This is an optimization exercise on Yosys and OpenROAD, whose aim is small area and a short achievable clock period, not a production implementation.
At most, simulation tests tie the RTL to the original design; equivalence was not proved.
Not every run is shown, and edits may drop behaviour that the tests do not exercise.
No functional check of the RTL was part of runs 8 to 19.

==> flow/design.v, too long to show whole: its modules and the start of the top module <==
// module cordic: 1757 lines
module cordic #(
    parameter data_width = 16,
    parameter iterations = 15
    )(
    input clk,
    input reset_n,
    input logic signed [data_width-1:0] angle,
    input logic signed [data_width-1:0] x_i,
    input logic signed [data_width-1:0] y_i,
    output logic signed [data_width-1:0] cos,
    output logic signed [data_width-1:0] sin,
    input valid_in,
    output logic valid_out
    );
  // ...
==> flow/flow/run.sh <==
#!/bin/bash
# Standard ORFS layout with three changes: synthesis does not extract full/half adder cells
# (ADDER_MAP_FILE empty), so ABC maps all arithmetic to plain gates; every port still gets
# its own buffer, but a sky130_fd_sc_hd__buf_2 rather than the delay cell the default picks;
# and clock tree synthesis inserts no dummy loads and uses the settings in flow/cts_args.
set -euo pipefail
CTS_EXTRA=$(cat flow/cts_args)
bash standard.sh ADDER_MAP_FILE= \
  "BUFFER_PORTS_ARGS=-buffer_cell sky130_fd_sc_hd__buf_2" \
  "CTS_ARGS=-sink_clustering_enable -repair_clock_nets -dont_use_dummy_load $CTS_EXTRA" \
  finish > make_finish.log 2>&1
==> flow/flow/cts_args <==
-buf_list sky130_fd_sc_hd__clkbuf_8
==> flow/standard.sh <==
#!/bin/bash
# synth_recipe.tcl (not shown) runs the flow's synth.tcl, then flattens the netlist and writes it again
# the make line also repeats each setting of config.mk as NAME=value (left out here)
make -C /OpenROAD-flow-scripts/flow DESIGN_CONFIG=/design/flow/config.mk WORK_HOME=/design/flow/orfs CLKGATE_MAP_FILE= SYNTH_SCRIPT=/design/flow/synth_recipe.tcl "${@:-finish}"
==> flow/config.mk <==
export PLATFORM = sky130hd
export DESIGN_NAME = cordic
export DESIGN_NICKNAME = cordic
export VERILOG_FILES = /design/flow/design.v
export SDC_FILE = /design/flow/constraint.sdc
export NUM_CORES = 4
export LEC_CHECK = 0
export ABC_AREA = 1
export CAP_MARGIN = 20
export CORE_MARGIN = 2
export CORE_UTILIZATION = 40
export SETUP_SLACK_MARGIN = 1.8
export SLEW_MARGIN = 20
==> flow/constraint.sdc <==
create_clock -name core_clock -period 4.0 [get_ports {clk}]
set_input_delay 0.8000 -clock core_clock [delete_from_list [all_inputs] [get_ports {clk}]]
set_output_delay 0.8000 -clock core_clock [all_outputs]
set_load 0.01 [all_outputs]
==> run_1/met1.png <==
Supply wires on this layer in gray. Cells faint in the background.
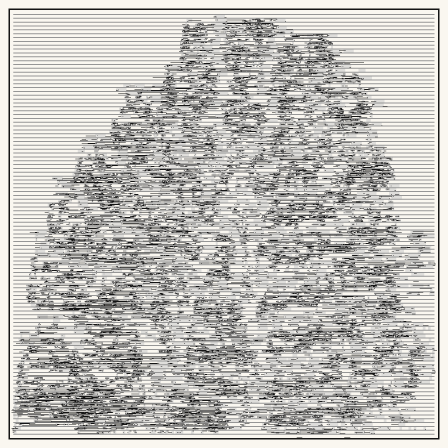
- share of all routed wire: 45%
- main direction: horizontal
- nets with wire on the layer: 5422
- longest straight run: 58.0 um
- wire length on this layer: 35.5 mm

==> run_1/met2.png <==
Cells faint in the background.
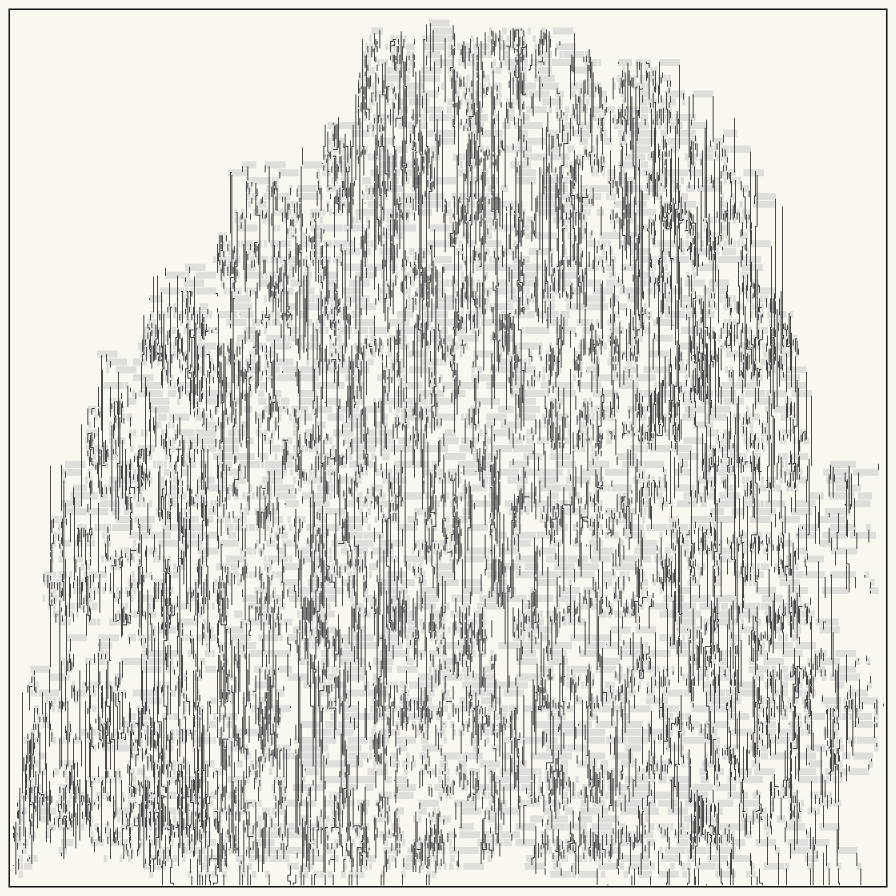
- share of all routed wire: 49%
- wire length on this layer: 39.3 mm
- main direction: vertical
- longest straight run: 85.3 um

==> run_1/met3.png <==
Bar = 100 um.
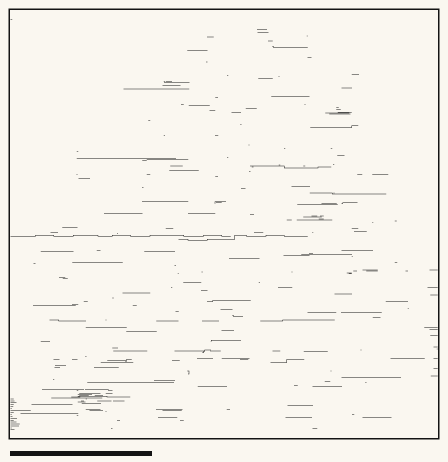
- nets with wire on the layer: 136
- wire length on this layer: 2680 um
- share of all routed wire: 3.4%
- longest straight run: 69.7 um
- main direction: horizontal

==> run_1/met4.png <==
Supply wires on this layer in gray. Cells faint in the background.
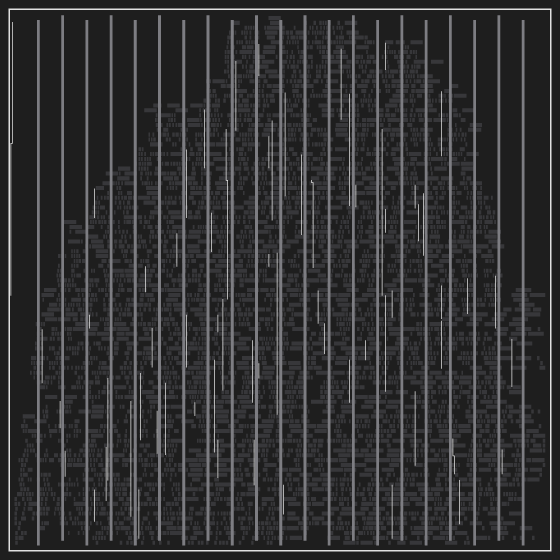
- share of all routed wire: 2.7%
- nets with wire on the layer: 32
- longest straight run: 93.2 um
- wire length on this layer: 2140 um

==> results.py, run 1 <==
metrics = {
    "status": {
        "status": "no timing/DRC/antenna violations",
    },
    "route": {
        "wl_per_cell_um": 11.8,
        "route.met3.wl_um": 2680,
        "vias": 31300,
        "via_per_inst": 4.63,
        "drt-total-wl_um": 79600,
        "top_layer_used": "met4",
        "route.detailed.drc": 0,
    },
    "cells_and_area": {
        "buf_share": 0.0365,
        "stdcell_area_mm2": 0.0411,
        "clockBufferCount": 108,
        "fill_cells": 8948,
        "largest_class": "multi-input gates",
        "fin_nets": 5636,
        "multi_input_area_share": 0.515,
        "buffers_excl_clock": 200,
        "final_cell_mix": "nand2_1, inv_1, dfxtp_1",
        "drive_gt1_frac": 0.137,
        "post-route-util": 0.466,
    },
    "place": {
        "dp_slack_ns": 0.881,
        "post_dp_cell_area_mm2": 0.0372,
        "dpl.cell_count": 6526,
    },
    "worst_hold_path": {
        "hp-class": "in2reg",
    },
    "global_route": {
        "grt_pass1_vias": 28800,
        "busiest_layer": "met2",
        "grt_start_max_net_pins": 36,
        "grt_pass1_wl_um": 129000,
    },
    "sta": {
        "fin_hold_ws_ns": 0.198,
        "fin_worst_skew_ns": 0.0857,
        "setup_slack_ns": 1.90,
        "tns_ns": 0,
        "tightest_slew_ns": 0.582,
        "rsz0062_at_grt": "true",
    },
    "logic_synthesis": {
        "synth_cell_types": 52,
        "syn-cell-area_mm2": 0.0356,
        "ys_dominant_reg_cell": "dfxtp_1",
        "yosysSeqAreaShare": 0.350,
        "ys_warn_count": 1,
    },
    "job": {
        "cap_violations": 0,
    },
    "floorplan": {
        "io_pins": 84,
    },
    "clock_network": {
        "cts_root_buf": "clkbuf_8",
        "clk_latency_ns": 0.71,
        "clkTransAtPathRegs_ns": 0.06,
    },
    "worst_setup_path": {
        "cp-end-kind": "register",
    },
}
-- run 1: logic make-up (layout without fill, tap and decap cells) --
group                     after synthesis  in the layout  synth area share
other                                   0              1                 0
AOI/OAI and AO/OA                     445            445            0.0692
DFF                                   619            619             0.350
buffers and inverters                 825           1073            0.0928
and+or+nand+nor                      2799           2805             0.330
xor gates and xnor gates              641            641             0.158
-- run 1: critical path, cell delays in order (launching register included) --
cell and delay, ns:
dfxtp_4 0.36, inv_2 0.06, nand2_2 0.06, nand2_4 0.09, nand2_4 0.06, nor2_4 0.14, nand2_4 0.07, nor3_4 0.24
nand4_1 0.28, nor3_4 0.32, nand4_1 0.17, nand3_1 0.10, nand2_1 0.05
-- run 1: repair_timing --
action	in CTS	in global routing
hold endpoints to repair	15	0
setup endpoints to repair	207	229
buffers inserted	22	82
cloned	2	7
resized for setup	107	326
pin swaps	5	92
hold buffers	1	0
--- run 2 (diff from run 1) ---
==> flow/flow/cts_args (replaced) <==
-sink_clustering_size 30 -sink_clustering_max_diameter 80
==> run_2/cts_layout.png <==
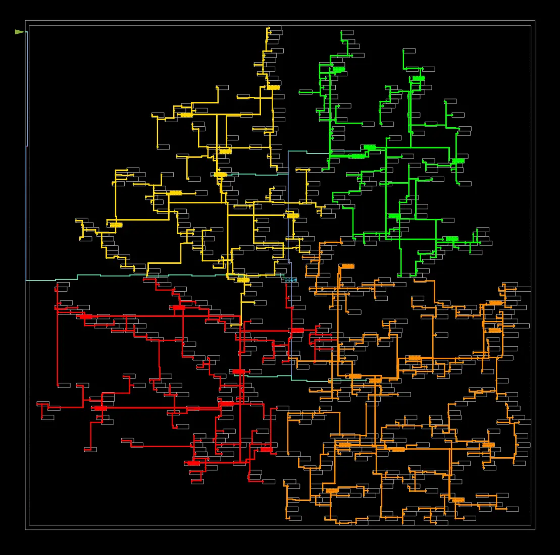
sequential cell count: 619
CTS root buf: clkbuf_16
Num Clock Sinks: 619

==> run 2 against run 1 <==
  * Clock skew increased by 0.013 ns
  * Design area about the same
  * Synthesized cell count unchanged
  * Routed wire length increased by 0.21%
  * Cell count decreased by 0.80%
  * Global-route usage decreased by 0.28 points
  * Hold slack got worse by 0.13 ns
  * Clock-buffer cell count decreased by 73
  * Critical endpoint unchanged
  * Largest cell class unchanged
  * Highest routed layer unchanged
==> results.py, run 2 <==
metrics = {
    "status": {
        "status": "no timing/DRC/antenna violations",
    },
    "worst_setup_path": {
        "path_buf_inv": 1,
        "cp-end-kind": "register",
        "critPathMaxStageDelay_ns": 0.37,
        "crit_family": "simple AND/OR/NAND/NOR gates",
        "crit_chain": "inv_2 -> nand2_2 -> nand2_4 -> nand2_4 -> nor2_4 -> nand2_4 -> nor3_4 -> nand4_1 -> nor3_4 -> nand4_1 -> nand3_1 -> nand2_1",
        "critPathMostFrequentCell": "nand2_4",
    },
    "clock_network": {
        "clk_latency_ns": 0.61,
        "clkTransAtPathRegs_ns": 0.10,
        "hold_buffers": 0,
    },
    "sta": {
        "fin_hold_ws_ns": 0.0642,
        "rsz0062_at_grt": "true",
    },
    "cells_and_area": {
        "fill_cells": 8914,
        "stdcell_area_mm2": 0.0411,
        "post-route-util": 0.466,
    },
    "place": {
        "dp_slack_ns": 0.881,
        "dpl.cell_count": 6526,
        "post_dp_cell_area_mm2": 0.0372,
    },
    "logic_synthesis": {
        "ys_dominant_reg_cell": "dfxtp_1",
        "syn-cell-area_mm2": 0.0356,
    },
    "route": {
        "drt-total-wl_um": 79700,
        "route.detailed.drc": 0,
        "route.met3.wl_um": 2270,
        "wl_per_cell_um": 11.9,
    },
    "global_route": {
        "grt_pass1_vias": 28200,
    },
    "worst_hold_path": {
        "hp-class": "in2async",
    },
}
==> run_2/met3.png <==
Bar = 100 um.
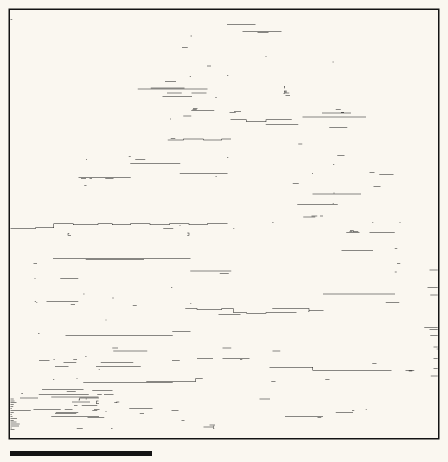
- main direction: horizontal
- longest straight run: 96.8 um

-- run 2: cell counts after synthesis --
Identical to the previous run, type by type.
-- run 2: what timing repair did --
action,in CTS,in global routing
setup endpoints to repair,224,230
gates cloned,4,8
pin swaps,9,114
endpoints found under the hold margin,0,0
resized for setup,114,437
setup buffers,23,98
-- run 2: area by class of cell --
class / instances / share of cell area
diodes: 1 / 0.0000608
clock buffers: 35 / 0.0213
inverters: 765 / 0.0711
multi-input cells: 3892 / 0.525
flip-flops and latches: 619 / 0.306
well taps: 1165 / 0.0354
repair buffers: 218 / 0.0416
-- run 2: logic make-up after synthesis --
family / Yosys count / synth area share
AO/OA/AOI/OAI: 445 / 0.0692
flip-flops: 619 / 0.350
AND/OR/NAND/NOR: 2799 / 0.330
buffers and inverters: 825 / 0.0928
XOR/XNOR: 641 / 0.158
--- run 3 (diff from run 2) ---
==> flow/flow/cts_args (replaced) <==
-sink_clustering_size 20 -sink_clustering_max_diameter 80
==> run_3/cts_layout.png <==
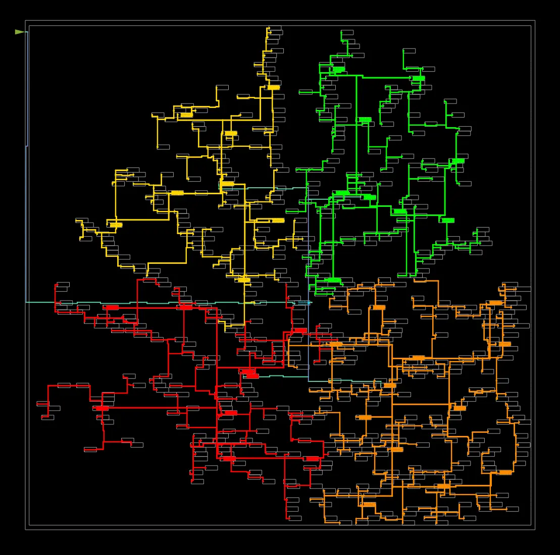
H-tree levels: 2
Inserted Clock Buffers: 39

==> run 3 against run 2 <==
  * Routed wire length is 0.68% lower
  * Synthesized cell count unchanged
  * Hold slack better by 0.016 ns
  * Maximum frequency barely moved
  * Cell count about the same
  * Register-to-register slack is essentially flat
  * Global-route usage increased by 0.11 points
  * First-iteration DRC count up 1.8%
  * Critical path depth is 1 higher
  * Core utilization decreased by 0.35 points
==> results.py, run 3 <==
metrics = {
    "status": {
        "status": "no timing/DRC/antenna violations",
    },
    "logic_synthesis": {
        "synth_top_family_by_area": "simple AND/OR/NAND/NOR gates",
        "synthXorXnorAreaFrac": 0.158,
        "synthAdderAreaFrac": 0,
        "yosys.area_share.simple": 0.330,
        "syn-cell-area_mm2": 0.0356,
        "yosys-mux-area-fraction": 0,
    },
    "clock_network": {
        "postCtsSetupBuffers": 21,
        "clk_latency_ns": 0.60,
        "clkTransAtPathRegs_ns": 0.09,
        "cts_root_buf": "clkbuf_16",
        "cts_resized": 112,
        "hold_buffers": 0,
    },
    "sta": {
        "rsz0062_at_grt": "true",
    },
    "worst_setup_path": {
        "cp-end-kind": "register",
        "crit_chain": "bufbuf_16 -> nand2_2 -> inv_1 -> nor2_2 -> nand2_2 -> nor4_4 -> nand3_1 -> nand2_2 -> nand3_2 -> nand3_2 -> xor2_2 -> buf_6 -> inv_1",
        "critPathMostFrequentCell": "nand2_2",
        "crit_family": "simple AND/OR/NAND/NOR gates",
        "path_buf_inv": 4,
    },
    "route": {
        "drt-total-wl_um": 79200,
        "route.detailed.drc": 0,
        "wl_per_cell_um": 11.8,
        "vias": 31000,
        "route.met3.wl_um": 2270,
    },
    "worst_hold_path": {
        "hp-class": "in2async",
    },
    "global_route": {
        "grt_pass1_vias": 28300,
    },
    "cells_and_area": {
        "n_antenna_cell": 0,
    },
    "place": {
        "dp_slack_ns": 0.881,
    },
}
==> run_3/layout.png <==
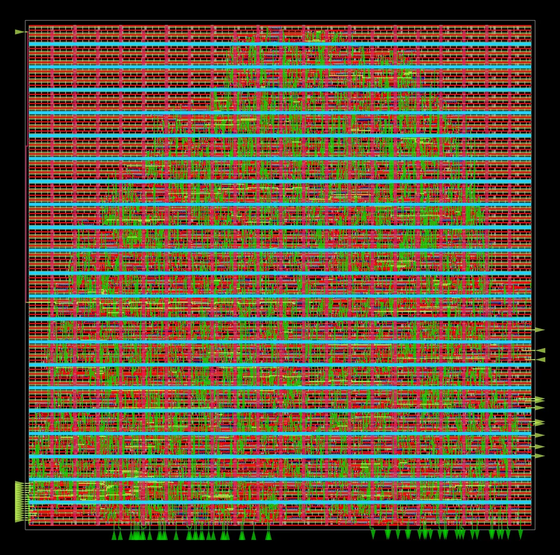
die extent in y: 302 um
Die X-Extent: 302 um
# rows: 109
Final Util: 0.463

==> run 3: cell counts after synthesis <==
Identical to the previous run, type by type.
==> run 3: stage by stage <==
step / instance area [um2] / hold WS [ns] / instances
global placement: 37200 / 0.310 / 6526
finish: 40800 / 0.0803 / 6690
floorplan: 35700 / 0.310 / 5329
detailed placement: 37200 / 0.312 / 6526
CTS: 38800 / 0.0505 / 6591
global route: 40800 / 0.0686 / 6690
==> run 3: final cells by class <==
class                   count  area (um2)  area share
multi-input cells        3893       21300       0.521
clock buffers              39         976      0.0239
inverters                 765        2930      0.0716
repair buffers            209        1620      0.0397
flip-flops and latches    619       12600       0.308
well taps                1165        1460      0.0357
--- run 4 (diff from run 3) ---
--- a/flow/config.mk
+++ b/flow/config.mk
@@ -9,5 +9,5 @@
 export CAP_MARGIN = 20
 export CORE_MARGIN = 2
 export CORE_UTILIZATION = 40
-export SETUP_SLACK_MARGIN = 1.8
+export SETUP_SLACK_MARGIN = 1.75
 export SLEW_MARGIN = 20
==> run_4/met2.png <==
Cells faint in the background.
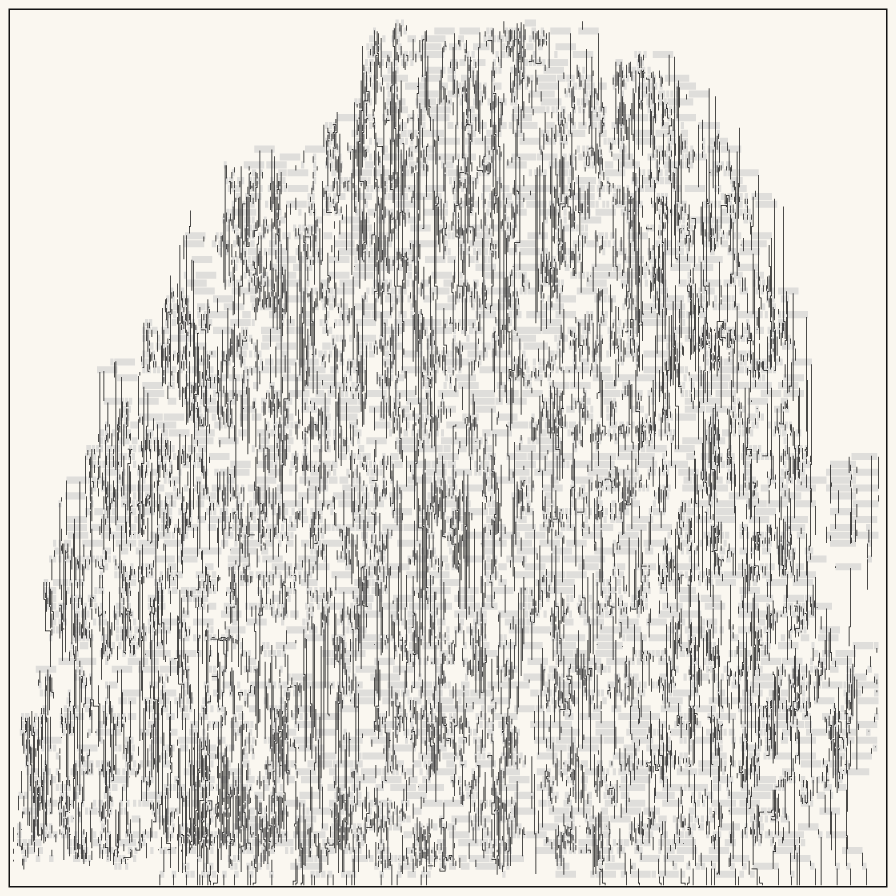
- share of all routed wire: 50%
- longest straight run: 88.2 um
- main direction: vertical

==> run 4 against run 3 <==
  * Largest cell class unchanged
  * Synthesized area did not move
  * Sequential share of layout area up 0.37 points
  * First-iteration DRC count fell by 5.3%
  * Critical path depth decreased by 2
  * Critical path type unchanged
  * Still clean
  * Worst setup slack lost 0.012 ns
==> results.py, run 4 <==
metrics = {
    "status": {
        "status": "no timing/DRC/antenna violations",
    },
    "cells_and_area": {
        "multi_input_area_mm2": 0.0209,
        "seqCellArea_mm2": 0.0126,
        "layout.cells.non_filler": 6668,
        "post-route-util": 0.457,
    },
    "floorplan": {
        "row_count": 109,
        "die_w_um": 302,
        "die_y_um": 302,
    },
    "place": {
        "dpl.cell_count": 6526,
        "dp_slack_ns": 0.903,
    },
    "route": {
        "route.detailed.drc": 0,
    },
    "logic_synthesis": {
        "yosys-mux-area-fraction": 0,
        "yosys.area_share.simple": 0.330,
        "synth_top_family_by_area": "simple AND/OR/NAND/NOR gates",
    },
    "sta": {
        "rsz0062_at_grt": "true",
    },
    "global_route": {
        "grt_pass1_vias": 28200,
    },
    "clock_network": {
        "cts_root_buf": "clkbuf_16",
    },
}
==> run_4/met1.png <==
Supply wires on this layer in gray. Cells faint in the background.
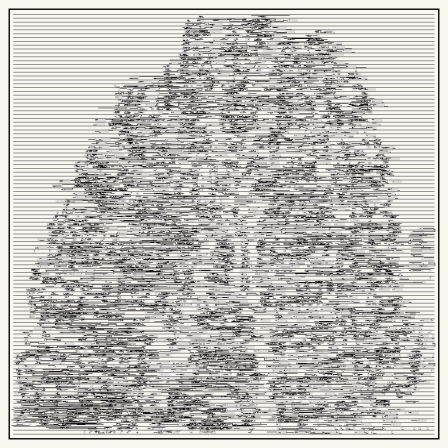
- longest straight run: 72.7 um
- nets with wire on the layer: 5365
- wire length on this layer: 36.2 mm
- share of all routed wire: 45%
- main direction: horizontal

## run 4: repair_timing
| action | in CTS | in global routing |
|---|---|---|
| gates cloned | 1 | 6 |
| gates resized for setup | 87 | 297 |
| hold buffers | 0 | 0 |
| setup endpoints to repair | 218 | 227 |
| setup buffers | 17 | 76 |
| pin swaps | 4 | 72 |
## run 4: critical path, delay by kind of cell (launching register included)
kind | cells | cell delay (ns)
compound gates | 2 | 0.42
flops | 1 | 0.40
xor+xnor | 1 | 0.13
buf+inv | 1 | 0.15
simple gates | 7 | 0.84
## run 4: final cells by class
class / count / share of cell area
repair buffers: 188 / 0.0357
flip-flops and latches: 619 / 0.311
well taps: 1165 / 0.0361
inverters: 765 / 0.0720
clock buffers: 42 / 0.0261
multi-input cells: 3889 / 0.519
## run 4: layer usage
metal | wire length, um | track usage | vias to the layer above
met5 | 0 | 0 | -
met4 | 1480 | 0.0375 | 0
met3 | 2400 | 0.0196 | 95
met2 | 39500 | 0.315 | 336
met1 | 36200 | 0.205 | 13700
li1 | - | - | 16700
--- run 5 (diff from run 4) ---
==> flow/flow/cts_args (replaced) <==
-sink_clustering_size 30 -sink_clustering_max_diameter 120
--- a/flow/config.mk
+++ b/flow/config.mk
@@ -9,5 +9,5 @@
 export CAP_MARGIN = 20
 export CORE_MARGIN = 2
 export CORE_UTILIZATION = 40
-export SETUP_SLACK_MARGIN = 1.75
+export SETUP_SLACK_MARGIN = 1.9
 export SLEW_MARGIN = 20
==> run_5/met3.png <==
Bar = 100 um.
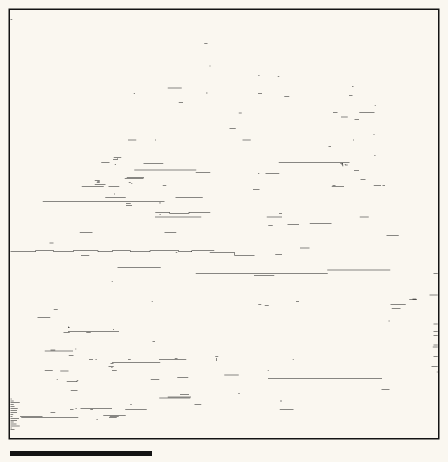
- wire length on this layer: 1550 um
- share of all routed wire: 1.9%
- main direction: horizontal
- nets with wire on the layer: 125
- longest straight run: 92.9 um

==> run 5 against run 4 <==
  * Synthesized area did not move
  * Die area did not move
  * Maximum frequency rose by 2.2%
  * Critical endpoint is now x4[13]
  * Highest routed layer unchanged
==> results.py, run 5 <==
metrics = {
    "logic_synthesis": {
        "ys_warn_count": 1,
        "synth_top_area_share": 0.340,
        "postSynthCellCount": 5329,
        "synthTopCellsByArea": "dfxtp_1, nand2_1, xor2_1, inv_1, xnor2_1",
        "yosysSeqAreaShare": 0.350,
    },
    "cells_and_area": {
        "drive_gt1_frac": 0.215,
        "layout.cells.non_filler": 6786,
        "final_cell_mix": "nand2_1, inv_1, dfxtp_1",
        "post-route-util": 0.495,
    },
    "sta": {
        "rsz0062_at_grt": "true",
        "maxSlewViolCount": 0,
        "tightest_slew_ns": 0.594,
    },
    "clock_network": {
        "cts.sinks": 619,
        "cts_root_buf": "clkbuf_16",
        "hold_buffers": 0,
        "postCtsSetupBuffers": 44,
        "cts_resized": 213,
    },
    "global_route": {
        "grtUsageMet3": 0.0136,
        "busiest_layer": "met2",
        "grt_pass1_vias": 28200,
        "use_met1": 0.205,
    },
    "route": {
        "top_layer_used": "met4",
        "route.met3.wl_um": 1550,
        "wl_met2_um": 43100,
        "route.detailed.drc": 0,
        "wl_met1_um": 37100,
        "vias": 31600,
        "via_per_inst": 4.66,
    },
    "status": {
        "status": "no timing/DRC/antenna violations",
    },
    "place": {
        "dp_slack_ns": 0.978,
        "dpl.cell_count": 6525,
    },
    "worst_setup_path": {
        "crit_family": "simple AND/OR/NAND/NOR gates",
        "path_depth": 11,
        "path_buf_inv": 3,
        "cp-end-kind": "register",
    },
    "floorplan": {
        "row_count": 109,
    },
}
==> run_5/met2.png <==
Cells faint in the background.
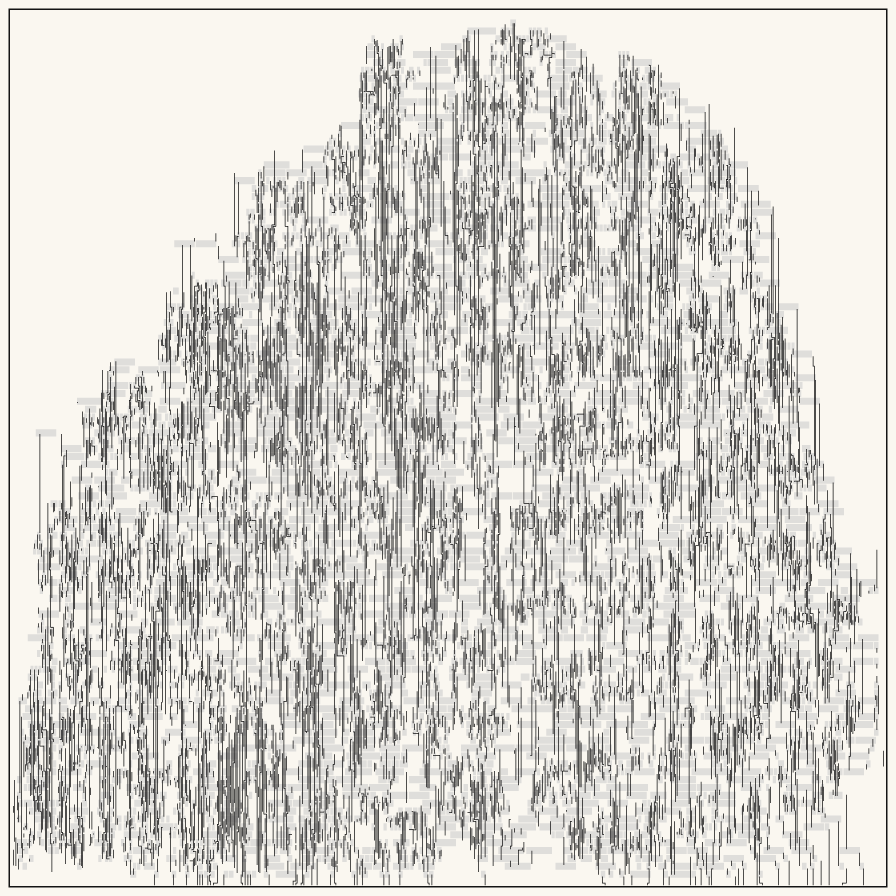
- share of all routed wire: 52%
- longest straight run: 107 um
- wire length on this layer: 43.1 mm

[run 5: worst reg2reg max path: stages (launching register included)]
cell	delay, ns
dfxtp_4	0.41
buf_12	0.17
buf_8	0.13
xnor2_2	0.14
or2_4	0.27
nand2_4	0.10
o21ai_2	0.08
a31oi_4	0.21
buf_6	0.16
nand3_2	0.08
nand3_1	0.09
nand2_1	0.07
[run 5: logic make-up (layout without fill, tap and decap cells)]
family	Yosys count	in the layout	share of synthesized area
DFF	619	619	0.350
buffers and inverters	825	1110	0.0928
and+or+nand+nor	2799	2806	0.330
AOI/OAI and AO/OA	445	445	0.0692
xor gates and xnor gates	641	641	0.158
[run 5: area by class of cell]
cell class	count	area, um2
repair buffers	317	2730
well taps	1165	1460
clock buffers	28	701
multi-input cells	3892	23200
inverters	765	2950
fillers	8666	44600
flip-flops and latches	619	12600
--- run 6 (diff from run 5) ---
--- a/flow/config.mk
+++ b/flow/config.mk
@@ -9,5 +9,5 @@
 export CAP_MARGIN = 20
 export CORE_MARGIN = 2
 export CORE_UTILIZATION = 40
-export SETUP_SLACK_MARGIN = 1.9
+export SETUP_SLACK_MARGIN = 1.8
 export SLEW_MARGIN = 20
==> run_6/met1.png <==
Supply wires on this layer in gray. Cells faint in the background.
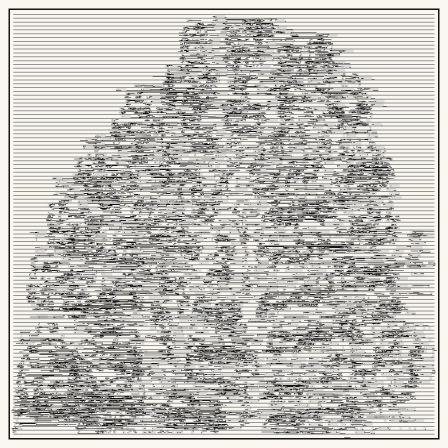
- main direction: horizontal
- share of all routed wire: 45%
- wire length on this layer: 35.3 mm
- longest straight run: 54.3 um

==> run 6 against run 5 <==
  * Design area down 7.9%
  * Flip-flop and latch count unchanged
  * Non-clock buffer count down 115
  * First-iteration DRC count up 15%
  * Register-to-register slack about the same
  * Sequential share of layout area up 2.4 points
  * Core utilization down 3.9 points
  * Hold slack worse by 0.034 ns
==> results.py, run 6 <==
metrics = {
    "worst_setup_path": {
        "path_depth": 14,
        "crit_family": "simple AND/OR/NAND/NOR gates",
        "cp-end-kind": "register",
    },
    "route": {
        "via_per_inst": 4.63,
        "vias": 30900,
        "route.detailed.drc": 0,
    },
    "clock_network": {
        "cts.sinks": 619,
    },
    "cells_and_area": {
        "largest_class": "multi-input gates",
        "final_cell_mix": "nand2_1, inv_1, dfxtp_1",
        "multi_input_cells": 3892,
        "n_all_inverters": 765,
        "multi_input_area_share": 0.525,
        "buffers_excl_clock": 202,
        "seqCellArea_mm2": 0.0126,
        "post-route-util": 0.456,
        "seq_cells": 619,
        "multi_input_area_mm2": 0.0211,
        "fill_cells": 9044,
        "drive_gt1_frac": 0.123,
        "seq_area_frac": 0.313,
    },
    "floorplan": {
        "tapCellCount": 1165,
    },
    "logic_synthesis": {
        "ys_warn_count": 1,
        "postSynthCellCount": 5329,
        "yosysSeqAreaShare": 0.350,
        "synth_top_area_share": 0.340,
        "synthTopCellsByArea": "dfxtp_1, nand2_1, xor2_1, inv_1, xnor2_1",
    },
    "global_route": {
        "busiest_layer": "met2",
        "grt_pass1_vias": 28100,
        "grtUsageMet3": 0.0147,
    },
    "sta": {
        "rsz0062_at_grt": "true",
    },
    "status": {
        "status": "no timing/DRC/antenna violations",
    },
}
==> run_6/met4.png <==
Supply wires on this layer in gray. Cells faint in the background.
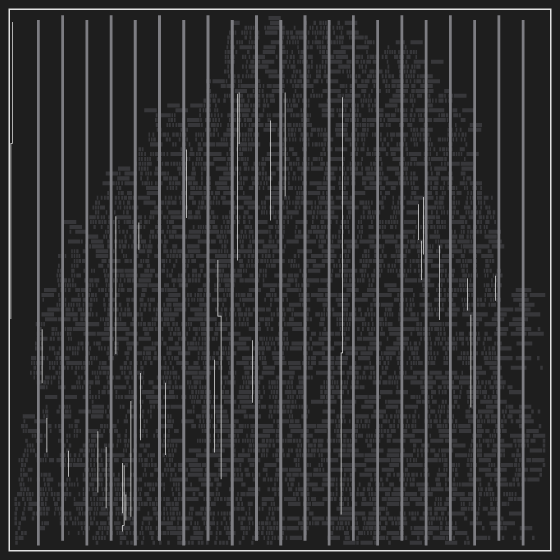
- share of all routed wire: 2.0%
- main direction: vertical
- nets with wire on the layer: 26
- longest straight run: 143 um
- wire length on this layer: 1530 um

## run 6: kinds of logic (layout without fill, tap and decap cells)
family,Yosys count,count (layout),synth area share
DFF,619,619,0.350
and+or+nand+nor,2799,2806,0.330
xor gates and xnor gates,641,641,0.158
AOI/OAI and AO/OA,445,445,0.0692
buffers and inverters,825,992,0.0928
## run 6: layer usage
layer / vias to the layer above / share of wire
met4: 0 / 0.020
met3: 73 / 0.025
met1: 13700 / 0.45
li1: 16700 / -
met5: - / 0
met2: 324 / 0.50
## run 6: per-stage QoR
| step | std cells | setup slack (ns) |
|---|---|---|
| 6_report | 6668 | 1.91 |
| 5_1_grt | 6668 | 1.73 |
| 4_1_cts | 6574 | 1.68 |
| 3_5_place_dp | 6526 | 0.881 |
| 3_3_place_gp | 6526 | 0.848 |
| 2_1_floorplan | 5329 | 1.78 |
## run 6: timing repair
| item | in CTS | in global routing |
|---|---|---|
| setup buffers | 18 | 90 |
| hold buffers | 0 | 0 |
| pin swaps | 10 | 72 |
| cloned | 5 | 4 |
| resized for setup | 96 | 320 |
| endpoints found under the setup margin | 223 | 230 |
--- run 7 (diff from run 6) ---
==> flow/flow/run.sh (replaced) <==
#!/bin/bash
# Standard ORFS layout with three changes: synthesis does not extract full/half adder cells
# (ADDER_MAP_FILE empty), so ABC maps all arithmetic to plain gates; every port still gets
# its own buffer, but a sky130_fd_sc_hd__buf_2 rather than the delay cell the default picks;
# and clock tree synthesis inserts no dummy loads.
set -euo pipefail
bash standard.sh ADDER_MAP_FILE= \
  "BUFFER_PORTS_ARGS=-buffer_cell sky130_fd_sc_hd__buf_2" \
  "CTS_ARGS=-sink_clustering_enable -repair_clock_nets -dont_use_dummy_load" \
  finish > make_finish.log 2>&1
removed: flow/flow/cts_args
==> run_7/met4.png <==
Supply wires on this layer in gray. Cells faint in the background.
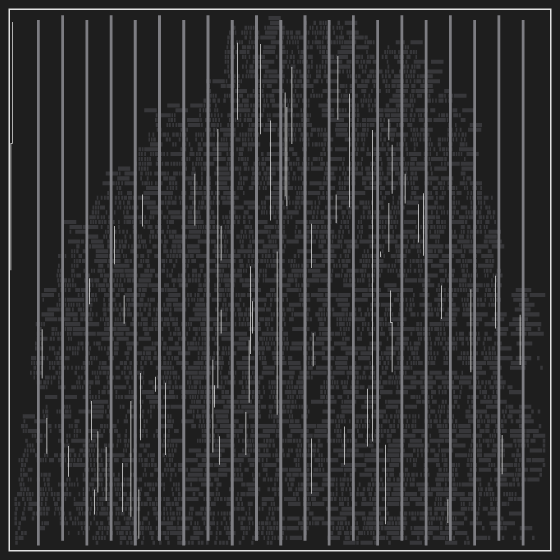
- main direction: vertical
- nets with wire on the layer: 39

==> run 7 against run 6 <==
  * Synthesized cell count unchanged
  * Routed wire length up 2.8%
  * Via count up 1.1%
  * Synthesized area unchanged
  * Register-to-register slack worse by 0.02 ns
  * Core utilization up 1.7 points
  * Sequential share of layout area down 1.1 points
  * Highest routed layer unchanged
==> results.py, run 7 <==
metrics = {
    "logic_synthesis": {
        "syn-cell-area_mm2": 0.0356,
        "yosysSeqAreaShare": 0.350,
        "synth.most_common_cell": "nand2_1",
        "synthTopCellsByArea": "dfxtp_1, nand2_1, xor2_1, inv_1, xnor2_1",
        "ys_warn_count": 1,
        "postSynthCellCount": 5329,
    },
    "clock_network": {
        "cts_resized": 105,
        "cts.sinks": 619,
        "hold_buffers": 0,
        "postCtsSetupBuffers": 22,
    },
    "worst_setup_path": {
        "cp-end-kind": "register",
    },
    "sta": {
        "rsz0062_at_grt": "true",
        "setup_slack_ns": 1.90,
    },
    "floorplan": {
        "die_y_um": 302,
    },
    "cells_and_area": {
        "multi_input_area_mm2": 0.0212,
        "layout.cells.non_filler": 6734,
        "final_cell_mix": "nand2_1, inv_1, dfxtp_1",
        "final_common_cell": "nand2_1",
        "drive_gt1_frac": 0.137,
        "post-route-util": 0.472,
    },
    "place": {
        "dp_slack_ns": 0.881,
        "dpl.cell_count": 6526,
    },
    "route": {
        "via_per_inst": 4.63,
        "vias": 31200,
        "route.detailed.drc": 0,
    },
    "status": {
        "status": "no timing/DRC/antenna violations",
    },
    "global_route": {
        "grt_pass1_vias": 28700,
    },
}
==> run_7/met1.png <==
Supply wires on this layer in gray. Cells faint in the background.
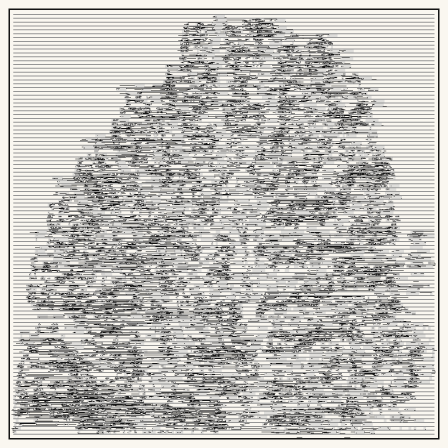
- longest straight run: 52.9 um
- nets with wire on the layer: 5410
- wire length on this layer: 35.6 mm

[run 7: cell counts after synthesis]
Identical to the previous run, type by type.
[run 7: kinds of logic (layout without fill, tap and decap cells)]
group           count (synthesis)  count (layout)  synth area share
compound gates                445             445            0.0692
xor+xnor                      641             641             0.158
flops                         619             619             0.350
simple gates                 2799            2806             0.330
buf+inv                       825            1058            0.0928
[run 7: worst max-delay path, cell delays in order (launching register included)]
cell and delay [ns]:
dfxtp_4 0.37, bufbuf_16 0.30, nand2_1 0.06, inv_1 0.06, nor2_4 0.11, inv_1 0.08, nor4_4 0.24, nand3_1 0.14
nand2_2 0.12, nand3_1 0.09, nand3_2 0.12, xor2_4 0.22, inv_1 0.05
[run 7: routing by layer]
metal / GRT usage / vias to the layer above / routed length, um
met5: 0 / - / 0
met4: 0.0559 / 0 / 2180
met3: 0.0224 / 138 / 2600
met2: 0.310 / 378 / 39500
met1: 0.203 / 13800 / 35600
li1: - / 16800 / -
[run 7: area by class of cell]
cell class / count / share of cell area
Clock buffer: 71 / 0.0426
Inverter: 765 / 0.0702
Multi-Input combinational cell: 3892 / 0.510
Sequential cell: 619 / 0.302
Tap cell: 1165 / 0.0350
Timing Repair Buffer: 222 / 0.0407
--- run 8 (diff from run 7) ---
--- a/flow/design.v
+++ b/flow/design.v
@@ -12,27 +12,30 @@
     input valid_in,
     output logic valid_out
     );
-    logic [14:0] vp;
+    logic [15:0] vp;
     always_ff @(posedge clk or negedge reset_n)
         if (!reset_n) vp <= '0;
-        else vp <= {vp[13:0], valid_in};
-    assign valid_out = vp[14];
-    logic nxx, nxy, nyx, nyy;
-    assign nxx = angle[15] ^ angle[14];
-    assign nxy = ~(angle[15] & angle[14]);
-    assign nyx = angle[15] & angle[14];
-    assign nyy = angle[15] ^ angle[14];
-    logic [15:0] my_i;
-    assign my_i = -y_i;
-    logic [15:0] x1n, y1n;
-    assign x1n = (x_i ^ {16{nxx}}) + (nxy ? my_i : y_i) + {15'd0, nxx};
-    assign y1n = (x_i ^ {16{nyx}}) + (y_i ^ {16{nyy}}) + {15'd0, nyx | nyy};
+        else vp <= {vp[14:0], valid_in};
+    assign valid_out = vp[15];
+    logic [15:0] a_r, x_r, y_r;
+    always_ff @(posedge clk) begin a_r <= angle; x_r <= x_i; y_r <= y_i; end
+    logic [15:0] s0, d0, e0, n0;
+    assign s0 = x_r + y_r;
+    assign d0 = x_r - y_r;
+    assign e0 = y_r - x_r;
+    assign n0 = ~x_r + ~y_r + 16'd2;
     logic [14:0] zop, zc;
-    always_comb case (angle[15:14])
-        2'b00: begin zop = angle[14:0]; zc = -15'sd12867; end
-        2'b01: begin zop = {1'b0, angle[13:0]}; zc = -15'sd12867; end
-        2'b10: begin zop = {1'b1, angle[13:0]}; zc = 15'sd12867; end
-        default: begin zop = ~angle[14:0]; zc = -15'sd12866; end
+    always_comb case (a_r[15:14])
+        2'b00: begin zop = a_r[14:0]; zc = -15'sd12867; end
+        2'b01: begin zop = {1'b0, a_r[13:0]}; zc = -15'sd12867; end
+        2'b10: begin zop = {1'b1, a_r[13:0]}; zc = 15'sd12867; end
+        default: begin zop = ~a_r[14:0]; zc = -15'sd12866; end
+    endcase
+    logic [15:0] x1n, y1n;
+    always_comb case (a_r[15:14])
+        2'b00: begin x1n = d0; y1n = s0; end
+        2'b11: begin x1n = s0; y1n = e0; end
+        default: begin x1n = n0; y1n = d0; end
     endcase
     logic [14:0] z1n;
     assign z1n = zop + zc;
==> run_8/layout.png <==
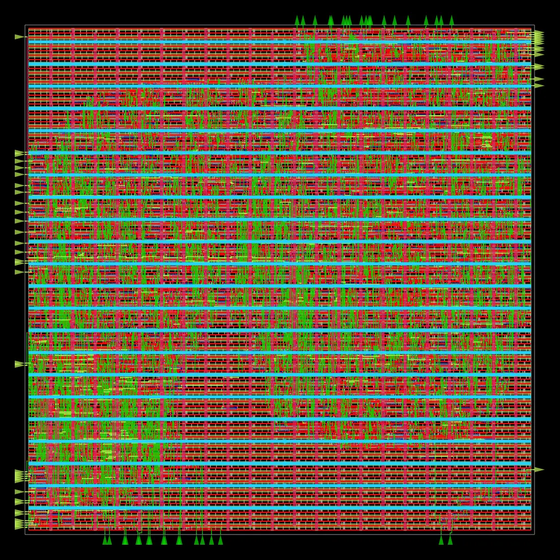
die extent in y: 312 um
IO Pins: 84
Non-Filler Instances: 7135
final wirelength: 88700 um
Final Util: 0.451

==> run 8 against run 7 <==
  * Still clean on timing, DRC and antenna
  * Clock-buffer cell count is 7 higher
  * Cell count is 6.0% higher
  * Design area is 2.5% higher
  * Hold slack better by 0.0020 ns
==> results.py, run 8 <==
metrics = {
    "worst_setup_path": {
        "cp-end-kind": "register",
        "crit_chain": "buf_8 -> clkinvlp_4 -> buf_6 -> nand2_1 -> nand2_1 -> nand2_1 -> nand2_2 -> nor2_2 -> and2_1 -> nand2_1 -> nand2_2 -> nand2_4 -> buf_4 -> nand3_1 -> nand2_1 -> nand2_1 -> nand2_1",
        "path_buf_inv": 4,
        "path_depth": 17,
        "critPathMaxStageDelay_ns": 0.33,
        "cpMaxStageDelayCell": "dfxtp_1",
        "critPathMostFrequentCell": "nand2_1",
    },
    "cells_and_area": {
        "multi_input_area_share": 0.507,
        "largest_class": "multi-input gates",
        "final_cell_mix": "nand2_1, inv_1, dfxtp_1",
        "clock_area_frac": 0.0457,
        "buffers_excl_clock": 140,
        "final_common_cell": "nand2_1",
        "n_all_inverters": 808,
        "drive_gt1_frac": 0.0920,
        "seq_cells": 667,
        "multi_input_area_mm2": 0.0217,
        "multi_input_cells": 4177,
        "clockBufferCount": 78,
        "seq_area_frac": 0.317,
    },
    "status": {
        "status": "no timing/DRC/antenna violations",
    },
    "logic_synthesis": {
        "synthTopCellsByArea": "dfxtp_1, nand2_1, xor2_1, inv_1, nand3_1",
        "ys_warn_count": 1,
        "yosysSeqAreaShare": 0.353,
        "postSynthCellCount": 5714,
        "syn-cell-area_mm2": 0.0380,
    },
    "place": {
        "dpl.cell_count": 7013,
    },
    "route": {
        "route.detailed.drc": 0,
        "via_per_inst": 4.70,
        "vias": 33500,
    },
    "floorplan": {
        "tapCellCount": 1265,
    },
    "clock_network": {
        "hold_buffers": 0,
        "cts.sinks": 667,
    },
    "sta": {
        "rsz0062_at_grt": "true",
        "setup_slack_ns": 1.91,
    },
}
==> run_8/met3.png <==
Bar = 100 um.
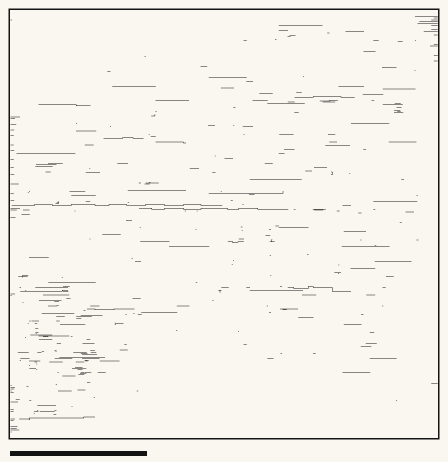
- share of all routed wire: 3.1%
- main direction: horizontal
- nets with wire on the layer: 211
- longest straight run: 54.1 um
- wire length on this layer: 2740 um

-- run 8: changes by cell type in the layout (fill, tap and decap cells not counted), moves of 24 or more --
| cell | before | now |
|---|---|---|
| nor3_1 | 14 | 38 |
| xnor2_1 | 218 | 184 |
| inv_2 | 8 | 38 |
| xor2_1 | 397 | 355 |
| nand3_1 | 370 | 440 |
| nand2_1 | 1544 | 1745 |
| o21ai_1 | 28 | 86 |
| a21oi_1 | 103 | 130 |
| dfxtp_1 | 565 | 623 |
| nor2_1 | 431 | 503 |
| or2_2 | 109 | 26 |
| buf_4 | 120 | 45 |
-- run 8: cells by family after synthesis --
logic type,after synthesis,synth area share
AO/OA/AOI/OAI,552,0.0840
flip-flops,667,0.353
multiplexers,2,0.000527
buffers and inverters,870,0.0928
XOR/XNOR,560,0.132
AND/OR/NAND/NOR,3063,0.337
-- run 8: per-layer routing --
layer,global-route usage,share of wire
met1,0.212,0.44
met2,0.322,0.49
met3,0.0235,0.031
met5,0,0
met4,0.0745,0.039
--- run 9 (diff from run 8) ---
==> flow/flow/run.sh (replaced) <==
#!/bin/bash
# Standard ORFS layout, except that synthesis does not extract full/half adder cells
# (ADDER_MAP_FILE empty), so ABC maps all arithmetic to plain gates.
set -euo pipefail
bash standard.sh ADDER_MAP_FILE= finish > make_finish.log 2>&1
--- a/flow/config.mk
+++ b/flow/config.mk
@@ -9,5 +9,5 @@
 export CAP_MARGIN = 20
 export CORE_MARGIN = 2
 export CORE_UTILIZATION = 40
-export SETUP_SLACK_MARGIN = 1.8
+export SETUP_SLACK_MARGIN = 2.0
 export SLEW_MARGIN = 20
==> run_9/layout.png <==
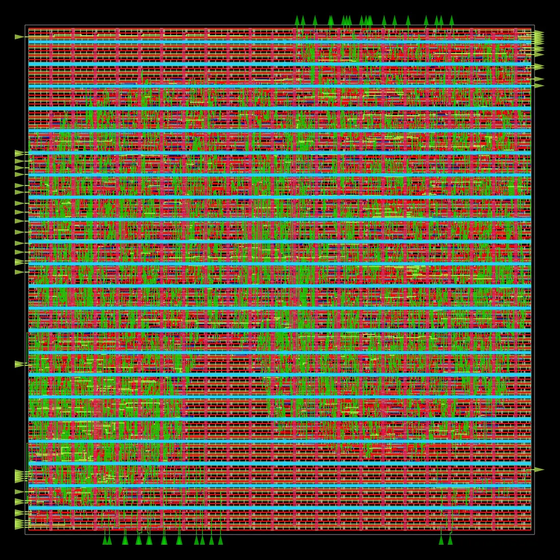
final wirelength: 97500 um
Non-Filler Instances: 7367

==> run 9 against run 8 <==
  * Routed wire length up 9.9%
  * Clock-buffer cell count up 21
  * Sequential share of layout area down 3.5 points
  * Highest routed layer unchanged
==> results.py, run 9 <==
metrics = {
    "status": {
        "status": "no timing/DRC/antenna violations",
    },
    "logic_synthesis": {
        "synthTopCellsByArea": "dfxtp_1, nand2_1, xor2_1, inv_1, nand3_1",
        "synthAdderAreaFrac": 0,
        "postSynthCellCount": 5714,
        "ys_warn_count": 1,
        "synthXorXnorAreaFrac": 0.132,
        "yosysSeqAreaShare": 0.353,
    },
    "worst_setup_path": {
        "cp-end-kind": "register",
        "critPathMostFrequentCell": "nand2_2",
        "path_depth": 13,
        "path_buf_inv": 3,
        "crit_chain": "buf_8 -> clkinvlp_4 -> nand2_2 -> nand2_1 -> nand2_1 -> nand2_2 -> nor2_4 -> and2_1 -> nand2_2 -> nand2_4 -> buf_4 -> a21oi_4 -> xor2_2",
    },
    "global_route": {
        "busiest_layer": "met2",
        "grtUsageMet3": 0.0238,
        "use_met1": 0.216,
        "use_met2": 0.341,
    },
    "cells_and_area": {
        "clockBufferCount": 99,
        "seq_area_frac": 0.282,
        "multi_input_area_share": 0.507,
        "final_common_cell": "nand2_1",
        "n_all_inverters": 808,
        "drive_gt1_frac": 0.212,
        "largest_class": "multi-input gates",
        "final_cell_mix": "nand2_1, inv_1, dfxtp_1",
        "multi_input_cells": 4188,
        "seq_cells": 667,
        "post-route-util": 0.510,
        "multi_input_area_mm2": 0.0244,
        "buffers_excl_clock": 295,
    },
    "route": {
        "via_per_inst": 4.79,
        "vias": 35300,
        "route.detailed.drc": 0,
    },
    "floorplan": {
        "die_y_um": 312,
        "io_pins": 84,
        "tapCellCount": 1265,
    },
    "clock_network": {
        "hold_buffers": 0,
        "cts.sinks": 667,
    },
    "sta": {
        "rsz0062_at_grt": "true",
    },
}
==> run_9/met3.png <==
Bar = 100 um.
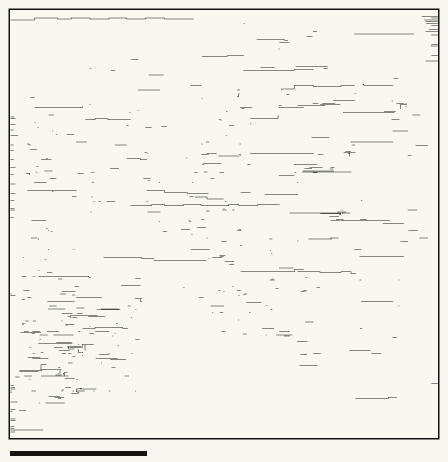
- nets with wire on the layer: 256
- main direction: horizontal
- longest straight run: 46.2 um

-- run 9: cell counts after synthesis --
Identical to the previous run, type by type.
-- run 9: metal layers --
layer | wire length (um) | up-vias
met5 | 0 | -
met4 | 3850 | 0
met3 | 3040 | 238
met2 | 49400 | 617
met1 | 41200 | 16000
li1 | - | 18500
-- run 9: timing repair --
| item | 4_1_cts | 5_1_grt |
|---|---|---|
| endpoints found under the setup margin | 333 | 269 |
| resized for setup | 360 | 871 |
| buffers inserted | 48 | 146 |
| gates cloned | 3 | 15 |
| pin swaps | 25 | 247 |
-- run 9: metrics by stage --
| stage | area (um2) | hold slack [ns] | instances | setup slack, ns |
|---|---|---|---|---|
| after floorplan | 38000 | 0.310 | 5714 | 2.20 |
| after global placement | 40000 | 0.311 | 7011 | 1.15 |
| after detailed placement | 40000 | 0.312 | 7011 | 1.15 |
| after CTS | 43900 | 0.323 | 7206 | 1.97 |
| after global routing | 48200 | 0.327 | 7367 | 1.84 |
| final | 48200 | 0.323 | 7367 | 1.96 |
--- run 10 (diff from run 9) ---
--- a/flow/config.mk
+++ b/flow/config.mk
@@ -9,5 +9,7 @@
 export CAP_MARGIN = 20
 export CORE_MARGIN = 2
 export CORE_UTILIZATION = 40
+export CTS_BUF_LIST = sky130_fd_sc_hd__clkbuf_8
+export CTS_CLUSTER_SIZE = 20
 export SETUP_SLACK_MARGIN = 2.0
 export SLEW_MARGIN = 20
==> run_10/cts_layout.png <==
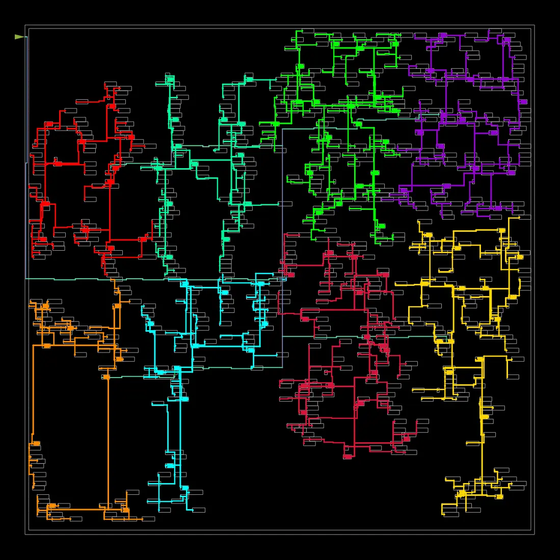
sequential cell count: 667
Inserted Clock Buffers: 114
Num Clock Sinks: 667

==> run 10 against run 9 <==
  * Global-route usage hardly changed
  * Critical path depth is 12 lower
  * Non-clock buffer count rose by 22
  * Hold slack got worse by 0.017 ns
  * Synthesized area did not move
==> results.py, run 10 <==
metrics = {
    "place": {
        "portBuffers": 83,
        "dp_slack_ns": 1.15,
        "post_dp_cell_area_mm2": 0.0400,
    },
    "route": {
        "vias": 35400,
        "drt-total-wl_um": 97600,
        "route.detailed.drc": 0,
    },
    "worst_setup_path": {
        "crit_chain": "buf_2",
        "path_depth": 1,
        "cp-end-kind": "output pin",
        "path_buf_inv": 1,
    },
    "clock_network": {
        "htree_levels": 3,
        "hold_buffers": 0,
        "clk_latency_ns": 0.78,
        "cts_resized": 353,
        "postCtsSetupBuffers": 41,
    },
    "floorplan": {
        "start_util": 0.402,
        "io_pins": 84,
        "die_y_um": 312,
    },
    "sta": {
        "rsz0062_at_grt": "true",
        "setup_slack_ns": 1.93,
    },
    "logic_synthesis": {
        "postSynthCellCount": 5714,
        "yosysSeqAreaShare": 0.353,
        "synthXorXnorAreaFrac": 0.132,
        "ys_warn_count": 1,
    },
    "status": {
        "status": "no timing/DRC/antenna violations",
    },
    "cells_and_area": {
        "stdcell_area_mm2": 0.0484,
        "final_cell_mix": "nand2_1, inv_1, dfxtp_1",
        "final_common_cell": "nand2_1",
        "post-route-util": 0.512,
        "drive_gt1_frac": 0.228,
    },
    "global_route": {
        "grt_start_max_net_pins": 29,
    },
}
==> run_10/met3.png <==
Bar = 100 um.
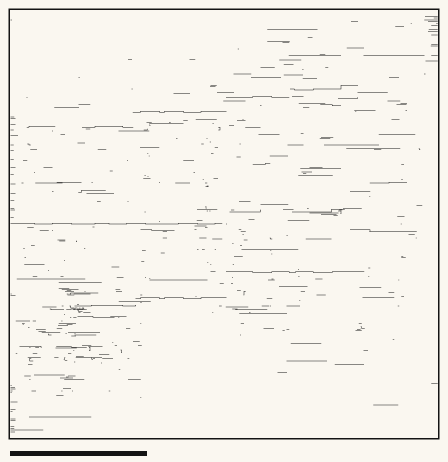
- longest straight run: 49.7 um
- share of all routed wire: 3.5%

-- run 10: cell type report --
type                            count  area, um2
Antenna cell                        1       2.50
Clock buffer                      147       2020
Clock inverter                     67        629
Fill cell                        9171      46200
Inverter                          808       3110
Multi-Input combinational cell   4187      24500
Sequential cell                   667      13600
Tap cell                         1265       1580
Timing Repair Buffer              317       2930
-- run 10: routing by layer --
layer,routed length (um),track usage,vias to the layer above
li1,-,-,18600
met1,41000,0.215,15900
met2,48800,0.337,629
met3,3370,0.0303,255
met4,4390,0.0775,0
met5,0,0,-
-- run 10: metrics by stage --
stage               cells  hold WS, ns
global route         7459        0.299
CTS                  7268        0.297
detailed placement   7011        0.312
finish               7459        0.306
floorplan            5714        0.310
global placement     7011        0.311
--- run 11 (diff from run 10) ---
==> flow/flow/run.sh (replaced) <==
#!/bin/bash
# Standard ORFS layout with two synthesis changes: no full/half adder cell extraction
# (ADDER_MAP_FILE empty) and ABC mapping with flow/abc.script. Everything else, including
# the register mapping, flattening and renaming of synth_recipe.tcl, is unchanged.
set -euo pipefail
W=$PWD
sed "s|log_cmd abc {\*}\$abc_args|log_cmd abc {*}[lreplace \$abc_args 1 1 $W/flow/abc.script]|" \
    "$FLOW_HOME/scripts/synth.tcl" > "$W/synth_abc.tcl"
grep -q "flow/abc.script" "$W/synth_abc.tcl"
sed "s|source \$::env(SCRIPTS_DIR)/synth.tcl|source $W/synth_abc.tcl|" "$W/synth_recipe.tcl" > "$W/my_synth.tcl"
grep -q "synth_abc.tcl" "$W/my_synth.tcl"
bash standard.sh ADDER_MAP_FILE= SYNTH_SCRIPT="$W/my_synth.tcl" finish > "$W/make_finish.log" 2>&1
==> flow/flow/abc.script (new file) <==
strash
dch
amap
topo
stime -c
buffer -c
upsize -c
dnsize -c
--- a/flow/config.mk
+++ b/flow/config.mk
@@ -9,7 +9,5 @@
 export CAP_MARGIN = 20
 export CORE_MARGIN = 2
 export CORE_UTILIZATION = 40
-export CTS_BUF_LIST = sky130_fd_sc_hd__clkbuf_8
-export CTS_CLUSTER_SIZE = 20
 export SETUP_SLACK_MARGIN = 2.0
 export SLEW_MARGIN = 20
==> run_11/cts_layout.png <==
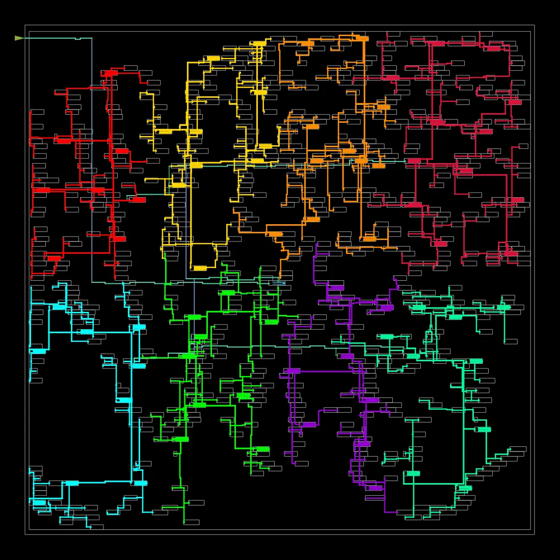
H-tree levels: 3
Inserted Clock Buffers: 77

==> run 11 against run 10 <==
  * Design area grew 11%
  * Non-clock buffer count grew 790
  * Highest routed layer is now met5
  * Cell count shrank 11%
  * Register-to-register slack lost 1.6 ns
  * Worst setup slack lost 1.5 ns
  * Hold slack gained 0.0068 ns
  * Via count grew 2.1%
==> results.py, run 11 <==
metrics = {
    "clock_network": {
        "hold_buffers": 0,
        "cts.sinks": 667,
        "clk_latency_ns": 0.66,
        "cts_tree": "yes",
        "clkTransAtPathRegs_ns": 0.06,
    },
    "logic_synthesis": {
        "postSynthCellCount": 4383,
        "ys_warn_count": 1,
        "synthXorXnorAreaFrac": 0.00112,
        "ys_dominant_reg_cell": "dfxtp_1",
        "synth_top_area_share": 0.416,
        "yosysSeqAreaShare": 0.429,
    },
    "place": {
        "portBuffers": 83,
        "dpl.cell_count": 5452,
        "dp_slack_ns": 0.537,
        "dp_hpwl_um": 59200,
    },
    "cells_and_area": {
        "post-route-util": 0.695,
        "drive_gt1_frac": 0.461,
        "final_common_cell": "nand2_1",
        "layout.cells.non_filler": 6619,
        "stdcell_area_mm2": 0.0538,
        "fill_cells": 5495,
    },
    "route": {
        "route.detailed.drc": 0,
        "vias": 36200,
        "drt_first_pass_iters": 8,
    },
    "status": {
        "status": "no timing/DRC/antenna violations",
    },
    "sta": {
        "fin_hold_ws_ns": 0.313,
        "setup_slack_ns": 0.403,
        "rsz0062_at_grt": "true",
    },
    "worst_setup_path": {
        "path_buf_inv": 4,
        "cp-end-kind": "register",
        "crit_chain": "clkinv_8 -> buf_4 -> o21ai_1 -> o21ai_0 -> nor3_2 -> a211oi_2 -> o31ai_4 -> nand3b_1 -> nand3_4 -> clkinv_4 -> buf_6 -> o22ai_4 -> nand2_1 -> o21ai_1",
        "path_depth": 14,
        "rrSetupSlack_ns": 0.40,
    },
    "floorplan": {
        "die_y_um": 284,
        "row_count": 102,
        "start_util": 0.404,
    },
    "global_route": {
        "grt_start_max_net_pins": 29,
    },
}
==> run_11/met2.png <==
Cells faint in the background.
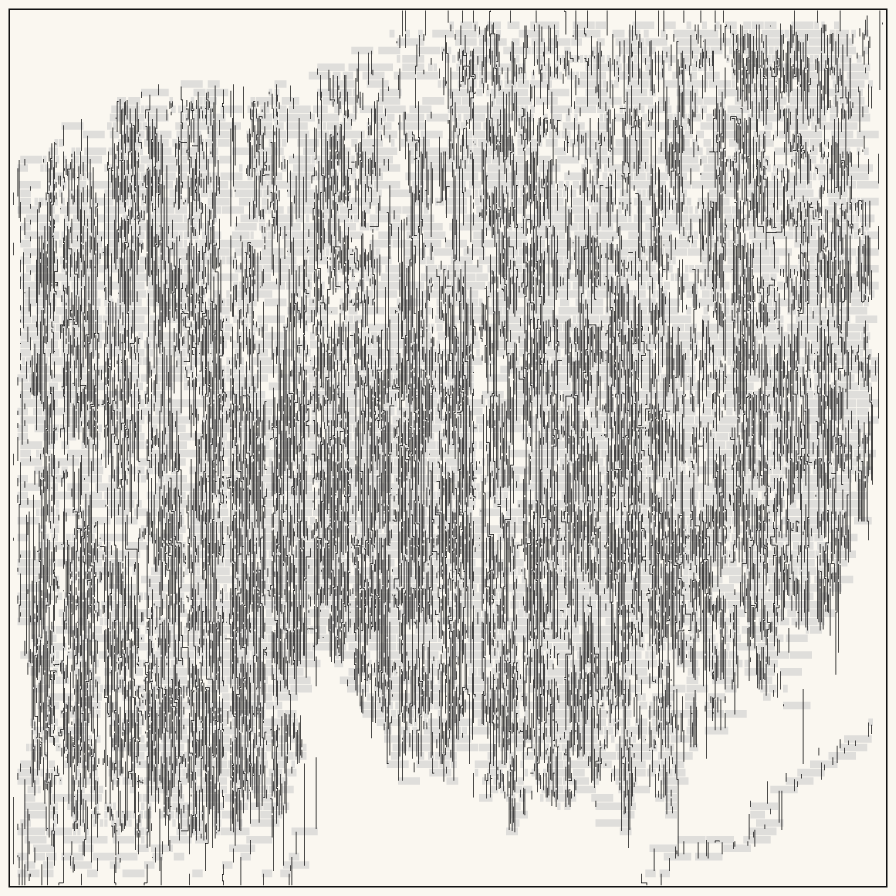
- wire length on this layer: 60.0 mm
- share of all routed wire: 52%
- main direction: vertical
- longest straight run: 64.6 um

-- run 11: area by class of cell --
class,instances,area (um2),area share
diodes,1,2.50,0.0000465
clock buffers,113,2300,0.0428
clock inverters,28,397,0.00737
inverters,414,1900,0.0353
multi-input cells,3240,23700,0.440
flip-flops and latches,667,13700,0.254
well taps,1040,1300,0.0242
repair buffers,1107,10500,0.195
repair inverters,9,73.8,0.00137
-- run 11: routing by layer --
metal | track usage | vias up | part of all wire
li1 | - | 17800 | -
met1 | 0.258 | 16800 | 0.38
met2 | 0.440 | 1068 | 0.52
met3 | 0.0325 | 432 | 0.042
met4 | 0.109 | 2 | 0.060
met5 | 0 | - | 0.00010
-- run 11: repair_timing --
action | 4_1_cts | 5_1_grt
setup endpoints to repair | 418 | 442
pin swaps | 414 | 423
buffers inserted | 744 | 266
resized for setup | 983 | 1187
hold endpoints to repair | 0 | 0
cloned | 15 | 0
--- run 12 (diff from run 11) ---
--- a/flow/design.v
+++ b/flow/design.v
@@ -19,11 +19,16 @@
     assign valid_out = vp[15];
     logic [15:0] a_r, x_r, y_r;
     always_ff @(posedge clk) begin a_r <= angle; x_r <= x_i; y_r <= y_i; end
-    logic [15:0] s0, d0, e0, n0;
-    assign s0 = x_r + y_r;
-    assign d0 = x_r - y_r;
-    assign e0 = y_r - x_r;
-    assign n0 = ~x_r + ~y_r + 16'd2;
+    logic nxx, nxy, nyx, nyy;
+    assign nxx = a_r[15] ^ a_r[14];
+    assign nxy = ~(a_r[15] & a_r[14]);
+    assign nyx = a_r[15] & a_r[14];
+    assign nyy = a_r[15] ^ a_r[14];
+    logic [15:0] my_i;
+    assign my_i = -y_r;
+    logic [15:0] x1n, y1n;
+    assign x1n = (x_r ^ {16{nxx}}) + (nxy ? my_i : y_r) + {15'd0, nxx};
+    assign y1n = (x_r ^ {16{nyx}}) + (y_r ^ {16{nyy}}) + {15'd0, nyx | nyy};
     logic [14:0] zop, zc;
     always_comb case (a_r[15:14])
         2'b00: begin zop = a_r[14:0]; zc = -15'sd12867; end
@@ -31,12 +36,6 @@
         2'b10: begin zop = {1'b1, a_r[13:0]}; zc = 15'sd12867; end
         default: begin zop = ~a_r[14:0]; zc = -15'sd12866; end
     endcase
-    logic [15:0] x1n, y1n;
-    always_comb case (a_r[15:14])
-        2'b00: begin x1n = d0; y1n = s0; end
-        2'b11: begin x1n = s0; y1n = e0; end
-        default: begin x1n = n0; y1n = d0; end
-    endcase
     logic [14:0] z1n;
     assign z1n = zop + zc;
     logic signed [15:0] x1, y1;
==> flow/flow/run.sh (replaced) <==
#!/bin/bash
# Standard ORFS layout with three changes: synthesis does not extract full/half adder cells
# (ADDER_MAP_FILE empty), so ABC maps all arithmetic to plain gates; every port still gets
# its own buffer, but a sky130_fd_sc_hd__buf_2 rather than the delay cell the default picks;
# and clock tree synthesis inserts no dummy loads and uses the settings in flow/cts_args.
set -euo pipefail
CTS_EXTRA=$(cat flow/cts_args)
bash standard.sh ADDER_MAP_FILE= \
  "BUFFER_PORTS_ARGS=-buffer_cell sky130_fd_sc_hd__buf_2" \
  "CTS_ARGS=-sink_clustering_enable -repair_clock_nets -dont_use_dummy_load $CTS_EXTRA" \
  finish > make_finish.log 2>&1
==> flow/flow/cts_args (new file) <==
-sink_clustering_size 30 -sink_clustering_max_diameter 120
--- a/flow/config.mk
+++ b/flow/config.mk
@@ -9,5 +9,5 @@
 export CAP_MARGIN = 20
 export CORE_MARGIN = 2
 export CORE_UTILIZATION = 40
-export SETUP_SLACK_MARGIN = 2.0
+export SETUP_SLACK_MARGIN = 1.8
 export SLEW_MARGIN = 20
removed: flow/flow/abc.script
==> run_12/layout.png <==
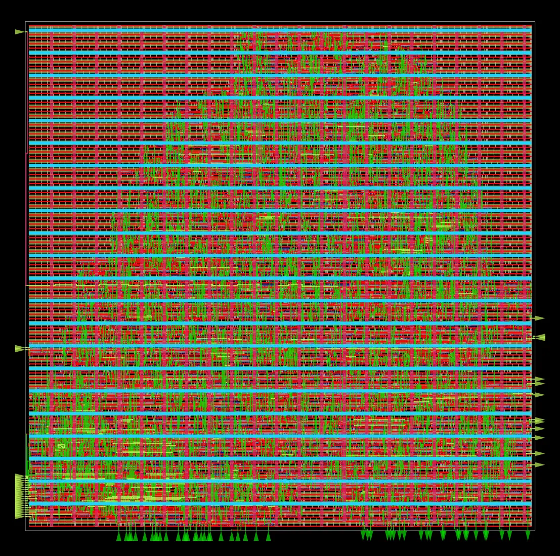
final wirelength: 81900 um
area of the die: 0.0944 mm2

==> run 12 against run 11 <==
  * Largest cell class unchanged
  * Critical path type unchanged
  * Maximum frequency grew 61%
  * First-iteration DRC count shrank 22%
  * Design area shrank 22%
  * Global-route usage shrank 7.0 points
  * Register-to-register slack gained 1.4 ns
  * Sequential share of layout area grew 7.0 points
  * Die area grew 17%
  * Core utilization shrank 24 points
  * Critical path depth is the same
==> results.py, run 12 <==
metrics = {
    "route": {
        "drt_first_pass_iters": 5,
        "top_layer_used": "met4",
        "vias": 31600,
        "route.met3.wl_um": 2600,
        "wl_met1_um": 37400,
        "route.detailed.drc": 0,
    },
    "logic_synthesis": {
        "async_flop_share": 0.0240,
        "synth-seq-cells": 668,
        "synth_top_area_share": 0.355,
        "synthTopCellsByCount": "nand2_1, inv_1, dfxtp_1",
        "ys_dominant_reg_cell": "dfxtp_1",
        "yosysSeqAreaShare": 0.366,
        "ys_warn_count": 1,
        "postSynthCellCount": 5418,
    },
    "global_route": {
        "grt_pass1_vias": 28600,
        "busiest_layer": "met2",
        "use_met1": 0.204,
        "use_met2": 0.303,
        "grtUsageMet3": 0.0151,
        "grt_start_max_net_pins": 31,
        "grt.total_usage": 0.164,
    },
    "clock_network": {
        "clkTransAtPathRegs_ns": 0.11,
        "clk_latency_ns": 0.61,
        "cts.sinks": 668,
        "htree_levels": 1,
        "cts_made_buffers": 28,
    },
    "cells_and_area": {
        "stdcell_area_mm2": 0.0419,
        "drive_gt1_frac": 0.134,
        "post-route-util": 0.458,
        "final_common_cell": "nand2_1",
        "layout.cells.non_filler": 6786,
        "n_antenna_cell": 0,
    },
    "place": {
        "dpl.cell_count": 6637,
        "dp_slack_ns": 1.22,
        "portBuffers": 83,
        "dp_hpwl_um": 62500,
    },
    "worst_setup_path": {
        "path_depth": 14,
        "path_buf_inv": 2,
        "r2r_cells": 14,
        "cp-end-kind": "register",
        "rrSetupSlack_ns": 1.77,
        "crit_fanout": 8,
        "crit_chain": "inv_8 -> nand2_8 -> nand2_8 -> xor2_2 -> or2_1 -> nand2_2 -> inv_2 -> nand2_4 -> o21a_1 -> nor2_1 -> nor2_1 -> nand2_1 -> nand2_1 -> nand2_1",
    },
    "floorplan": {
        "die_y_um": 307,
        "start_util": 0.402,
        "row_count": 111,
    },
    "status": {
        "status": "no timing/DRC/antenna violations",
    },
    "sta": {
        "setup_slack_ns": 1.77,
        "rsz0062_at_grt": "true",
        "fin_hold_ws_ns": 0.0345,
    },
}
==> run_12/met4.png <==
Supply wires on this layer in gray. Cells faint in the background.
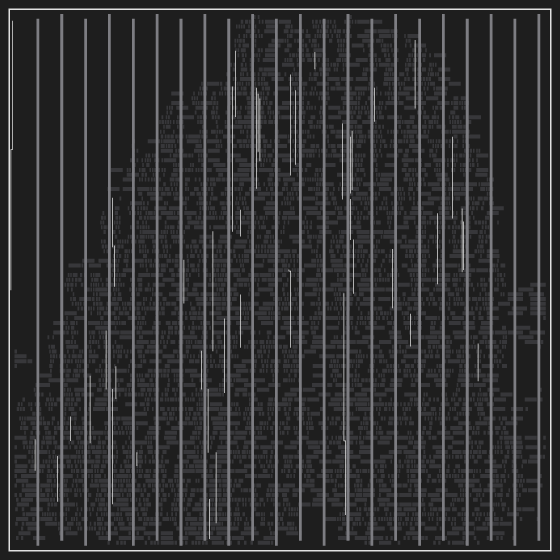
- nets with wire on the layer: 32
- wire length on this layer: 1690 um
- main direction: vertical

==> run 12: cell types whose count changed in the layout (fill, tap and decap cells not counted), moves of 128 or more <==
cell	delta
nand2_1	+870
buf_6	-460
inv_1	+453
buf_4	-438
xor2_1	+392
nand3_1	+340
xnor2_1	+222
o21ai_1	-164
a21oi_2	-142
nor2_2	-134
a21oi_1	-128
==> run 12: timing repair <==
item                       in CTS  in global routing
setup endpoints to repair     234                242
resized for setup             108                396
setup buffers                  11                 96
pin swaps                       9                 98
hold buffers                    0                  0
gates cloned                    5                  9
==> run 12: area by class of cell <==
class	count	area, um2
Sequential cell	668	13600
Inverter	789	3000
Timing Repair Buffer	201	1570
Timing Repair inverter	1	8.76
Fill cell	9224	49500
Clock buffer	28	701
Tap cell	1186	1480
Multi-Input combinational cell	3913	21500
==> run 12: logic make-up after synthesis <==
kind of cell / synth area share
buf+inv: 0.0911
simple gates: 0.324
compound gates: 0.0643
flops: 0.366
xor+xnor: 0.155
--- run 13: outline of the changes from run 12 ---
flow/design.v: 1759 -> 1730 lines; modules unchanged: 0
  cordic: edited, 1759 -> 1730 lines
==> flow/flow/run.sh (replaced) <==
#!/bin/bash
# Standard ORFS layout with three changes: synthesis does not extract full/half adder cells
# (ADDER_MAP_FILE empty), so ABC maps all arithmetic to plain gates; every port still gets
# its own buffer, but a sky130_fd_sc_hd__buf_2 rather than the delay cell the default picks;
# and clock tree synthesis inserts no dummy loads.
set -euo pipefail
bash standard.sh ADDER_MAP_FILE= \
  "BUFFER_PORTS_ARGS=-buffer_cell sky130_fd_sc_hd__buf_2" \
  "CTS_ARGS=-sink_clustering_enable -repair_clock_nets -dont_use_dummy_load" \
  finish > make_finish.log 2>&1
removed: flow/flow/cts_args
==> run_13/layout.png <==
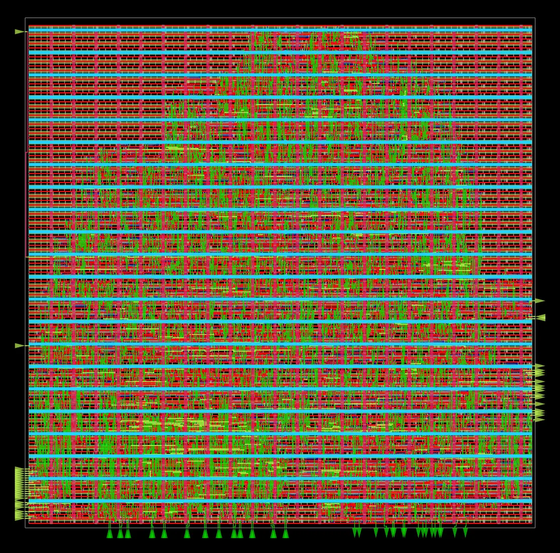
area of the die: 0.0957 mm2
Non-Filler Instances: 7153
final wirelength: 91100 um

==> run 13 against run 12 <==
  * Flip-flop and latch count fell by 64
  * Clock skew increased by 0.060 ns
  * Highest routed layer unchanged
==> results.py, run 13 <==
metrics = {
    "cells_and_area": {
        "clockBufferCount": 71,
        "post-route-util": 0.458,
        "seqCellArea_mm2": 0.0122,
        "largest_class": "multi-input gates",
        "drive_gt1_frac": 0.0963,
        "clock_area_frac": 0.0421,
        "fill_cells": 9520,
        "stdcell_area_mm2": 0.0422,
        "buf_share": 0.0320,
        "seq_cells": 604,
        "n_antenna_cell": 0,
        "buffers_excl_clock": 175,
    },
    "floorplan": {
        "row_count": 111,
        "die_y_um": 309,
        "tapCellCount": 1243,
    },
    "logic_synthesis": {
        "postSynthCellCount": 5738,
        "ys_dominant_reg_cell": "dfxtp_1",
        "yosysSeqAreaShare": 0.326,
        "synthTopCellsByCount": "nand2_1, inv_1, dfxtp_1",
        "ys_warn_count": 1,
        "async_flop_share": 0.0248,
    },
    "global_route": {
        "grtUsageMet3": 0.0234,
        "use_met1": 0.237,
        "use_met2": 0.332,
        "grt.total_usage": 0.186,
        "busiest_layer": "met2",
    },
    "worst_setup_path": {
        "rrSetupSlack_ns": 1.91,
        "crit_chain": "clkbuf_4 -> nand2_1 -> buf_6 -> clkinvlp_4 -> a21oi_1 -> o21ai_0 -> a21oi_1 -> inv_1 -> a21oi_1 -> nand2_1 -> xor2_1",
    },
    "route": {
        "route.met3.wl_um": 2930,
        "wl_met1_um": 42200,
        "route.detailed.drc": 0,
        "vias": 34300,
        "top_layer_used": "met4",
        "drt_first_pass_iters": 6,
    },
    "place": {
        "dp_hpwl_um": 71000,
        "dp_slack_ns": 1.05,
    },
    "clock_network": {
        "cts.sinks": 604,
        "cts_made_buffers": 71,
        "clkTransAtPathRegs_ns": 0.06,
        "htree_levels": 3,
    },
    "sta": {
        "fin_hold_ws_ns": 0.0818,
    },
    "status": {
        "status": "no timing/DRC/antenna violations",
    },
}
==> run_13/met3.png <==
Bar = 100 um.
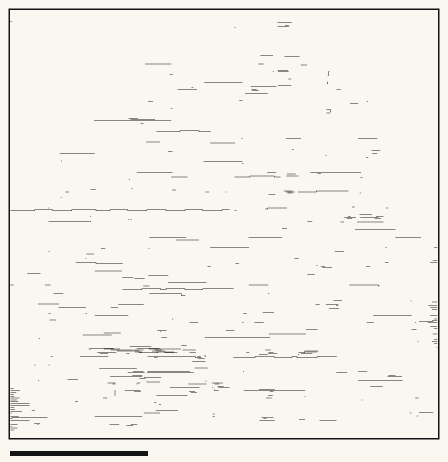
- share of all routed wire: 3.2%
- longest straight run: 55.4 um
- wire length on this layer: 2930 um

run 13: repair_timing:
| action | CTS | global route |
|---|---|---|
| resized for setup | 50 | 215 |
| endpoints found under the setup margin | 205 | 229 |
| pin swaps | 1 | 21 |
| setup buffers | 5 | 64 |
| gates cloned | 2 | 9 |
run 13: logic make-up after synthesis:
kind of cell / after synthesis / synth area share
simple gates: 3179 / 0.362
buf+inv: 874 / 0.0976
flops: 604 / 0.326
compound gates: 544 / 0.0850
xor+xnor: 534 / 0.128
mux: 3 / 0.000805
run 13: critical path: cells and delay by family:
| kind | cells | cell delay [ns] |
|---|---|---|
| buf+inv | 4 | 0.72 |
| xor+xnor | 1 | 0.14 |
| simple gates | 2 | 0.18 |
| compound gates | 4 | 0.75 |
## Run 14: large edit since run 13, in outline
flow/design.v: 1730 -> 1788 lines; modules unchanged: 0
  cordic: edited, 1730 -> 1788 lines
==> run_14/cts_layout.png <==
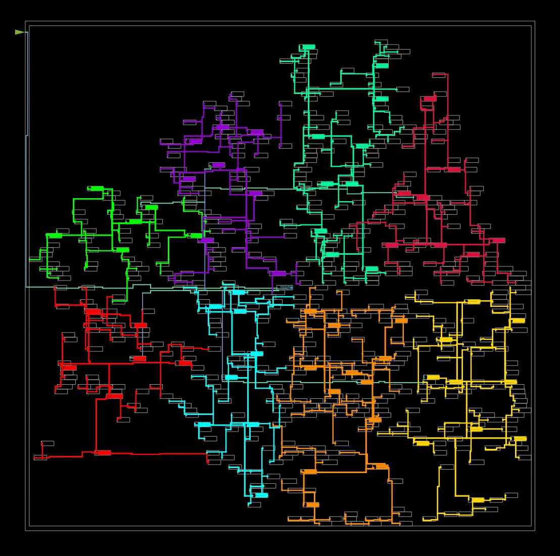
Num Clock Sinks: 583
Inserted Clock Buffers: 70

==> run 14 against run 13 <==
  * Still clean on timing, DRC and antenna
  * Flip-flop and latch count down 21
  * Synthesized cell count down 16%
  * Clock-buffer cell count down 1
  * Maximum frequency down 26%
  * Critical endpoint is now x15[15]
==> results.py, run 14 <==
metrics = {
    "clock_network": {
        "cts_resized": 750,
        "clkTransAtPathRegs_ns": 0.06,
        "htree_levels": 3,
        "postCtsSetupBuffers": 471,
    },
    "floorplan": {
        "dieArea_mm2": 0.0863,
        "die_y_um": 294,
        "row_count": 106,
    },
    "cells_and_area": {
        "final_cell_mix": "nand2_1, inv_1, dfxtp_1",
        "fill_cells": 6708,
        "stdcell_area_mm2": 0.0504,
        "post-route-util": 0.604,
        "layout.cells.non_filler": 6722,
    },
    "logic_synthesis": {
        "synthTopCellsByCount": "nand2_1, inv_1, dfxtp_1",
        "async_flop_share": 0.0240,
        "yosysSeqAreaShare": 0.350,
        "syn_nets": 4884,
        "ys_warn_count": 1,
        "synth_top_area_share": 0.339,
        "postSynthCellCount": 4833,
        "ys_dominant_reg_cell": "dfxtp_1",
        "synth_cell_types": 65,
    },
    "sta": {
        "fmax_mhz": 347,
        "fin_hold_ws_ns": 0.0466,
    },
    "route": {
        "route.met3.wl_um": 3600,
        "vias": 32600,
        "drt_first_pass_iters": 5,
        "drt-total-wl_um": 101000,
        "wl_met1_um": 39800,
        "top_layer_used": "met4",
    },
    "worst_setup_path": {
        "rrSetupSlack_ns": 1.12,
        "crit_family": "simple AND/OR/NAND/NOR gates",
        "path_depth": 26,
    },
    "global_route": {
        "busiest_layer": "met2",
        "grt.total_usage": 0.200,
        "use_met1": 0.226,
        "grtUsageMet3": 0.0310,
        "use_met2": 0.374,
    },
    "place": {
        "dp_hpwl_um": 58900,
        "dp_slack_ns": 0.793,
    },
    "status": {
        "status": "no timing/DRC/antenna violations",
    },
}
==> run_14/met4.png <==
Supply wires on this layer in gray. Cells faint in the background.
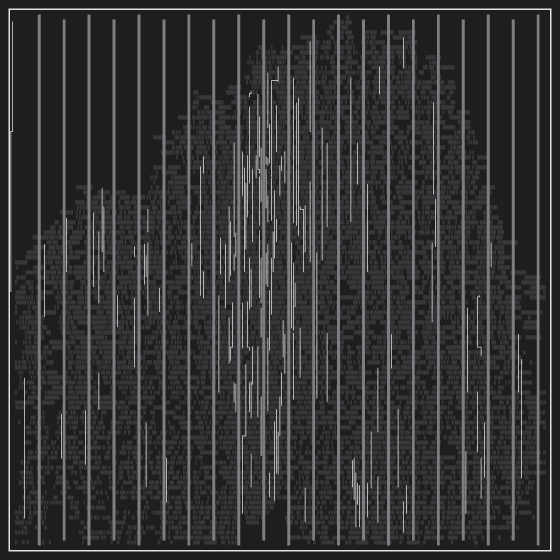
- main direction: vertical
- wire length on this layer: 4280 um

run 14: cell types whose count changed after synthesis, moves of 25 or more:
cell	change
a21boi_0	-25
a21o_1	-27
buf_6	-26
nand2_1	-640
nand3_1	-308
nand3b_1	-28
nand4_1	-45
o21ai_1	-38
or2_2	+25
xnor2_1	+137
xor2_1	+114
run 14: kinds of logic after synthesis:
logic type	count (synthesis)	synth area share
DFF	583	0.350
and+or+nand+nor	2127	0.262
xor gates and xnor gates	778	0.204
adders and majority gates	1	0.000298
AOI/OAI and AO/OA	471	0.0810
muxes	12	0.00384
buffers and inverters	861	0.0992
run 14: final cells by class:
| class | instances | area [um2] | share of cell area |
|---|---|---|---|
| Multi-Input combinational cell | 3395 | 24800 | 0.493 |
| Sequential cell | 583 | 12000 | 0.238 |
| Timing Repair Buffer | 806 | 7300 | 0.145 |
| Inverter | 787 | 3130 | 0.0621 |
| Clock buffer | 70 | 1750 | 0.0348 |
| Tap cell | 1080 | 1350 | 0.0268 |
| Antenna cell | 1 | 2.50 | 0.0000497 |
--- run 15: outline of the changes from run 14 ---
flow/design.v: 1788 -> 2502 lines; modules unchanged: 0
  cordic: edited, 1788 -> 2502 lines
==> flow/run.sh (new file) <==
#!/bin/bash
# synth_recipe.tcl (not shown) runs the flow's synth.tcl, then flattens the netlist and writes it again
# the make line also repeats each setting of config.mk as NAME=value (left out here)
make -C /OpenROAD-flow-scripts/flow DESIGN_CONFIG=/design/flow/config.mk WORK_HOME=/design/flow/orfs CLKGATE_MAP_FILE= SYNTH_SCRIPT=/design/flow/synth_recipe.tcl finish
--- a/flow/config.mk
+++ b/flow/config.mk
@@ -10,4 +10,4 @@
 export CORE_MARGIN = 2
 export CORE_UTILIZATION = 40
-export SETUP_SLACK_MARGIN = 1.8
+export SETUP_SLACK_MARGIN = 1.5
 export SLEW_MARGIN = 20
removed: flow/flow/run.sh
removed: flow/standard.sh
==> run_15/met2.png <==
Cells faint in the background.
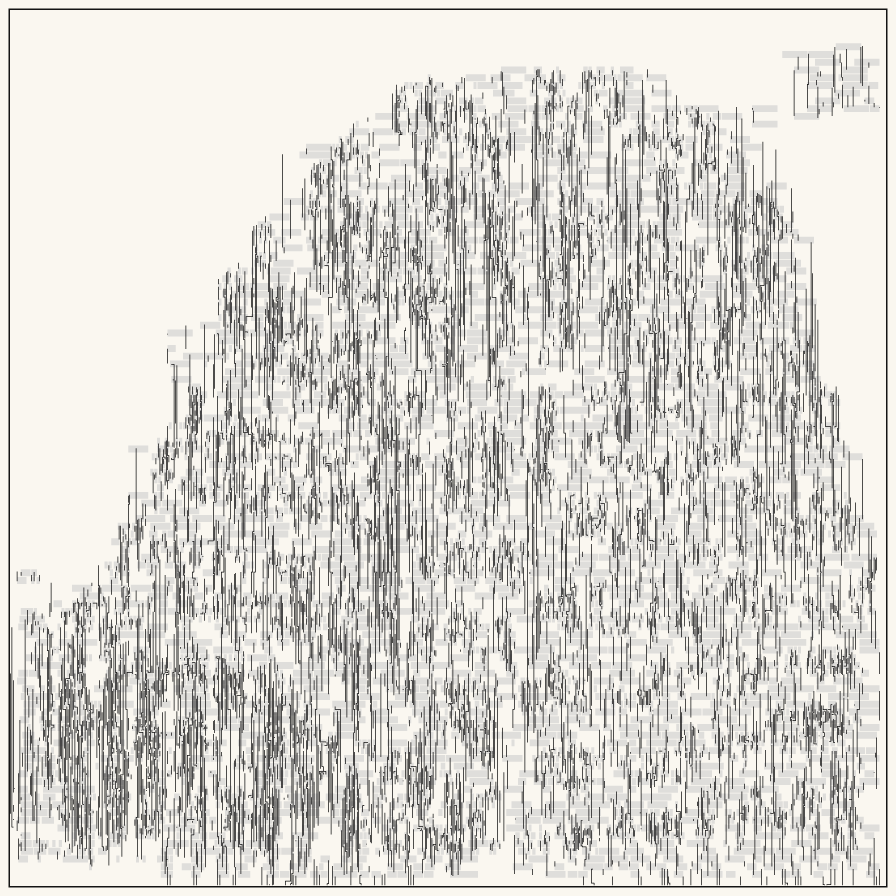
- main direction: vertical
- wire length on this layer: 40.3 mm
- nets with wire on the layer: 4240
- share of all routed wire: 49%

==> run 15 against run 14 <==
  * Flip-flop and latch count rose by 35
  * Synthesized cell count fell by 2.2%
  * Register-to-register slack improved by 0.54 ns
  * Routed wire length fell by 19%
  * Sequential share of layout area rose by 5.2 points
  * Maximum frequency rose by 18%
  * Clock skew fell by 0.036 ns
  * Die area rose by 10%
  * Critical path type is now in2reg
  * Critical endpoint is now x1[15]
  * Largest cell class unchanged
==> results.py, run 15 <==
metrics = {
    "status": {
        "status": "no timing/DRC/antenna violations",
    },
    "route": {
        "drt_first_pass_iters": 7,
        "vias": 29400,
        "drt-total-wl_um": 82600,
    },
    "cells_and_area": {
        "n_antenna_cell": 0,
        "final_cell_mix": "nand2_1, xor2_1, dfxtp_1",
        "stdcell_area_mm2": 0.0432,
    },
    "clock_network": {
        "htree_levels": 3,
        "clkTransAtPathRegs_ns": 0.06,
        "cts_made_buffers": 72,
        "cts.sinks": 618,
    },
    "sta": {
        "fmax_mhz": 408,
        "fin_hold_ws_ns": 0.295,
    },
    "global_route": {
        "grt.total_usage": 0.172,
        "grtUsageMet3": 0.0230,
        "busiest_layer": "met2",
        "use_met1": 0.211,
        "use_met2": 0.307,
    },
    "logic_synthesis": {
        "synth_cell_types": 65,
        "syn_nets": 5123,
        "async_flop_share": 0.0243,
        "ys_dominant_reg_cell": "dfxtp_1",
        "postSynthCellCount": 4727,
        "yosysSeqAreaShare": 0.337,
        "synth_top_area_share": 0.326,
        "ys_warn_count": 1,
    },
    "worst_setup_path": {
        "crit_family": "simple AND/OR/NAND/NOR gates",
        "rrSetupSlack_ns": 1.66,
    },
    "place": {
        "dp_slack_ns": 0.486,
        "dpl.cell_count": 5944,
        "dp_hpwl_um": 65600,
    },
}
==> run_15/layout.png <==
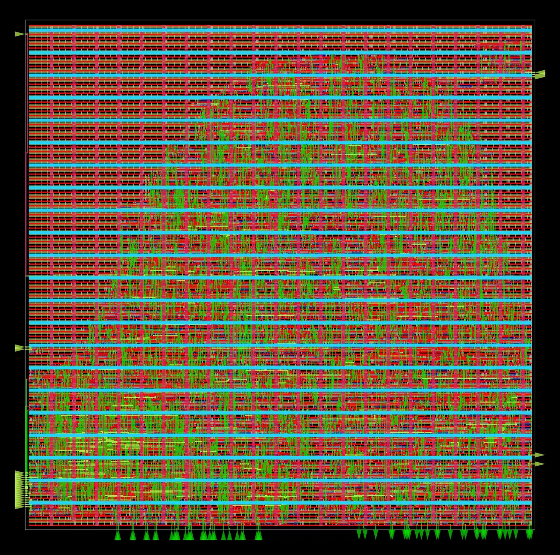
Die X-Extent: 308 um
Non-Filler Instances: 6124
Final Util: 0.471

## run 15: repair_timing
item                                    CTS  global route
pin swaps                                 5            27
gates cloned                              0             1
hold buffers                              0             0
endpoints found under the setup margin   97           123
gates resized for setup                  75           215
setup buffers                             4            42
## run 15: cell families after synthesis
group	count (synthesis)	share of synthesized area
and+or+nand+nor	1701	0.196
AOI/OAI and AO/OA	739	0.110
muxes	1	0.000271
buffers and inverters	646	0.0697
DFF	618	0.337
xor gates and xnor gates	677	0.163
adders and majority gates	345	0.124
## run 15: cell type report
cell class / instances / area, um2
fill: 8981 / 48500
multi-input combinational: 3463 / 22800
sequential: 618 / 12500
inverter: 576 / 2190
clock buffer: 95 / 2020
tap: 1186 / 1480
timing repair buffer: 148 / 1430
clock inverter: 38 / 712
## run 15: routing by layer
metal,vias up,part of all wire
li1,15600,-
met1,13200,0.45
met2,428,0.49
met3,129,0.034
met4,0,0.024
met5,-,0
--- run 16 (diff from run 15) ---
--- a/flow/config.mk
+++ b/flow/config.mk
@@ -9,5 +9,7 @@
 export CAP_MARGIN = 20
 export CORE_MARGIN = 2
 export CORE_UTILIZATION = 40
-export SETUP_SLACK_MARGIN = 1.5
+export CTS_BUF_LIST = sky130_fd_sc_hd__clkbuf_4
+export CTS_CLUSTER_SIZE = 20
+export SETUP_SLACK_MARGIN = 1.8
 export SLEW_MARGIN = 20
==> run_16/cts_layout.png <==
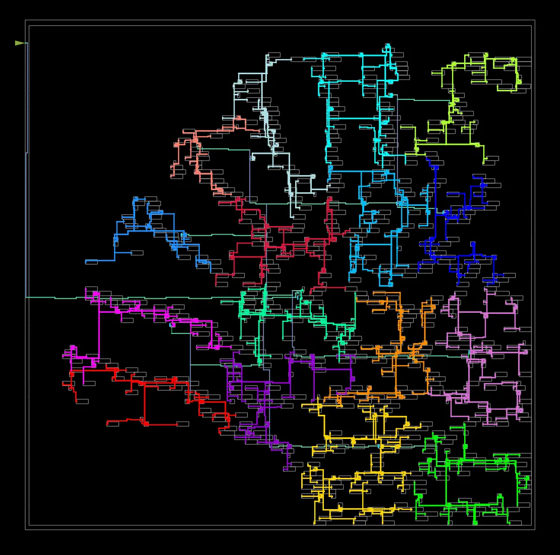
H-tree levels: 4
sequential cell count: 618
Num Clock Sinks: 618

==> run 16 against run 15 <==
  * Global-route usage increased by 0.75 points
  * Cell count increased by 5.1%
  * Synthesized area is the same
  * Synthesized cell count is the same
  * Sequential share of layout area decreased by 1.1 points
  * Core utilization increased by 2.3 points
  * Largest cell class unchanged
==> results.py, run 16 <==
metrics = {
    "status": {
        "status": "no timing/DRC/antenna violations",
    },
    "logic_synthesis": {
        "postSynthCellCount": 4727,
        "synth_cell_types": 65,
        "synthAdderAreaFrac": 0.124,
        "ys_dominant_reg_cell": "dfxtp_1",
        "syn_nets": 5123,
        "yosys-mux-area-fraction": 0.000271,
        "synth_compound_area_frac": 0.110,
        "ys_warn_count": 1,
        "synthXorXnorAreaFrac": 0.163,
        "async_flop_share": 0.0243,
        "synth_top_area_share": 0.326,
        "synth_top_family_by_area": "simple AND/OR/NAND/NOR gates",
    },
    "clock_network": {
        "clkTransAtPathRegs_ns": 0.07,
        "cts_made_buffers": 165,
    },
    "sta": {
        "fin_hold_ws_ns": 0.130,
        "fmax_mhz": 428,
    },
    "route": {
        "drt_first_pass_iters": 9,
        "drt-total-wl_um": 89200,
    },
    "worst_setup_path": {
        "rrSetupSlack_ns": 1.74,
        "crit_family": "flip-flops",
        "critPathLaunchType": "register",
    },
    "cells_and_area": {
        "post-route-util": 0.493,
        "final_cell_mix": "nand2_1, xor2_1, dfxtp_1",
        "seqCellArea_mm2": 0.0126,
    },
    "floorplan": {
        "die_w_um": 308,
    },
    "place": {
        "dp_hpwl_um": 65400,
        "dpl.cell_count": 5937,
        "dp_slack_ns": 0.541,
    },
    "global_route": {
        "use_met2": 0.319,
        "busiest_layer": "met2",
    },
}
==> run_16/layout.png <==
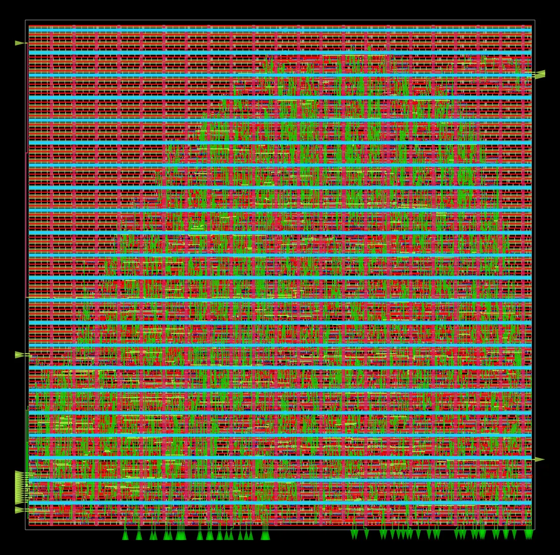
# rows: 111
Design Area, Final: 0.0452 mm2

## run 16: cell counts after synthesis
No cell type changed its count.
## run 16: kinds of logic (layout without fill, tap and decap cells)
group	Yosys count	in the layout
xor+xnor	677	677
other cells	0	7
buf+inv	646	1159
mux	1	1
compound gates	739	739
flops	618	618
simple gates	1701	1705
fa+ha+maj	345	345
## run 16: metal layers
layer | vias to the layer above | wire [um]
met1 | 14000 | 39100
li1 | 16200 | -
met3 | 179 | 3130
met5 | - | 0
met2 | 504 | 44500
met4 | 0 | 2460
## run 16: final cells by class
cell class,count,share of cell area
multi-input combinational,3467,0.536
sequential,618,0.279
timing repair buffer,303,0.0584
inverter,576,0.0487
clock buffer,228,0.0378
tap,1186,0.0328
clock inverter,52,0.00755
antenna,7,0.000387
## run 16: what timing repair did
action,4_1_cts,5_1_grt
setup endpoints to repair,226,192
pin swaps,42,216
hold buffers,0,0
gates resized for setup,302,431
endpoints found under the hold margin,0,0
setup buffers,56,149
gates cloned,1,7
--- run 17 (diff from run 16) ---
==> flow/flow/run.sh (new file) <==
#!/bin/bash
# Standard ORFS layout with three changes: synthesis does not extract full/half adder cells
# (ADDER_MAP_FILE empty), so ABC maps all arithmetic to plain gates; every port still gets
# its own buffer, but a sky130_fd_sc_hd__buf_2 rather than the delay cell the default picks;
# and clock tree synthesis inserts no dummy loads.
set -euo pipefail
bash standard.sh ADDER_MAP_FILE= \
  "BUFFER_PORTS_ARGS=-buffer_cell sky130_fd_sc_hd__buf_2" \
  "CTS_ARGS=-sink_clustering_enable -repair_clock_nets -dont_use_dummy_load" \
  finish > make_finish.log 2>&1
==> flow/standard.sh (new file) <==
#!/bin/bash
# synth_recipe.tcl (not shown) runs the flow's synth.tcl, then flattens the netlist and writes it again
# the make line also repeats each setting of config.mk as NAME=value (left out here)
make -C /OpenROAD-flow-scripts/flow DESIGN_CONFIG=/design/flow/config.mk WORK_HOME=/design/flow/orfs CLKGATE_MAP_FILE= SYNTH_SCRIPT=/design/flow/synth_recipe.tcl "${@:-finish}"
--- a/flow/config.mk
+++ b/flow/config.mk
@@ -9,7 +9,5 @@
 export CAP_MARGIN = 20
 export CORE_MARGIN = 2
 export CORE_UTILIZATION = 40
-export CTS_BUF_LIST = sky130_fd_sc_hd__clkbuf_4
-export CTS_CLUSTER_SIZE = 20
 export SETUP_SLACK_MARGIN = 1.8
 export SLEW_MARGIN = 20
removed: flow/run.sh
==> run_17/met4.png <==
Supply wires on this layer in gray. Cells faint in the background.
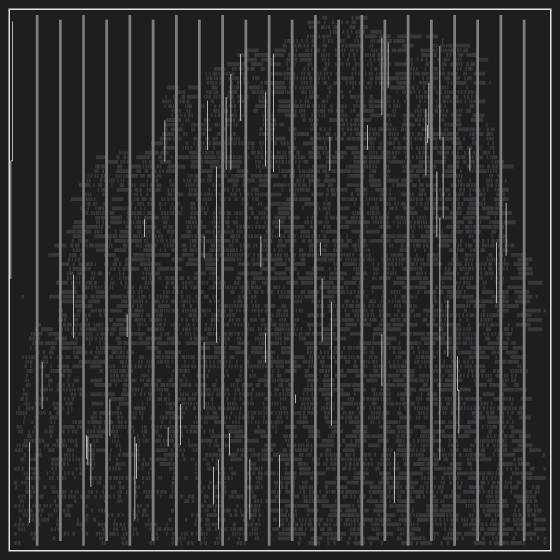
- wire length on this layer: 1920 um
- nets with wire on the layer: 34
- longest straight run: 141 um
- main direction: vertical
- share of all routed wire: 1.9%

==> run 17 against run 16 <==
  * Register-to-register slack better by 0.20 ns
  * Largest cell class unchanged
  * Still clean
  * Global-route usage increased by 2.3 points
  * Routed wire length increased by 15%
  * Flip-flop and latch count stayed put
  * Clock skew shrank 0.013 ns
==> results.py, run 17 <==
metrics = {
    "status": {
        "status": "no timing/DRC/antenna violations",
    },
    "place": {
        "dp_hpwl_um": 82400,
    },
    "logic_synthesis": {
        "async_flop_share": 0.0243,
        "synthAdderAreaFrac": 0,
        "syn_nets": 6094,
        "yosys-mux-area-fraction": 0,
        "synth_top_area_share": 0.310,
        "postSynthCellCount": 6043,
        "ys_warn_count": 1,
    },
    "cells_and_area": {
        "clock_area_frac": 0.0425,
        "seq_area_frac": 0.287,
        "multi_input_area_share": 0.538,
        "n_all_inverters": 830,
        "multi_input_cells": 4528,
        "seq_cells": 618,
        "buffers_excl_clock": 146,
    },
    "route": {
        "drt_first_pass_iters": 5,
        "drt-total-wl_um": 103000,
    },
    "floorplan": {
        "tapCellCount": 1276,
        "die_w_um": 316,
    },
    "clock_network": {
        "clkTransAtPathRegs_ns": 0.05,
    },
    "sta": {
        "fin_hold_ws_ns": 0.0746,
    },
    "worst_setup_path": {
        "critPathLaunchType": "input pin",
    },
}
==> run_17/met1.png <==
Supply wires on this layer in gray. Cells faint in the background.
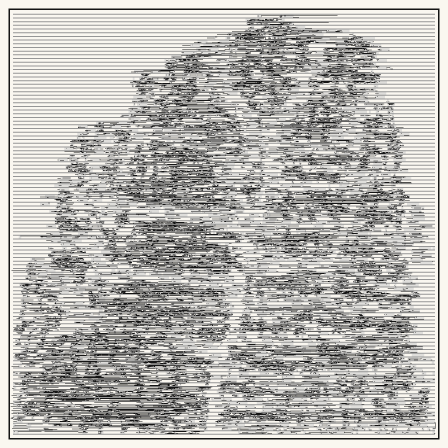
- nets with wire on the layer: 6010
- longest straight run: 75.9 um
- main direction: horizontal

## run 17: cell types whose count changed in the layout (fill, tap and decap cells not counted), moves of 168 or more
cell and change:
inv_1 +275, nand3_1 +304, nor2_1 +168, nand2_1 +1062
clkbuf_4 -229, xor2_1 -181, ha_1 -253
## run 17: what timing repair did
action	in CTS	in global routing
setup endpoints to repair	165	192
resized for setup	34	222
pin swaps	0	24
gates cloned	1	2
setup buffers	0	51
## run 17: metal layers
metal  GRT usage  vias up  share of wire
met5           0        -              0
met4      0.0498        0          0.019
met3      0.0253      124          0.045
met2       0.333      701           0.45
met1       0.280    16500           0.48
li1            -    19300              -
## run 17: worst max-delay path, cell delays in order
cell and delay, ns:
buf_2 0.11, inv_1 0.06, nand2_1 0.10, nand2_1 0.22, nor2_1 0.11, o21ai_0 0.43, nor2_1 0.12, nor2_2 0.15
nor2_1 0.07, nor2_1 0.14, nand3b_1 0.10, nand3_1 0.08, nand3_1 0.09
==> run 18: too many edits to list; what changed since run 17 <==
flow/design.v: 2502 -> 1638 lines; modules unchanged: 0
  cordic: edited, 2502 -> 1638 lines
==> run_18/met2.png <==
Cells faint in the background.
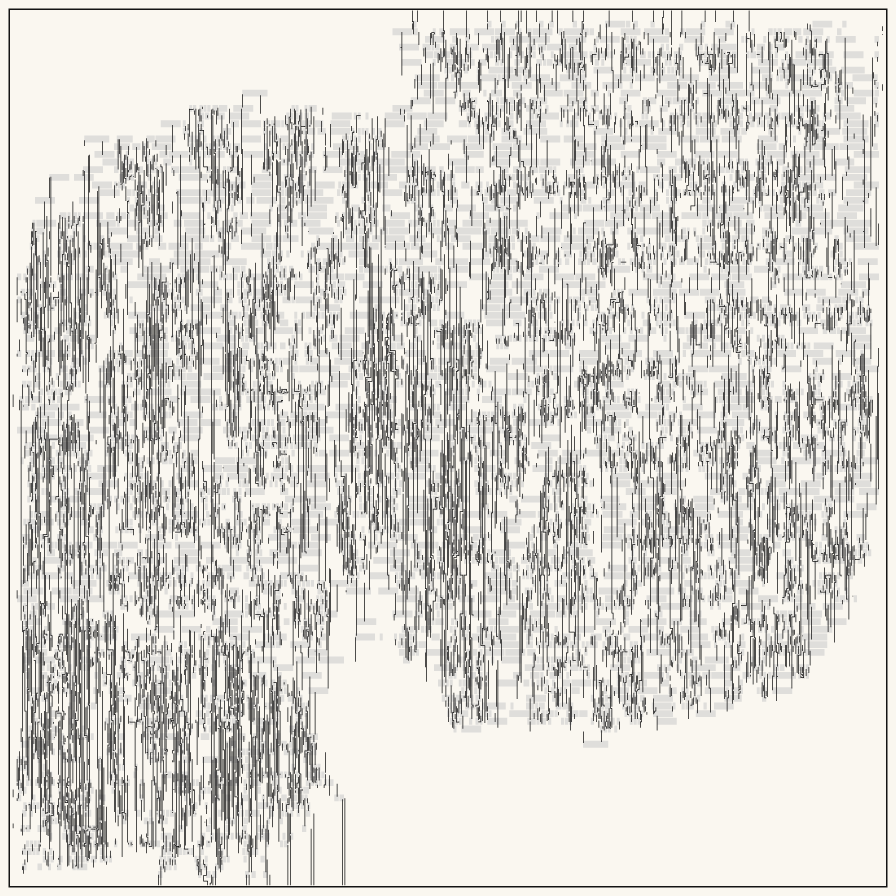
- main direction: vertical
- longest straight run: 121 um
- wire length on this layer: 44.3 mm
- nets with wire on the layer: 4836

==> run 18 against run 17 <==
  * First-iteration DRC count down 21%
  * Clock skew up 0.023 ns
  * Die area down 3.1%
  * Maximum frequency down 2.2%
  * Clock-buffer cell count down 5
  * Non-clock buffer count up 15
  * Core utilization up 0.40 points
  * Hold slack better by 0.0022 ns
  * Worst setup slack worse by 0.048 ns
  * Register-to-register slack about the same
  * Critical path type unchanged
  * Largest cell class unchanged
==> results.py, run 18 <==
metrics = {
    "worst_setup_path": {
        "r2r_cells": 12,
        "critPathMaxStageDelay_ns": 0.41,
        "critPathMostFrequentCell": "nand2_1",
        "crit_family": "simple AND/OR/NAND/NOR gates",
        "critPathLaunchType": "input pin",
        "path_buf_inv": 3,
        "crit_chain": "buf_2 -> inv_1 -> nand2_1 -> nand2_2 -> nand2_1 -> nor3_1 -> nand2_1 -> nand3_1 -> nand3b_1 -> nand2_1 -> nand2_1 -> nand3_1 -> nand2_1 -> inv_1 -> nand2_1",
        "rrSetupSlack_ns": 1.93,
        "path_depth": 15,
        "cpMaxStageDelayCell": "nor3_1",
    },
    "status": {
        "status": "no timing/DRC/antenna violations",
    },
    "logic_synthesis": {
        "async_flop_share": 0.0243,
        "postSynthCellCount": 5910,
        "ys_warn_count": 1,
        "syn_nets": 5961,
        "synth_top_area_share": 0.320,
        "syn-cell-area_mm2": 0.0377,
    },
    "clock_network": {
        "cts_tree": "yes",
        "clkTransAtPathRegs_ns": 0.06,
    },
    "route": {
        "vias": 34300,
        "drt_first_pass_iters": 5,
        "drt-initial-drc-count": 1786,
        "route.met3.wl_um": 2730,
        "wl_met2_um": 44300,
        "via_per_inst": 4.69,
        "top_layer_used": "met4",
        "wl_met1_um": 43200,
    },
    "place": {
        "dp_hpwl_um": 72300,
        "dpl.cell_count": 7188,
    },
    "global_route": {
        "grt_pass1_wl_um": 150000,
    },
}
==> run_18/layout.png <==
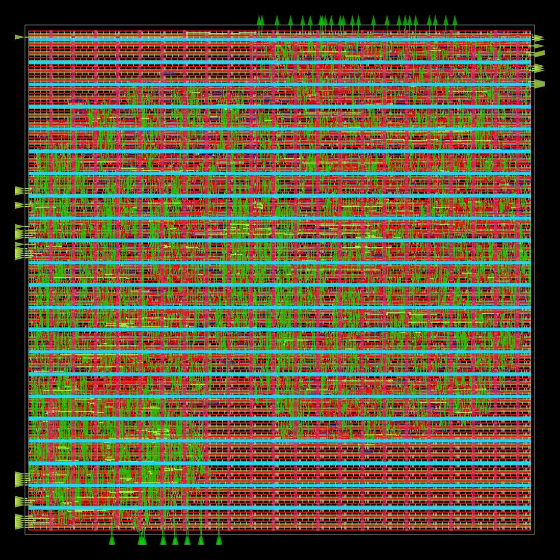
Die X-Extent: 311 um
Non-Filler Instances: 7321
die extent in y: 311 um
final wirelength: 92200 um

## run 18: changes by cell type after synthesis, moves of 36 or more
cell,previous run,this run
a21oi_1,127,163
inv_1,798,914
nand2_1,2004,1865
nand3_1,511,572
nand4_1,106,55
nor2_1,484,543
o21ai_0,261,209
## run 18: cells by family after synthesis
kind of cell              Yosys count  share of synthesized area
buffers and inverters            1011                      0.109
xor gates and xnor gates          531                      0.125
AOI/OAI and AO/OA                 506                     0.0756
and+or+nand+nor                  3244                      0.361
DFF                               618                      0.330
## run 18: timing repair
item / 4_1_cts / 5_1_grt
setup endpoints to repair: 163 / 223
resized for setup: 50 / 251
hold endpoints to repair: 0 / 0
gates cloned: 0 / 4
setup buffers: 8 / 52
pin swaps: 0 / 21
## run 18: layer usage
metal  vias up  global-route usage
li1      18500                   -
met1     15200               0.236
met2       495               0.327
met3       128              0.0211
met4         0              0.0473
met5         -                   0
## run 18: layout make-up
type | instances | area, um2
inverter | 935 | 3560
tap | 1254 | 1570
clock buffer | 69 | 1730
sequential | 618 | 12500
fill | 9762 | 50900
timing repair buffer | 161 | 1140
multi-input combinational | 4284 | 21900
--- run 19: outline of the changes from run 18 ---
flow/design.v: 1638 -> 1270 lines; modules unchanged: 0
  cordic: edited, 1638 -> 1270 lines
==> flow/flow/run.sh (replaced) <==
#!/bin/bash
# Standard ORFS layout, except that synthesis does not extract full/half adder cells
# (ADDER_MAP_FILE empty), so ABC maps all arithmetic to plain gates.
set -euo pipefail
bash standard.sh ADDER_MAP_FILE= finish > make_finish.log 2>&1
--- a/flow/config.mk
+++ b/flow/config.mk
@@ -10,4 +10,6 @@
 export CORE_MARGIN = 2
 export CORE_UTILIZATION = 40
-export SETUP_SLACK_MARGIN = 1.8
+export CTS_BUF_LIST = sky130_fd_sc_hd__clkbuf_4
+export CTS_CLUSTER_SIZE = 20
+export SETUP_SLACK_MARGIN = 1.5
 export SLEW_MARGIN = 20
==> run_19/met4.png <==
Supply wires on this layer in gray. Cells faint in the background.
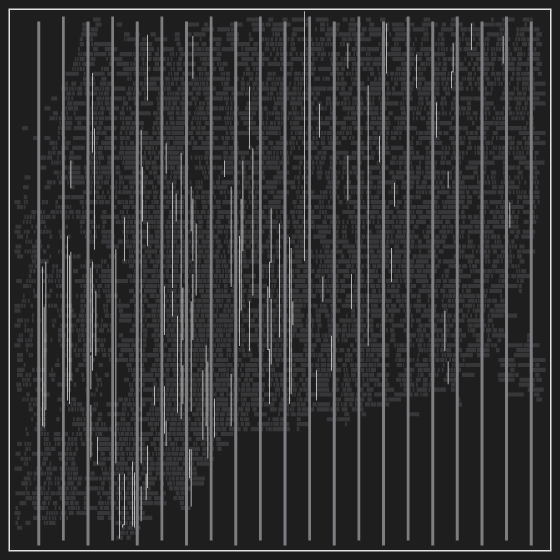
- longest straight run: 184 um
- share of all routed wire: 4.5%
- nets with wire on the layer: 62

==> run 19 against run 18 <==
  * Clock skew up 0.0055 ns
  * Register-to-register slack worse by 0.82 ns
  * Worst setup slack worse by 0.72 ns
  * Critical path type is now reg2reg
  * Critical endpoint is now y2[1]
  * Still clean
==> results.py, run 19 <==
metrics = {
    "route": {
        "wl_met2_um": 42000,
        "top_layer_used": "met4",
        "drt-initial-drc-count": 1000,
        "drt-total-wl_um": 81100,
        "wl_per_cell_um": 12.6,
        "via_per_inst": 4.44,
        "wl_met1_um": 32900,
        "vias": 28700,
        "drt_first_pass_iters": 5,
        "route.met3.wl_um": 2580,
    },
    "clock_network": {
        "cts_root_buf": "clkbuf_4",
        "cts_resized": 296,
        "cts_tree": "yes",
        "clkTransAtPathRegs_ns": 0.06,
        "postCtsSetupBuffers": 277,
    },
    "worst_setup_path": {
        "cp.required_ns": 4.87,
        "critPathLaunchType": "register",
        "r2r_cells": 21,
        "cp-end-kind": "register",
        "rrSetupSlack_ns": 1.11,
    },
    "floorplan": {
        "start_util": 0.404,
        "die_y_um": 298,
        "row_count": 107,
        "die_w_um": 298,
    },
    "sta": {
        "fmax_mhz": 346,
        "timing.final.hold_violations": 0,
        "maxSlewViolCount": 0,
        "slew_headroom": 0.521,
        "setup_slack_ns": 1.11,
        "fin_worst_skew_ns": 0.0743,
    },
    "global_route": {
        "use_met2": 0.316,
        "grtUsageMet3": 0.0326,
        "grt_pass1_wl_um": 125000,
        "antenna_found_initial": 2,
        "busiest_layer": "met2",
        "use_met1": 0.183,
    },
    "cells_and_area": {
        "layout.cells.non_filler": 6458,
        "seqCellArea_mm2": 0.0126,
        "fill_cells": 7841,
        "multi_input_area_mm2": 0.0211,
        "final_cell_mix": "inv_1, nand2_1, xor2_1",
    },
    "place": {
        "place_congestion": 0.910,
        "dpl.cell_count": 5733,
        "dp_hpwl_um": 55100,
    },
    "status": {
        "status": "no timing/DRC/antenna violations",
    },
    "logic_synthesis": {
        "syn_nets": 4592,
        "synth_top_area_share": 0.350,
        "async_flop_share": 0.0243,
        "postSynthCellCount": 4541,
        "ys_warn_count": 1,
    },
    "worst_hold_path": {
        "hp-class": "in2async",
    },
}
==> run_19/met3.png <==
Bar = 100 um.
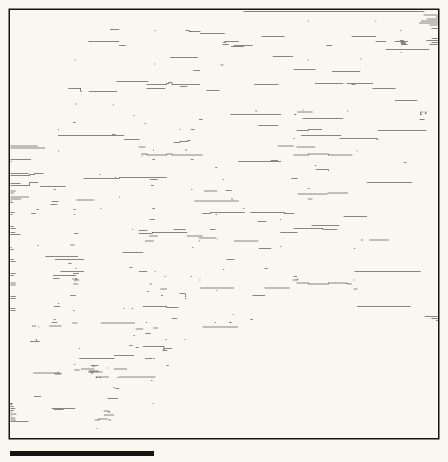
- main direction: horizontal
- share of all routed wire: 3.2%
- longest straight run: 126 um
- nets with wire on the layer: 169

## run 19: final cells by class
| type | instances | share of cell area |
|---|---|---|
| inverter | 790 | 0.0669 |
| antenna | 1 | 0.0000553 |
| multi-input combinational | 3064 | 0.466 |
| timing repair buffer | 550 | 0.111 |
| sequential | 618 | 0.278 |
| clock buffer | 241 | 0.0400 |
| tap | 1144 | 0.0316 |
| clock inverter | 50 | 0.00733 |
## run 19: worst max-delay path, stage by stage, from the launching register on
cell     delay [ns]
dfxtp_4        0.46
buf_12         0.15
nand2_2        0.06
nand3_4        0.08
nand3_2        0.09
buf_4          0.14
buf_4          0.12
buf_4          0.12
buf_4          0.12
buf_4          0.12
buf_4          0.12
buf_4          0.12
buf_4          0.12
buf_4          0.12
buf_4          0.12
buf_4          0.12
buf_4          0.13
buf_4          0.12
buf_4          0.12
buf_4          0.12
inv_1          0.05
nor2_1         0.04
## run 19: kinds of logic after synthesis
kind of cell,share of synthesized area
simple gates,0.219
xor+xnor,0.235
buf+inv,0.100
flops,0.361
compound gates,0.0788
mux,0.00559
fa+ha+maj,0.000290

==> notes/layouts.md <==
Pictures saved along the way, in no particular order.

Signal wires on met4.
Supply wires on this layer in gray. Cells faint in the background.
image #1
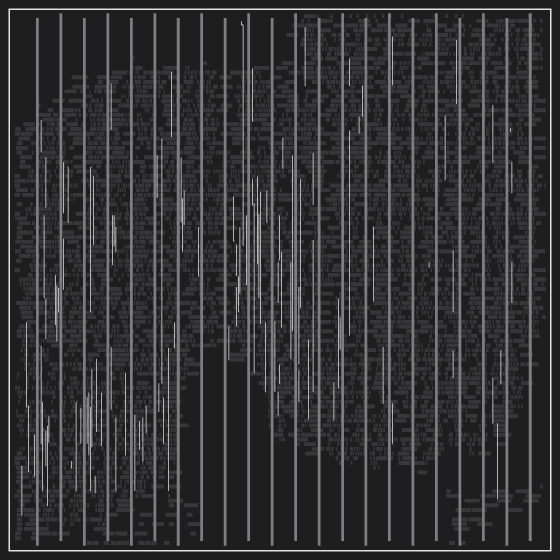
image #2
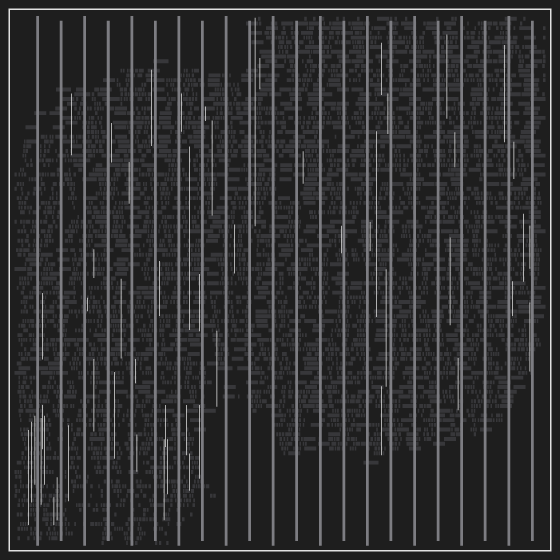
image #3
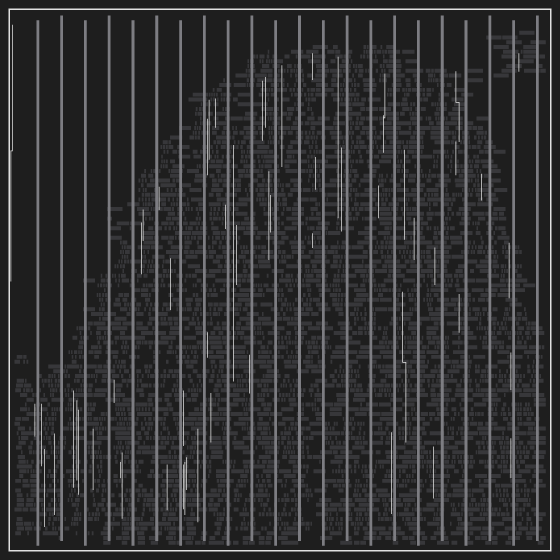
image #4
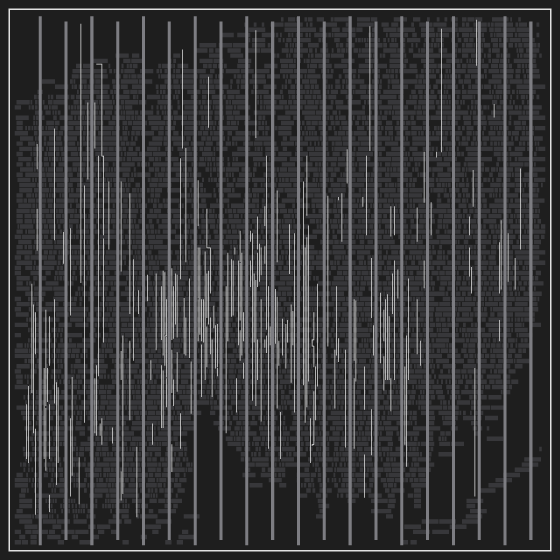
image #5
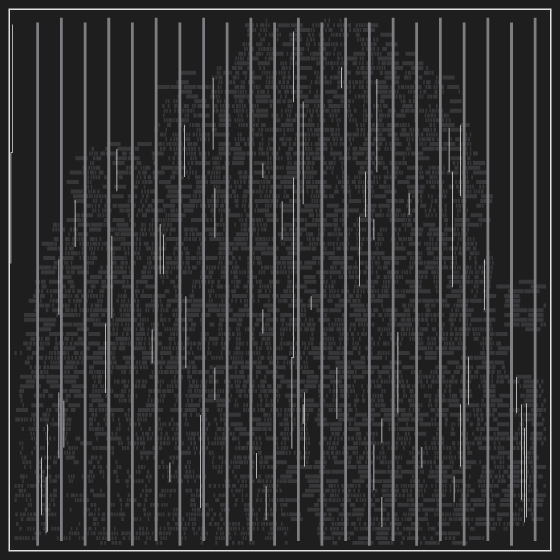
Image #5 comes from run 13.
Image #1 comes from run 9.
Image #4 comes from run 11.
Image #3 comes from run 15.
Image #2 comes from run 18.

Key to image #1:
- longest straight run: 141 um
- nets with wire on the layer: 74
- share of all routed wire: 4.0%


==> layout pictures side by side <==
The metal 3 layer.
Bar = 100 um.
Plate I
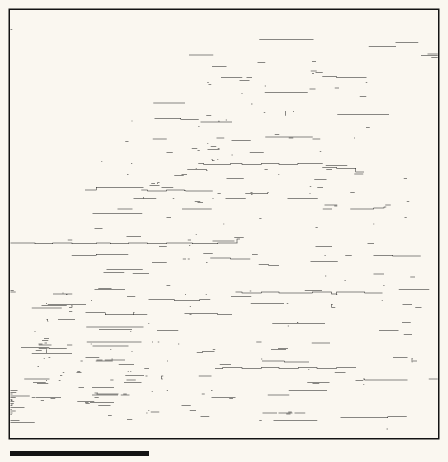
Plate II
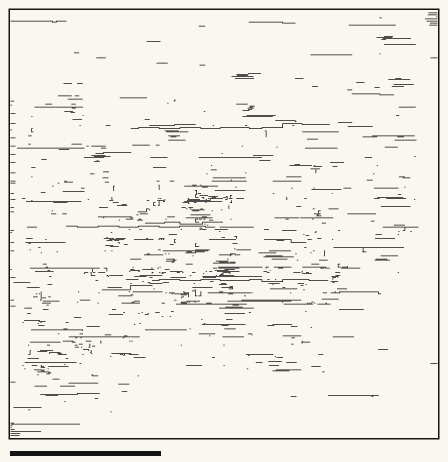
Plate I -> run 16
Plate II -> run 11
The one with the largest die is Plate I.

## re-timing with driven ports
How much do the figures lean on ideal ports? The routed layouts below were timed once more, with nothing changed but the port constraints. Step 1 sets driving cells, clkbuf_16 on the clock port and buf_2 on the other inputs (assumed; they add their load-dependent delay and slew). Step 2 adds t to the input delays and takes it off the output delays; t is the mean of the earliest and latest rising clock arrival at the registers after step 1. Input paths then give back, and output paths get back, about the clock's delay inside the block. Slacks: ideal / step 1 / step 2; pairs: ideal / step 1.
run | shift t [ns] | setup WS [ns] | hold WS [ns] | worst setup path after step 2 | slew at the worst register clock pin (ns) | worst slew at a driven data input, ns
run 1 | 0.733 | 1.903 / 1.903 / 1.205 | 0.198 / 0.161 / 0.292 | input to register | 0.06 / 0.06 | 0.04
run 2 | 0.623 | 1.883 / 1.883 / 1.342 | 0.064 / 0.023 / 0.292 | input to register | 0.11 / 0.11 | 0.06
run 3 | 0.625 | 1.883 / 1.883 / 1.323 | 0.080 / 0.038 / 0.304 | input to register | 0.09 / 0.09 | 0.06
run 4 | 0.629 | 1.871 / 1.871 / 1.286 | 0.068 / 0.034 / 0.302 | input to register | 0.09 / 0.09 | 0.05
run 5 | 0.657 | 1.917 / 1.915 / 1.258 | 0.084 / 0.044 / 0.308 | input to register | 0.12 / 0.12 | 0.09
run 6 | 0.637 | 1.909 / 1.917 / 1.291 | 0.049 / 0.006 / 0.286 | input to register | 0.12 / 0.12 | 0.06
run 7 | 0.658 | 1.896 / 1.896 / 1.290 | 0.078 / 0.038 / 0.262 | input to register | 0.06 / 0.06 | 0.05
run 8 | 0.676 | 1.907 / 1.907 / 1.907 | 0.080 / 0.036 / 0.325 | register to register | 0.06 / 0.06 | 0.04
run 9 | 0.720 | 1.958 / 1.958 / 1.958 | 0.323 / 0.323 / 0.323 | register to register | 0.06 / 0.06 | 0.05
run 10 | 0.825 | 1.930 / 1.867 / 1.968 | 0.306 / 0.306 / 0.306 | register to register | 0.07 / 0.07 | 0.05
run 11 | 0.716 | 0.403 / 0.403 / 0.403 | 0.313 / 0.313 / 0.313 | register to register | 0.06 / 0.06 | 0.05
run 12 | 0.660 | 1.770 / 1.770 / 1.770 | 0.035 / -0.002 / 0.330 | register to register | 0.12 / 0.12 | 0.04
run 13 | 0.661 | 1.862 / 1.906 / 1.244 | 0.082 / 0.039 / 0.275 | input to register | 0.06 / 0.06 | 0.04
run 14 | 0.669 | 1.121 / 1.121 / 0.984 | 0.047 / 0.003 / 0.316 | input to register | 0.06 / 0.06 | 0.08
run 15 | 0.675 | 1.551 / 1.592 / 0.916 | 0.295 / 0.295 / 0.295 | input to register | 0.06 / 0.06 | 0.07
run 16 | 1.123 | 1.664 / 1.600 / 0.765 | 0.130 / 0.092 / 0.302 | input to register | 0.08 / 0.08 | 0.05
run 17 | 0.666 | 1.874 / 1.919 / 1.253 | 0.075 / 0.034 / 0.317 | input to register | 0.06 / 0.06 | 0.05
run 18 | 0.647 | 1.826 / 1.869 / 1.222 | 0.077 / 0.036 / 0.264 | input to register | 0.06 / 0.06 | 0.04
run 19 | 1.025 | 1.109 / 1.109 / 0.518 | 0.229 / 0.200 / 0.323 | input to register | 0.07 / 0.07 | 0.06
After both steps every run listed still meets setup and hold. The setup slack of run 16, which loses most, moves by -0.064 ns with the drivers and by -0.899 ns with both steps.
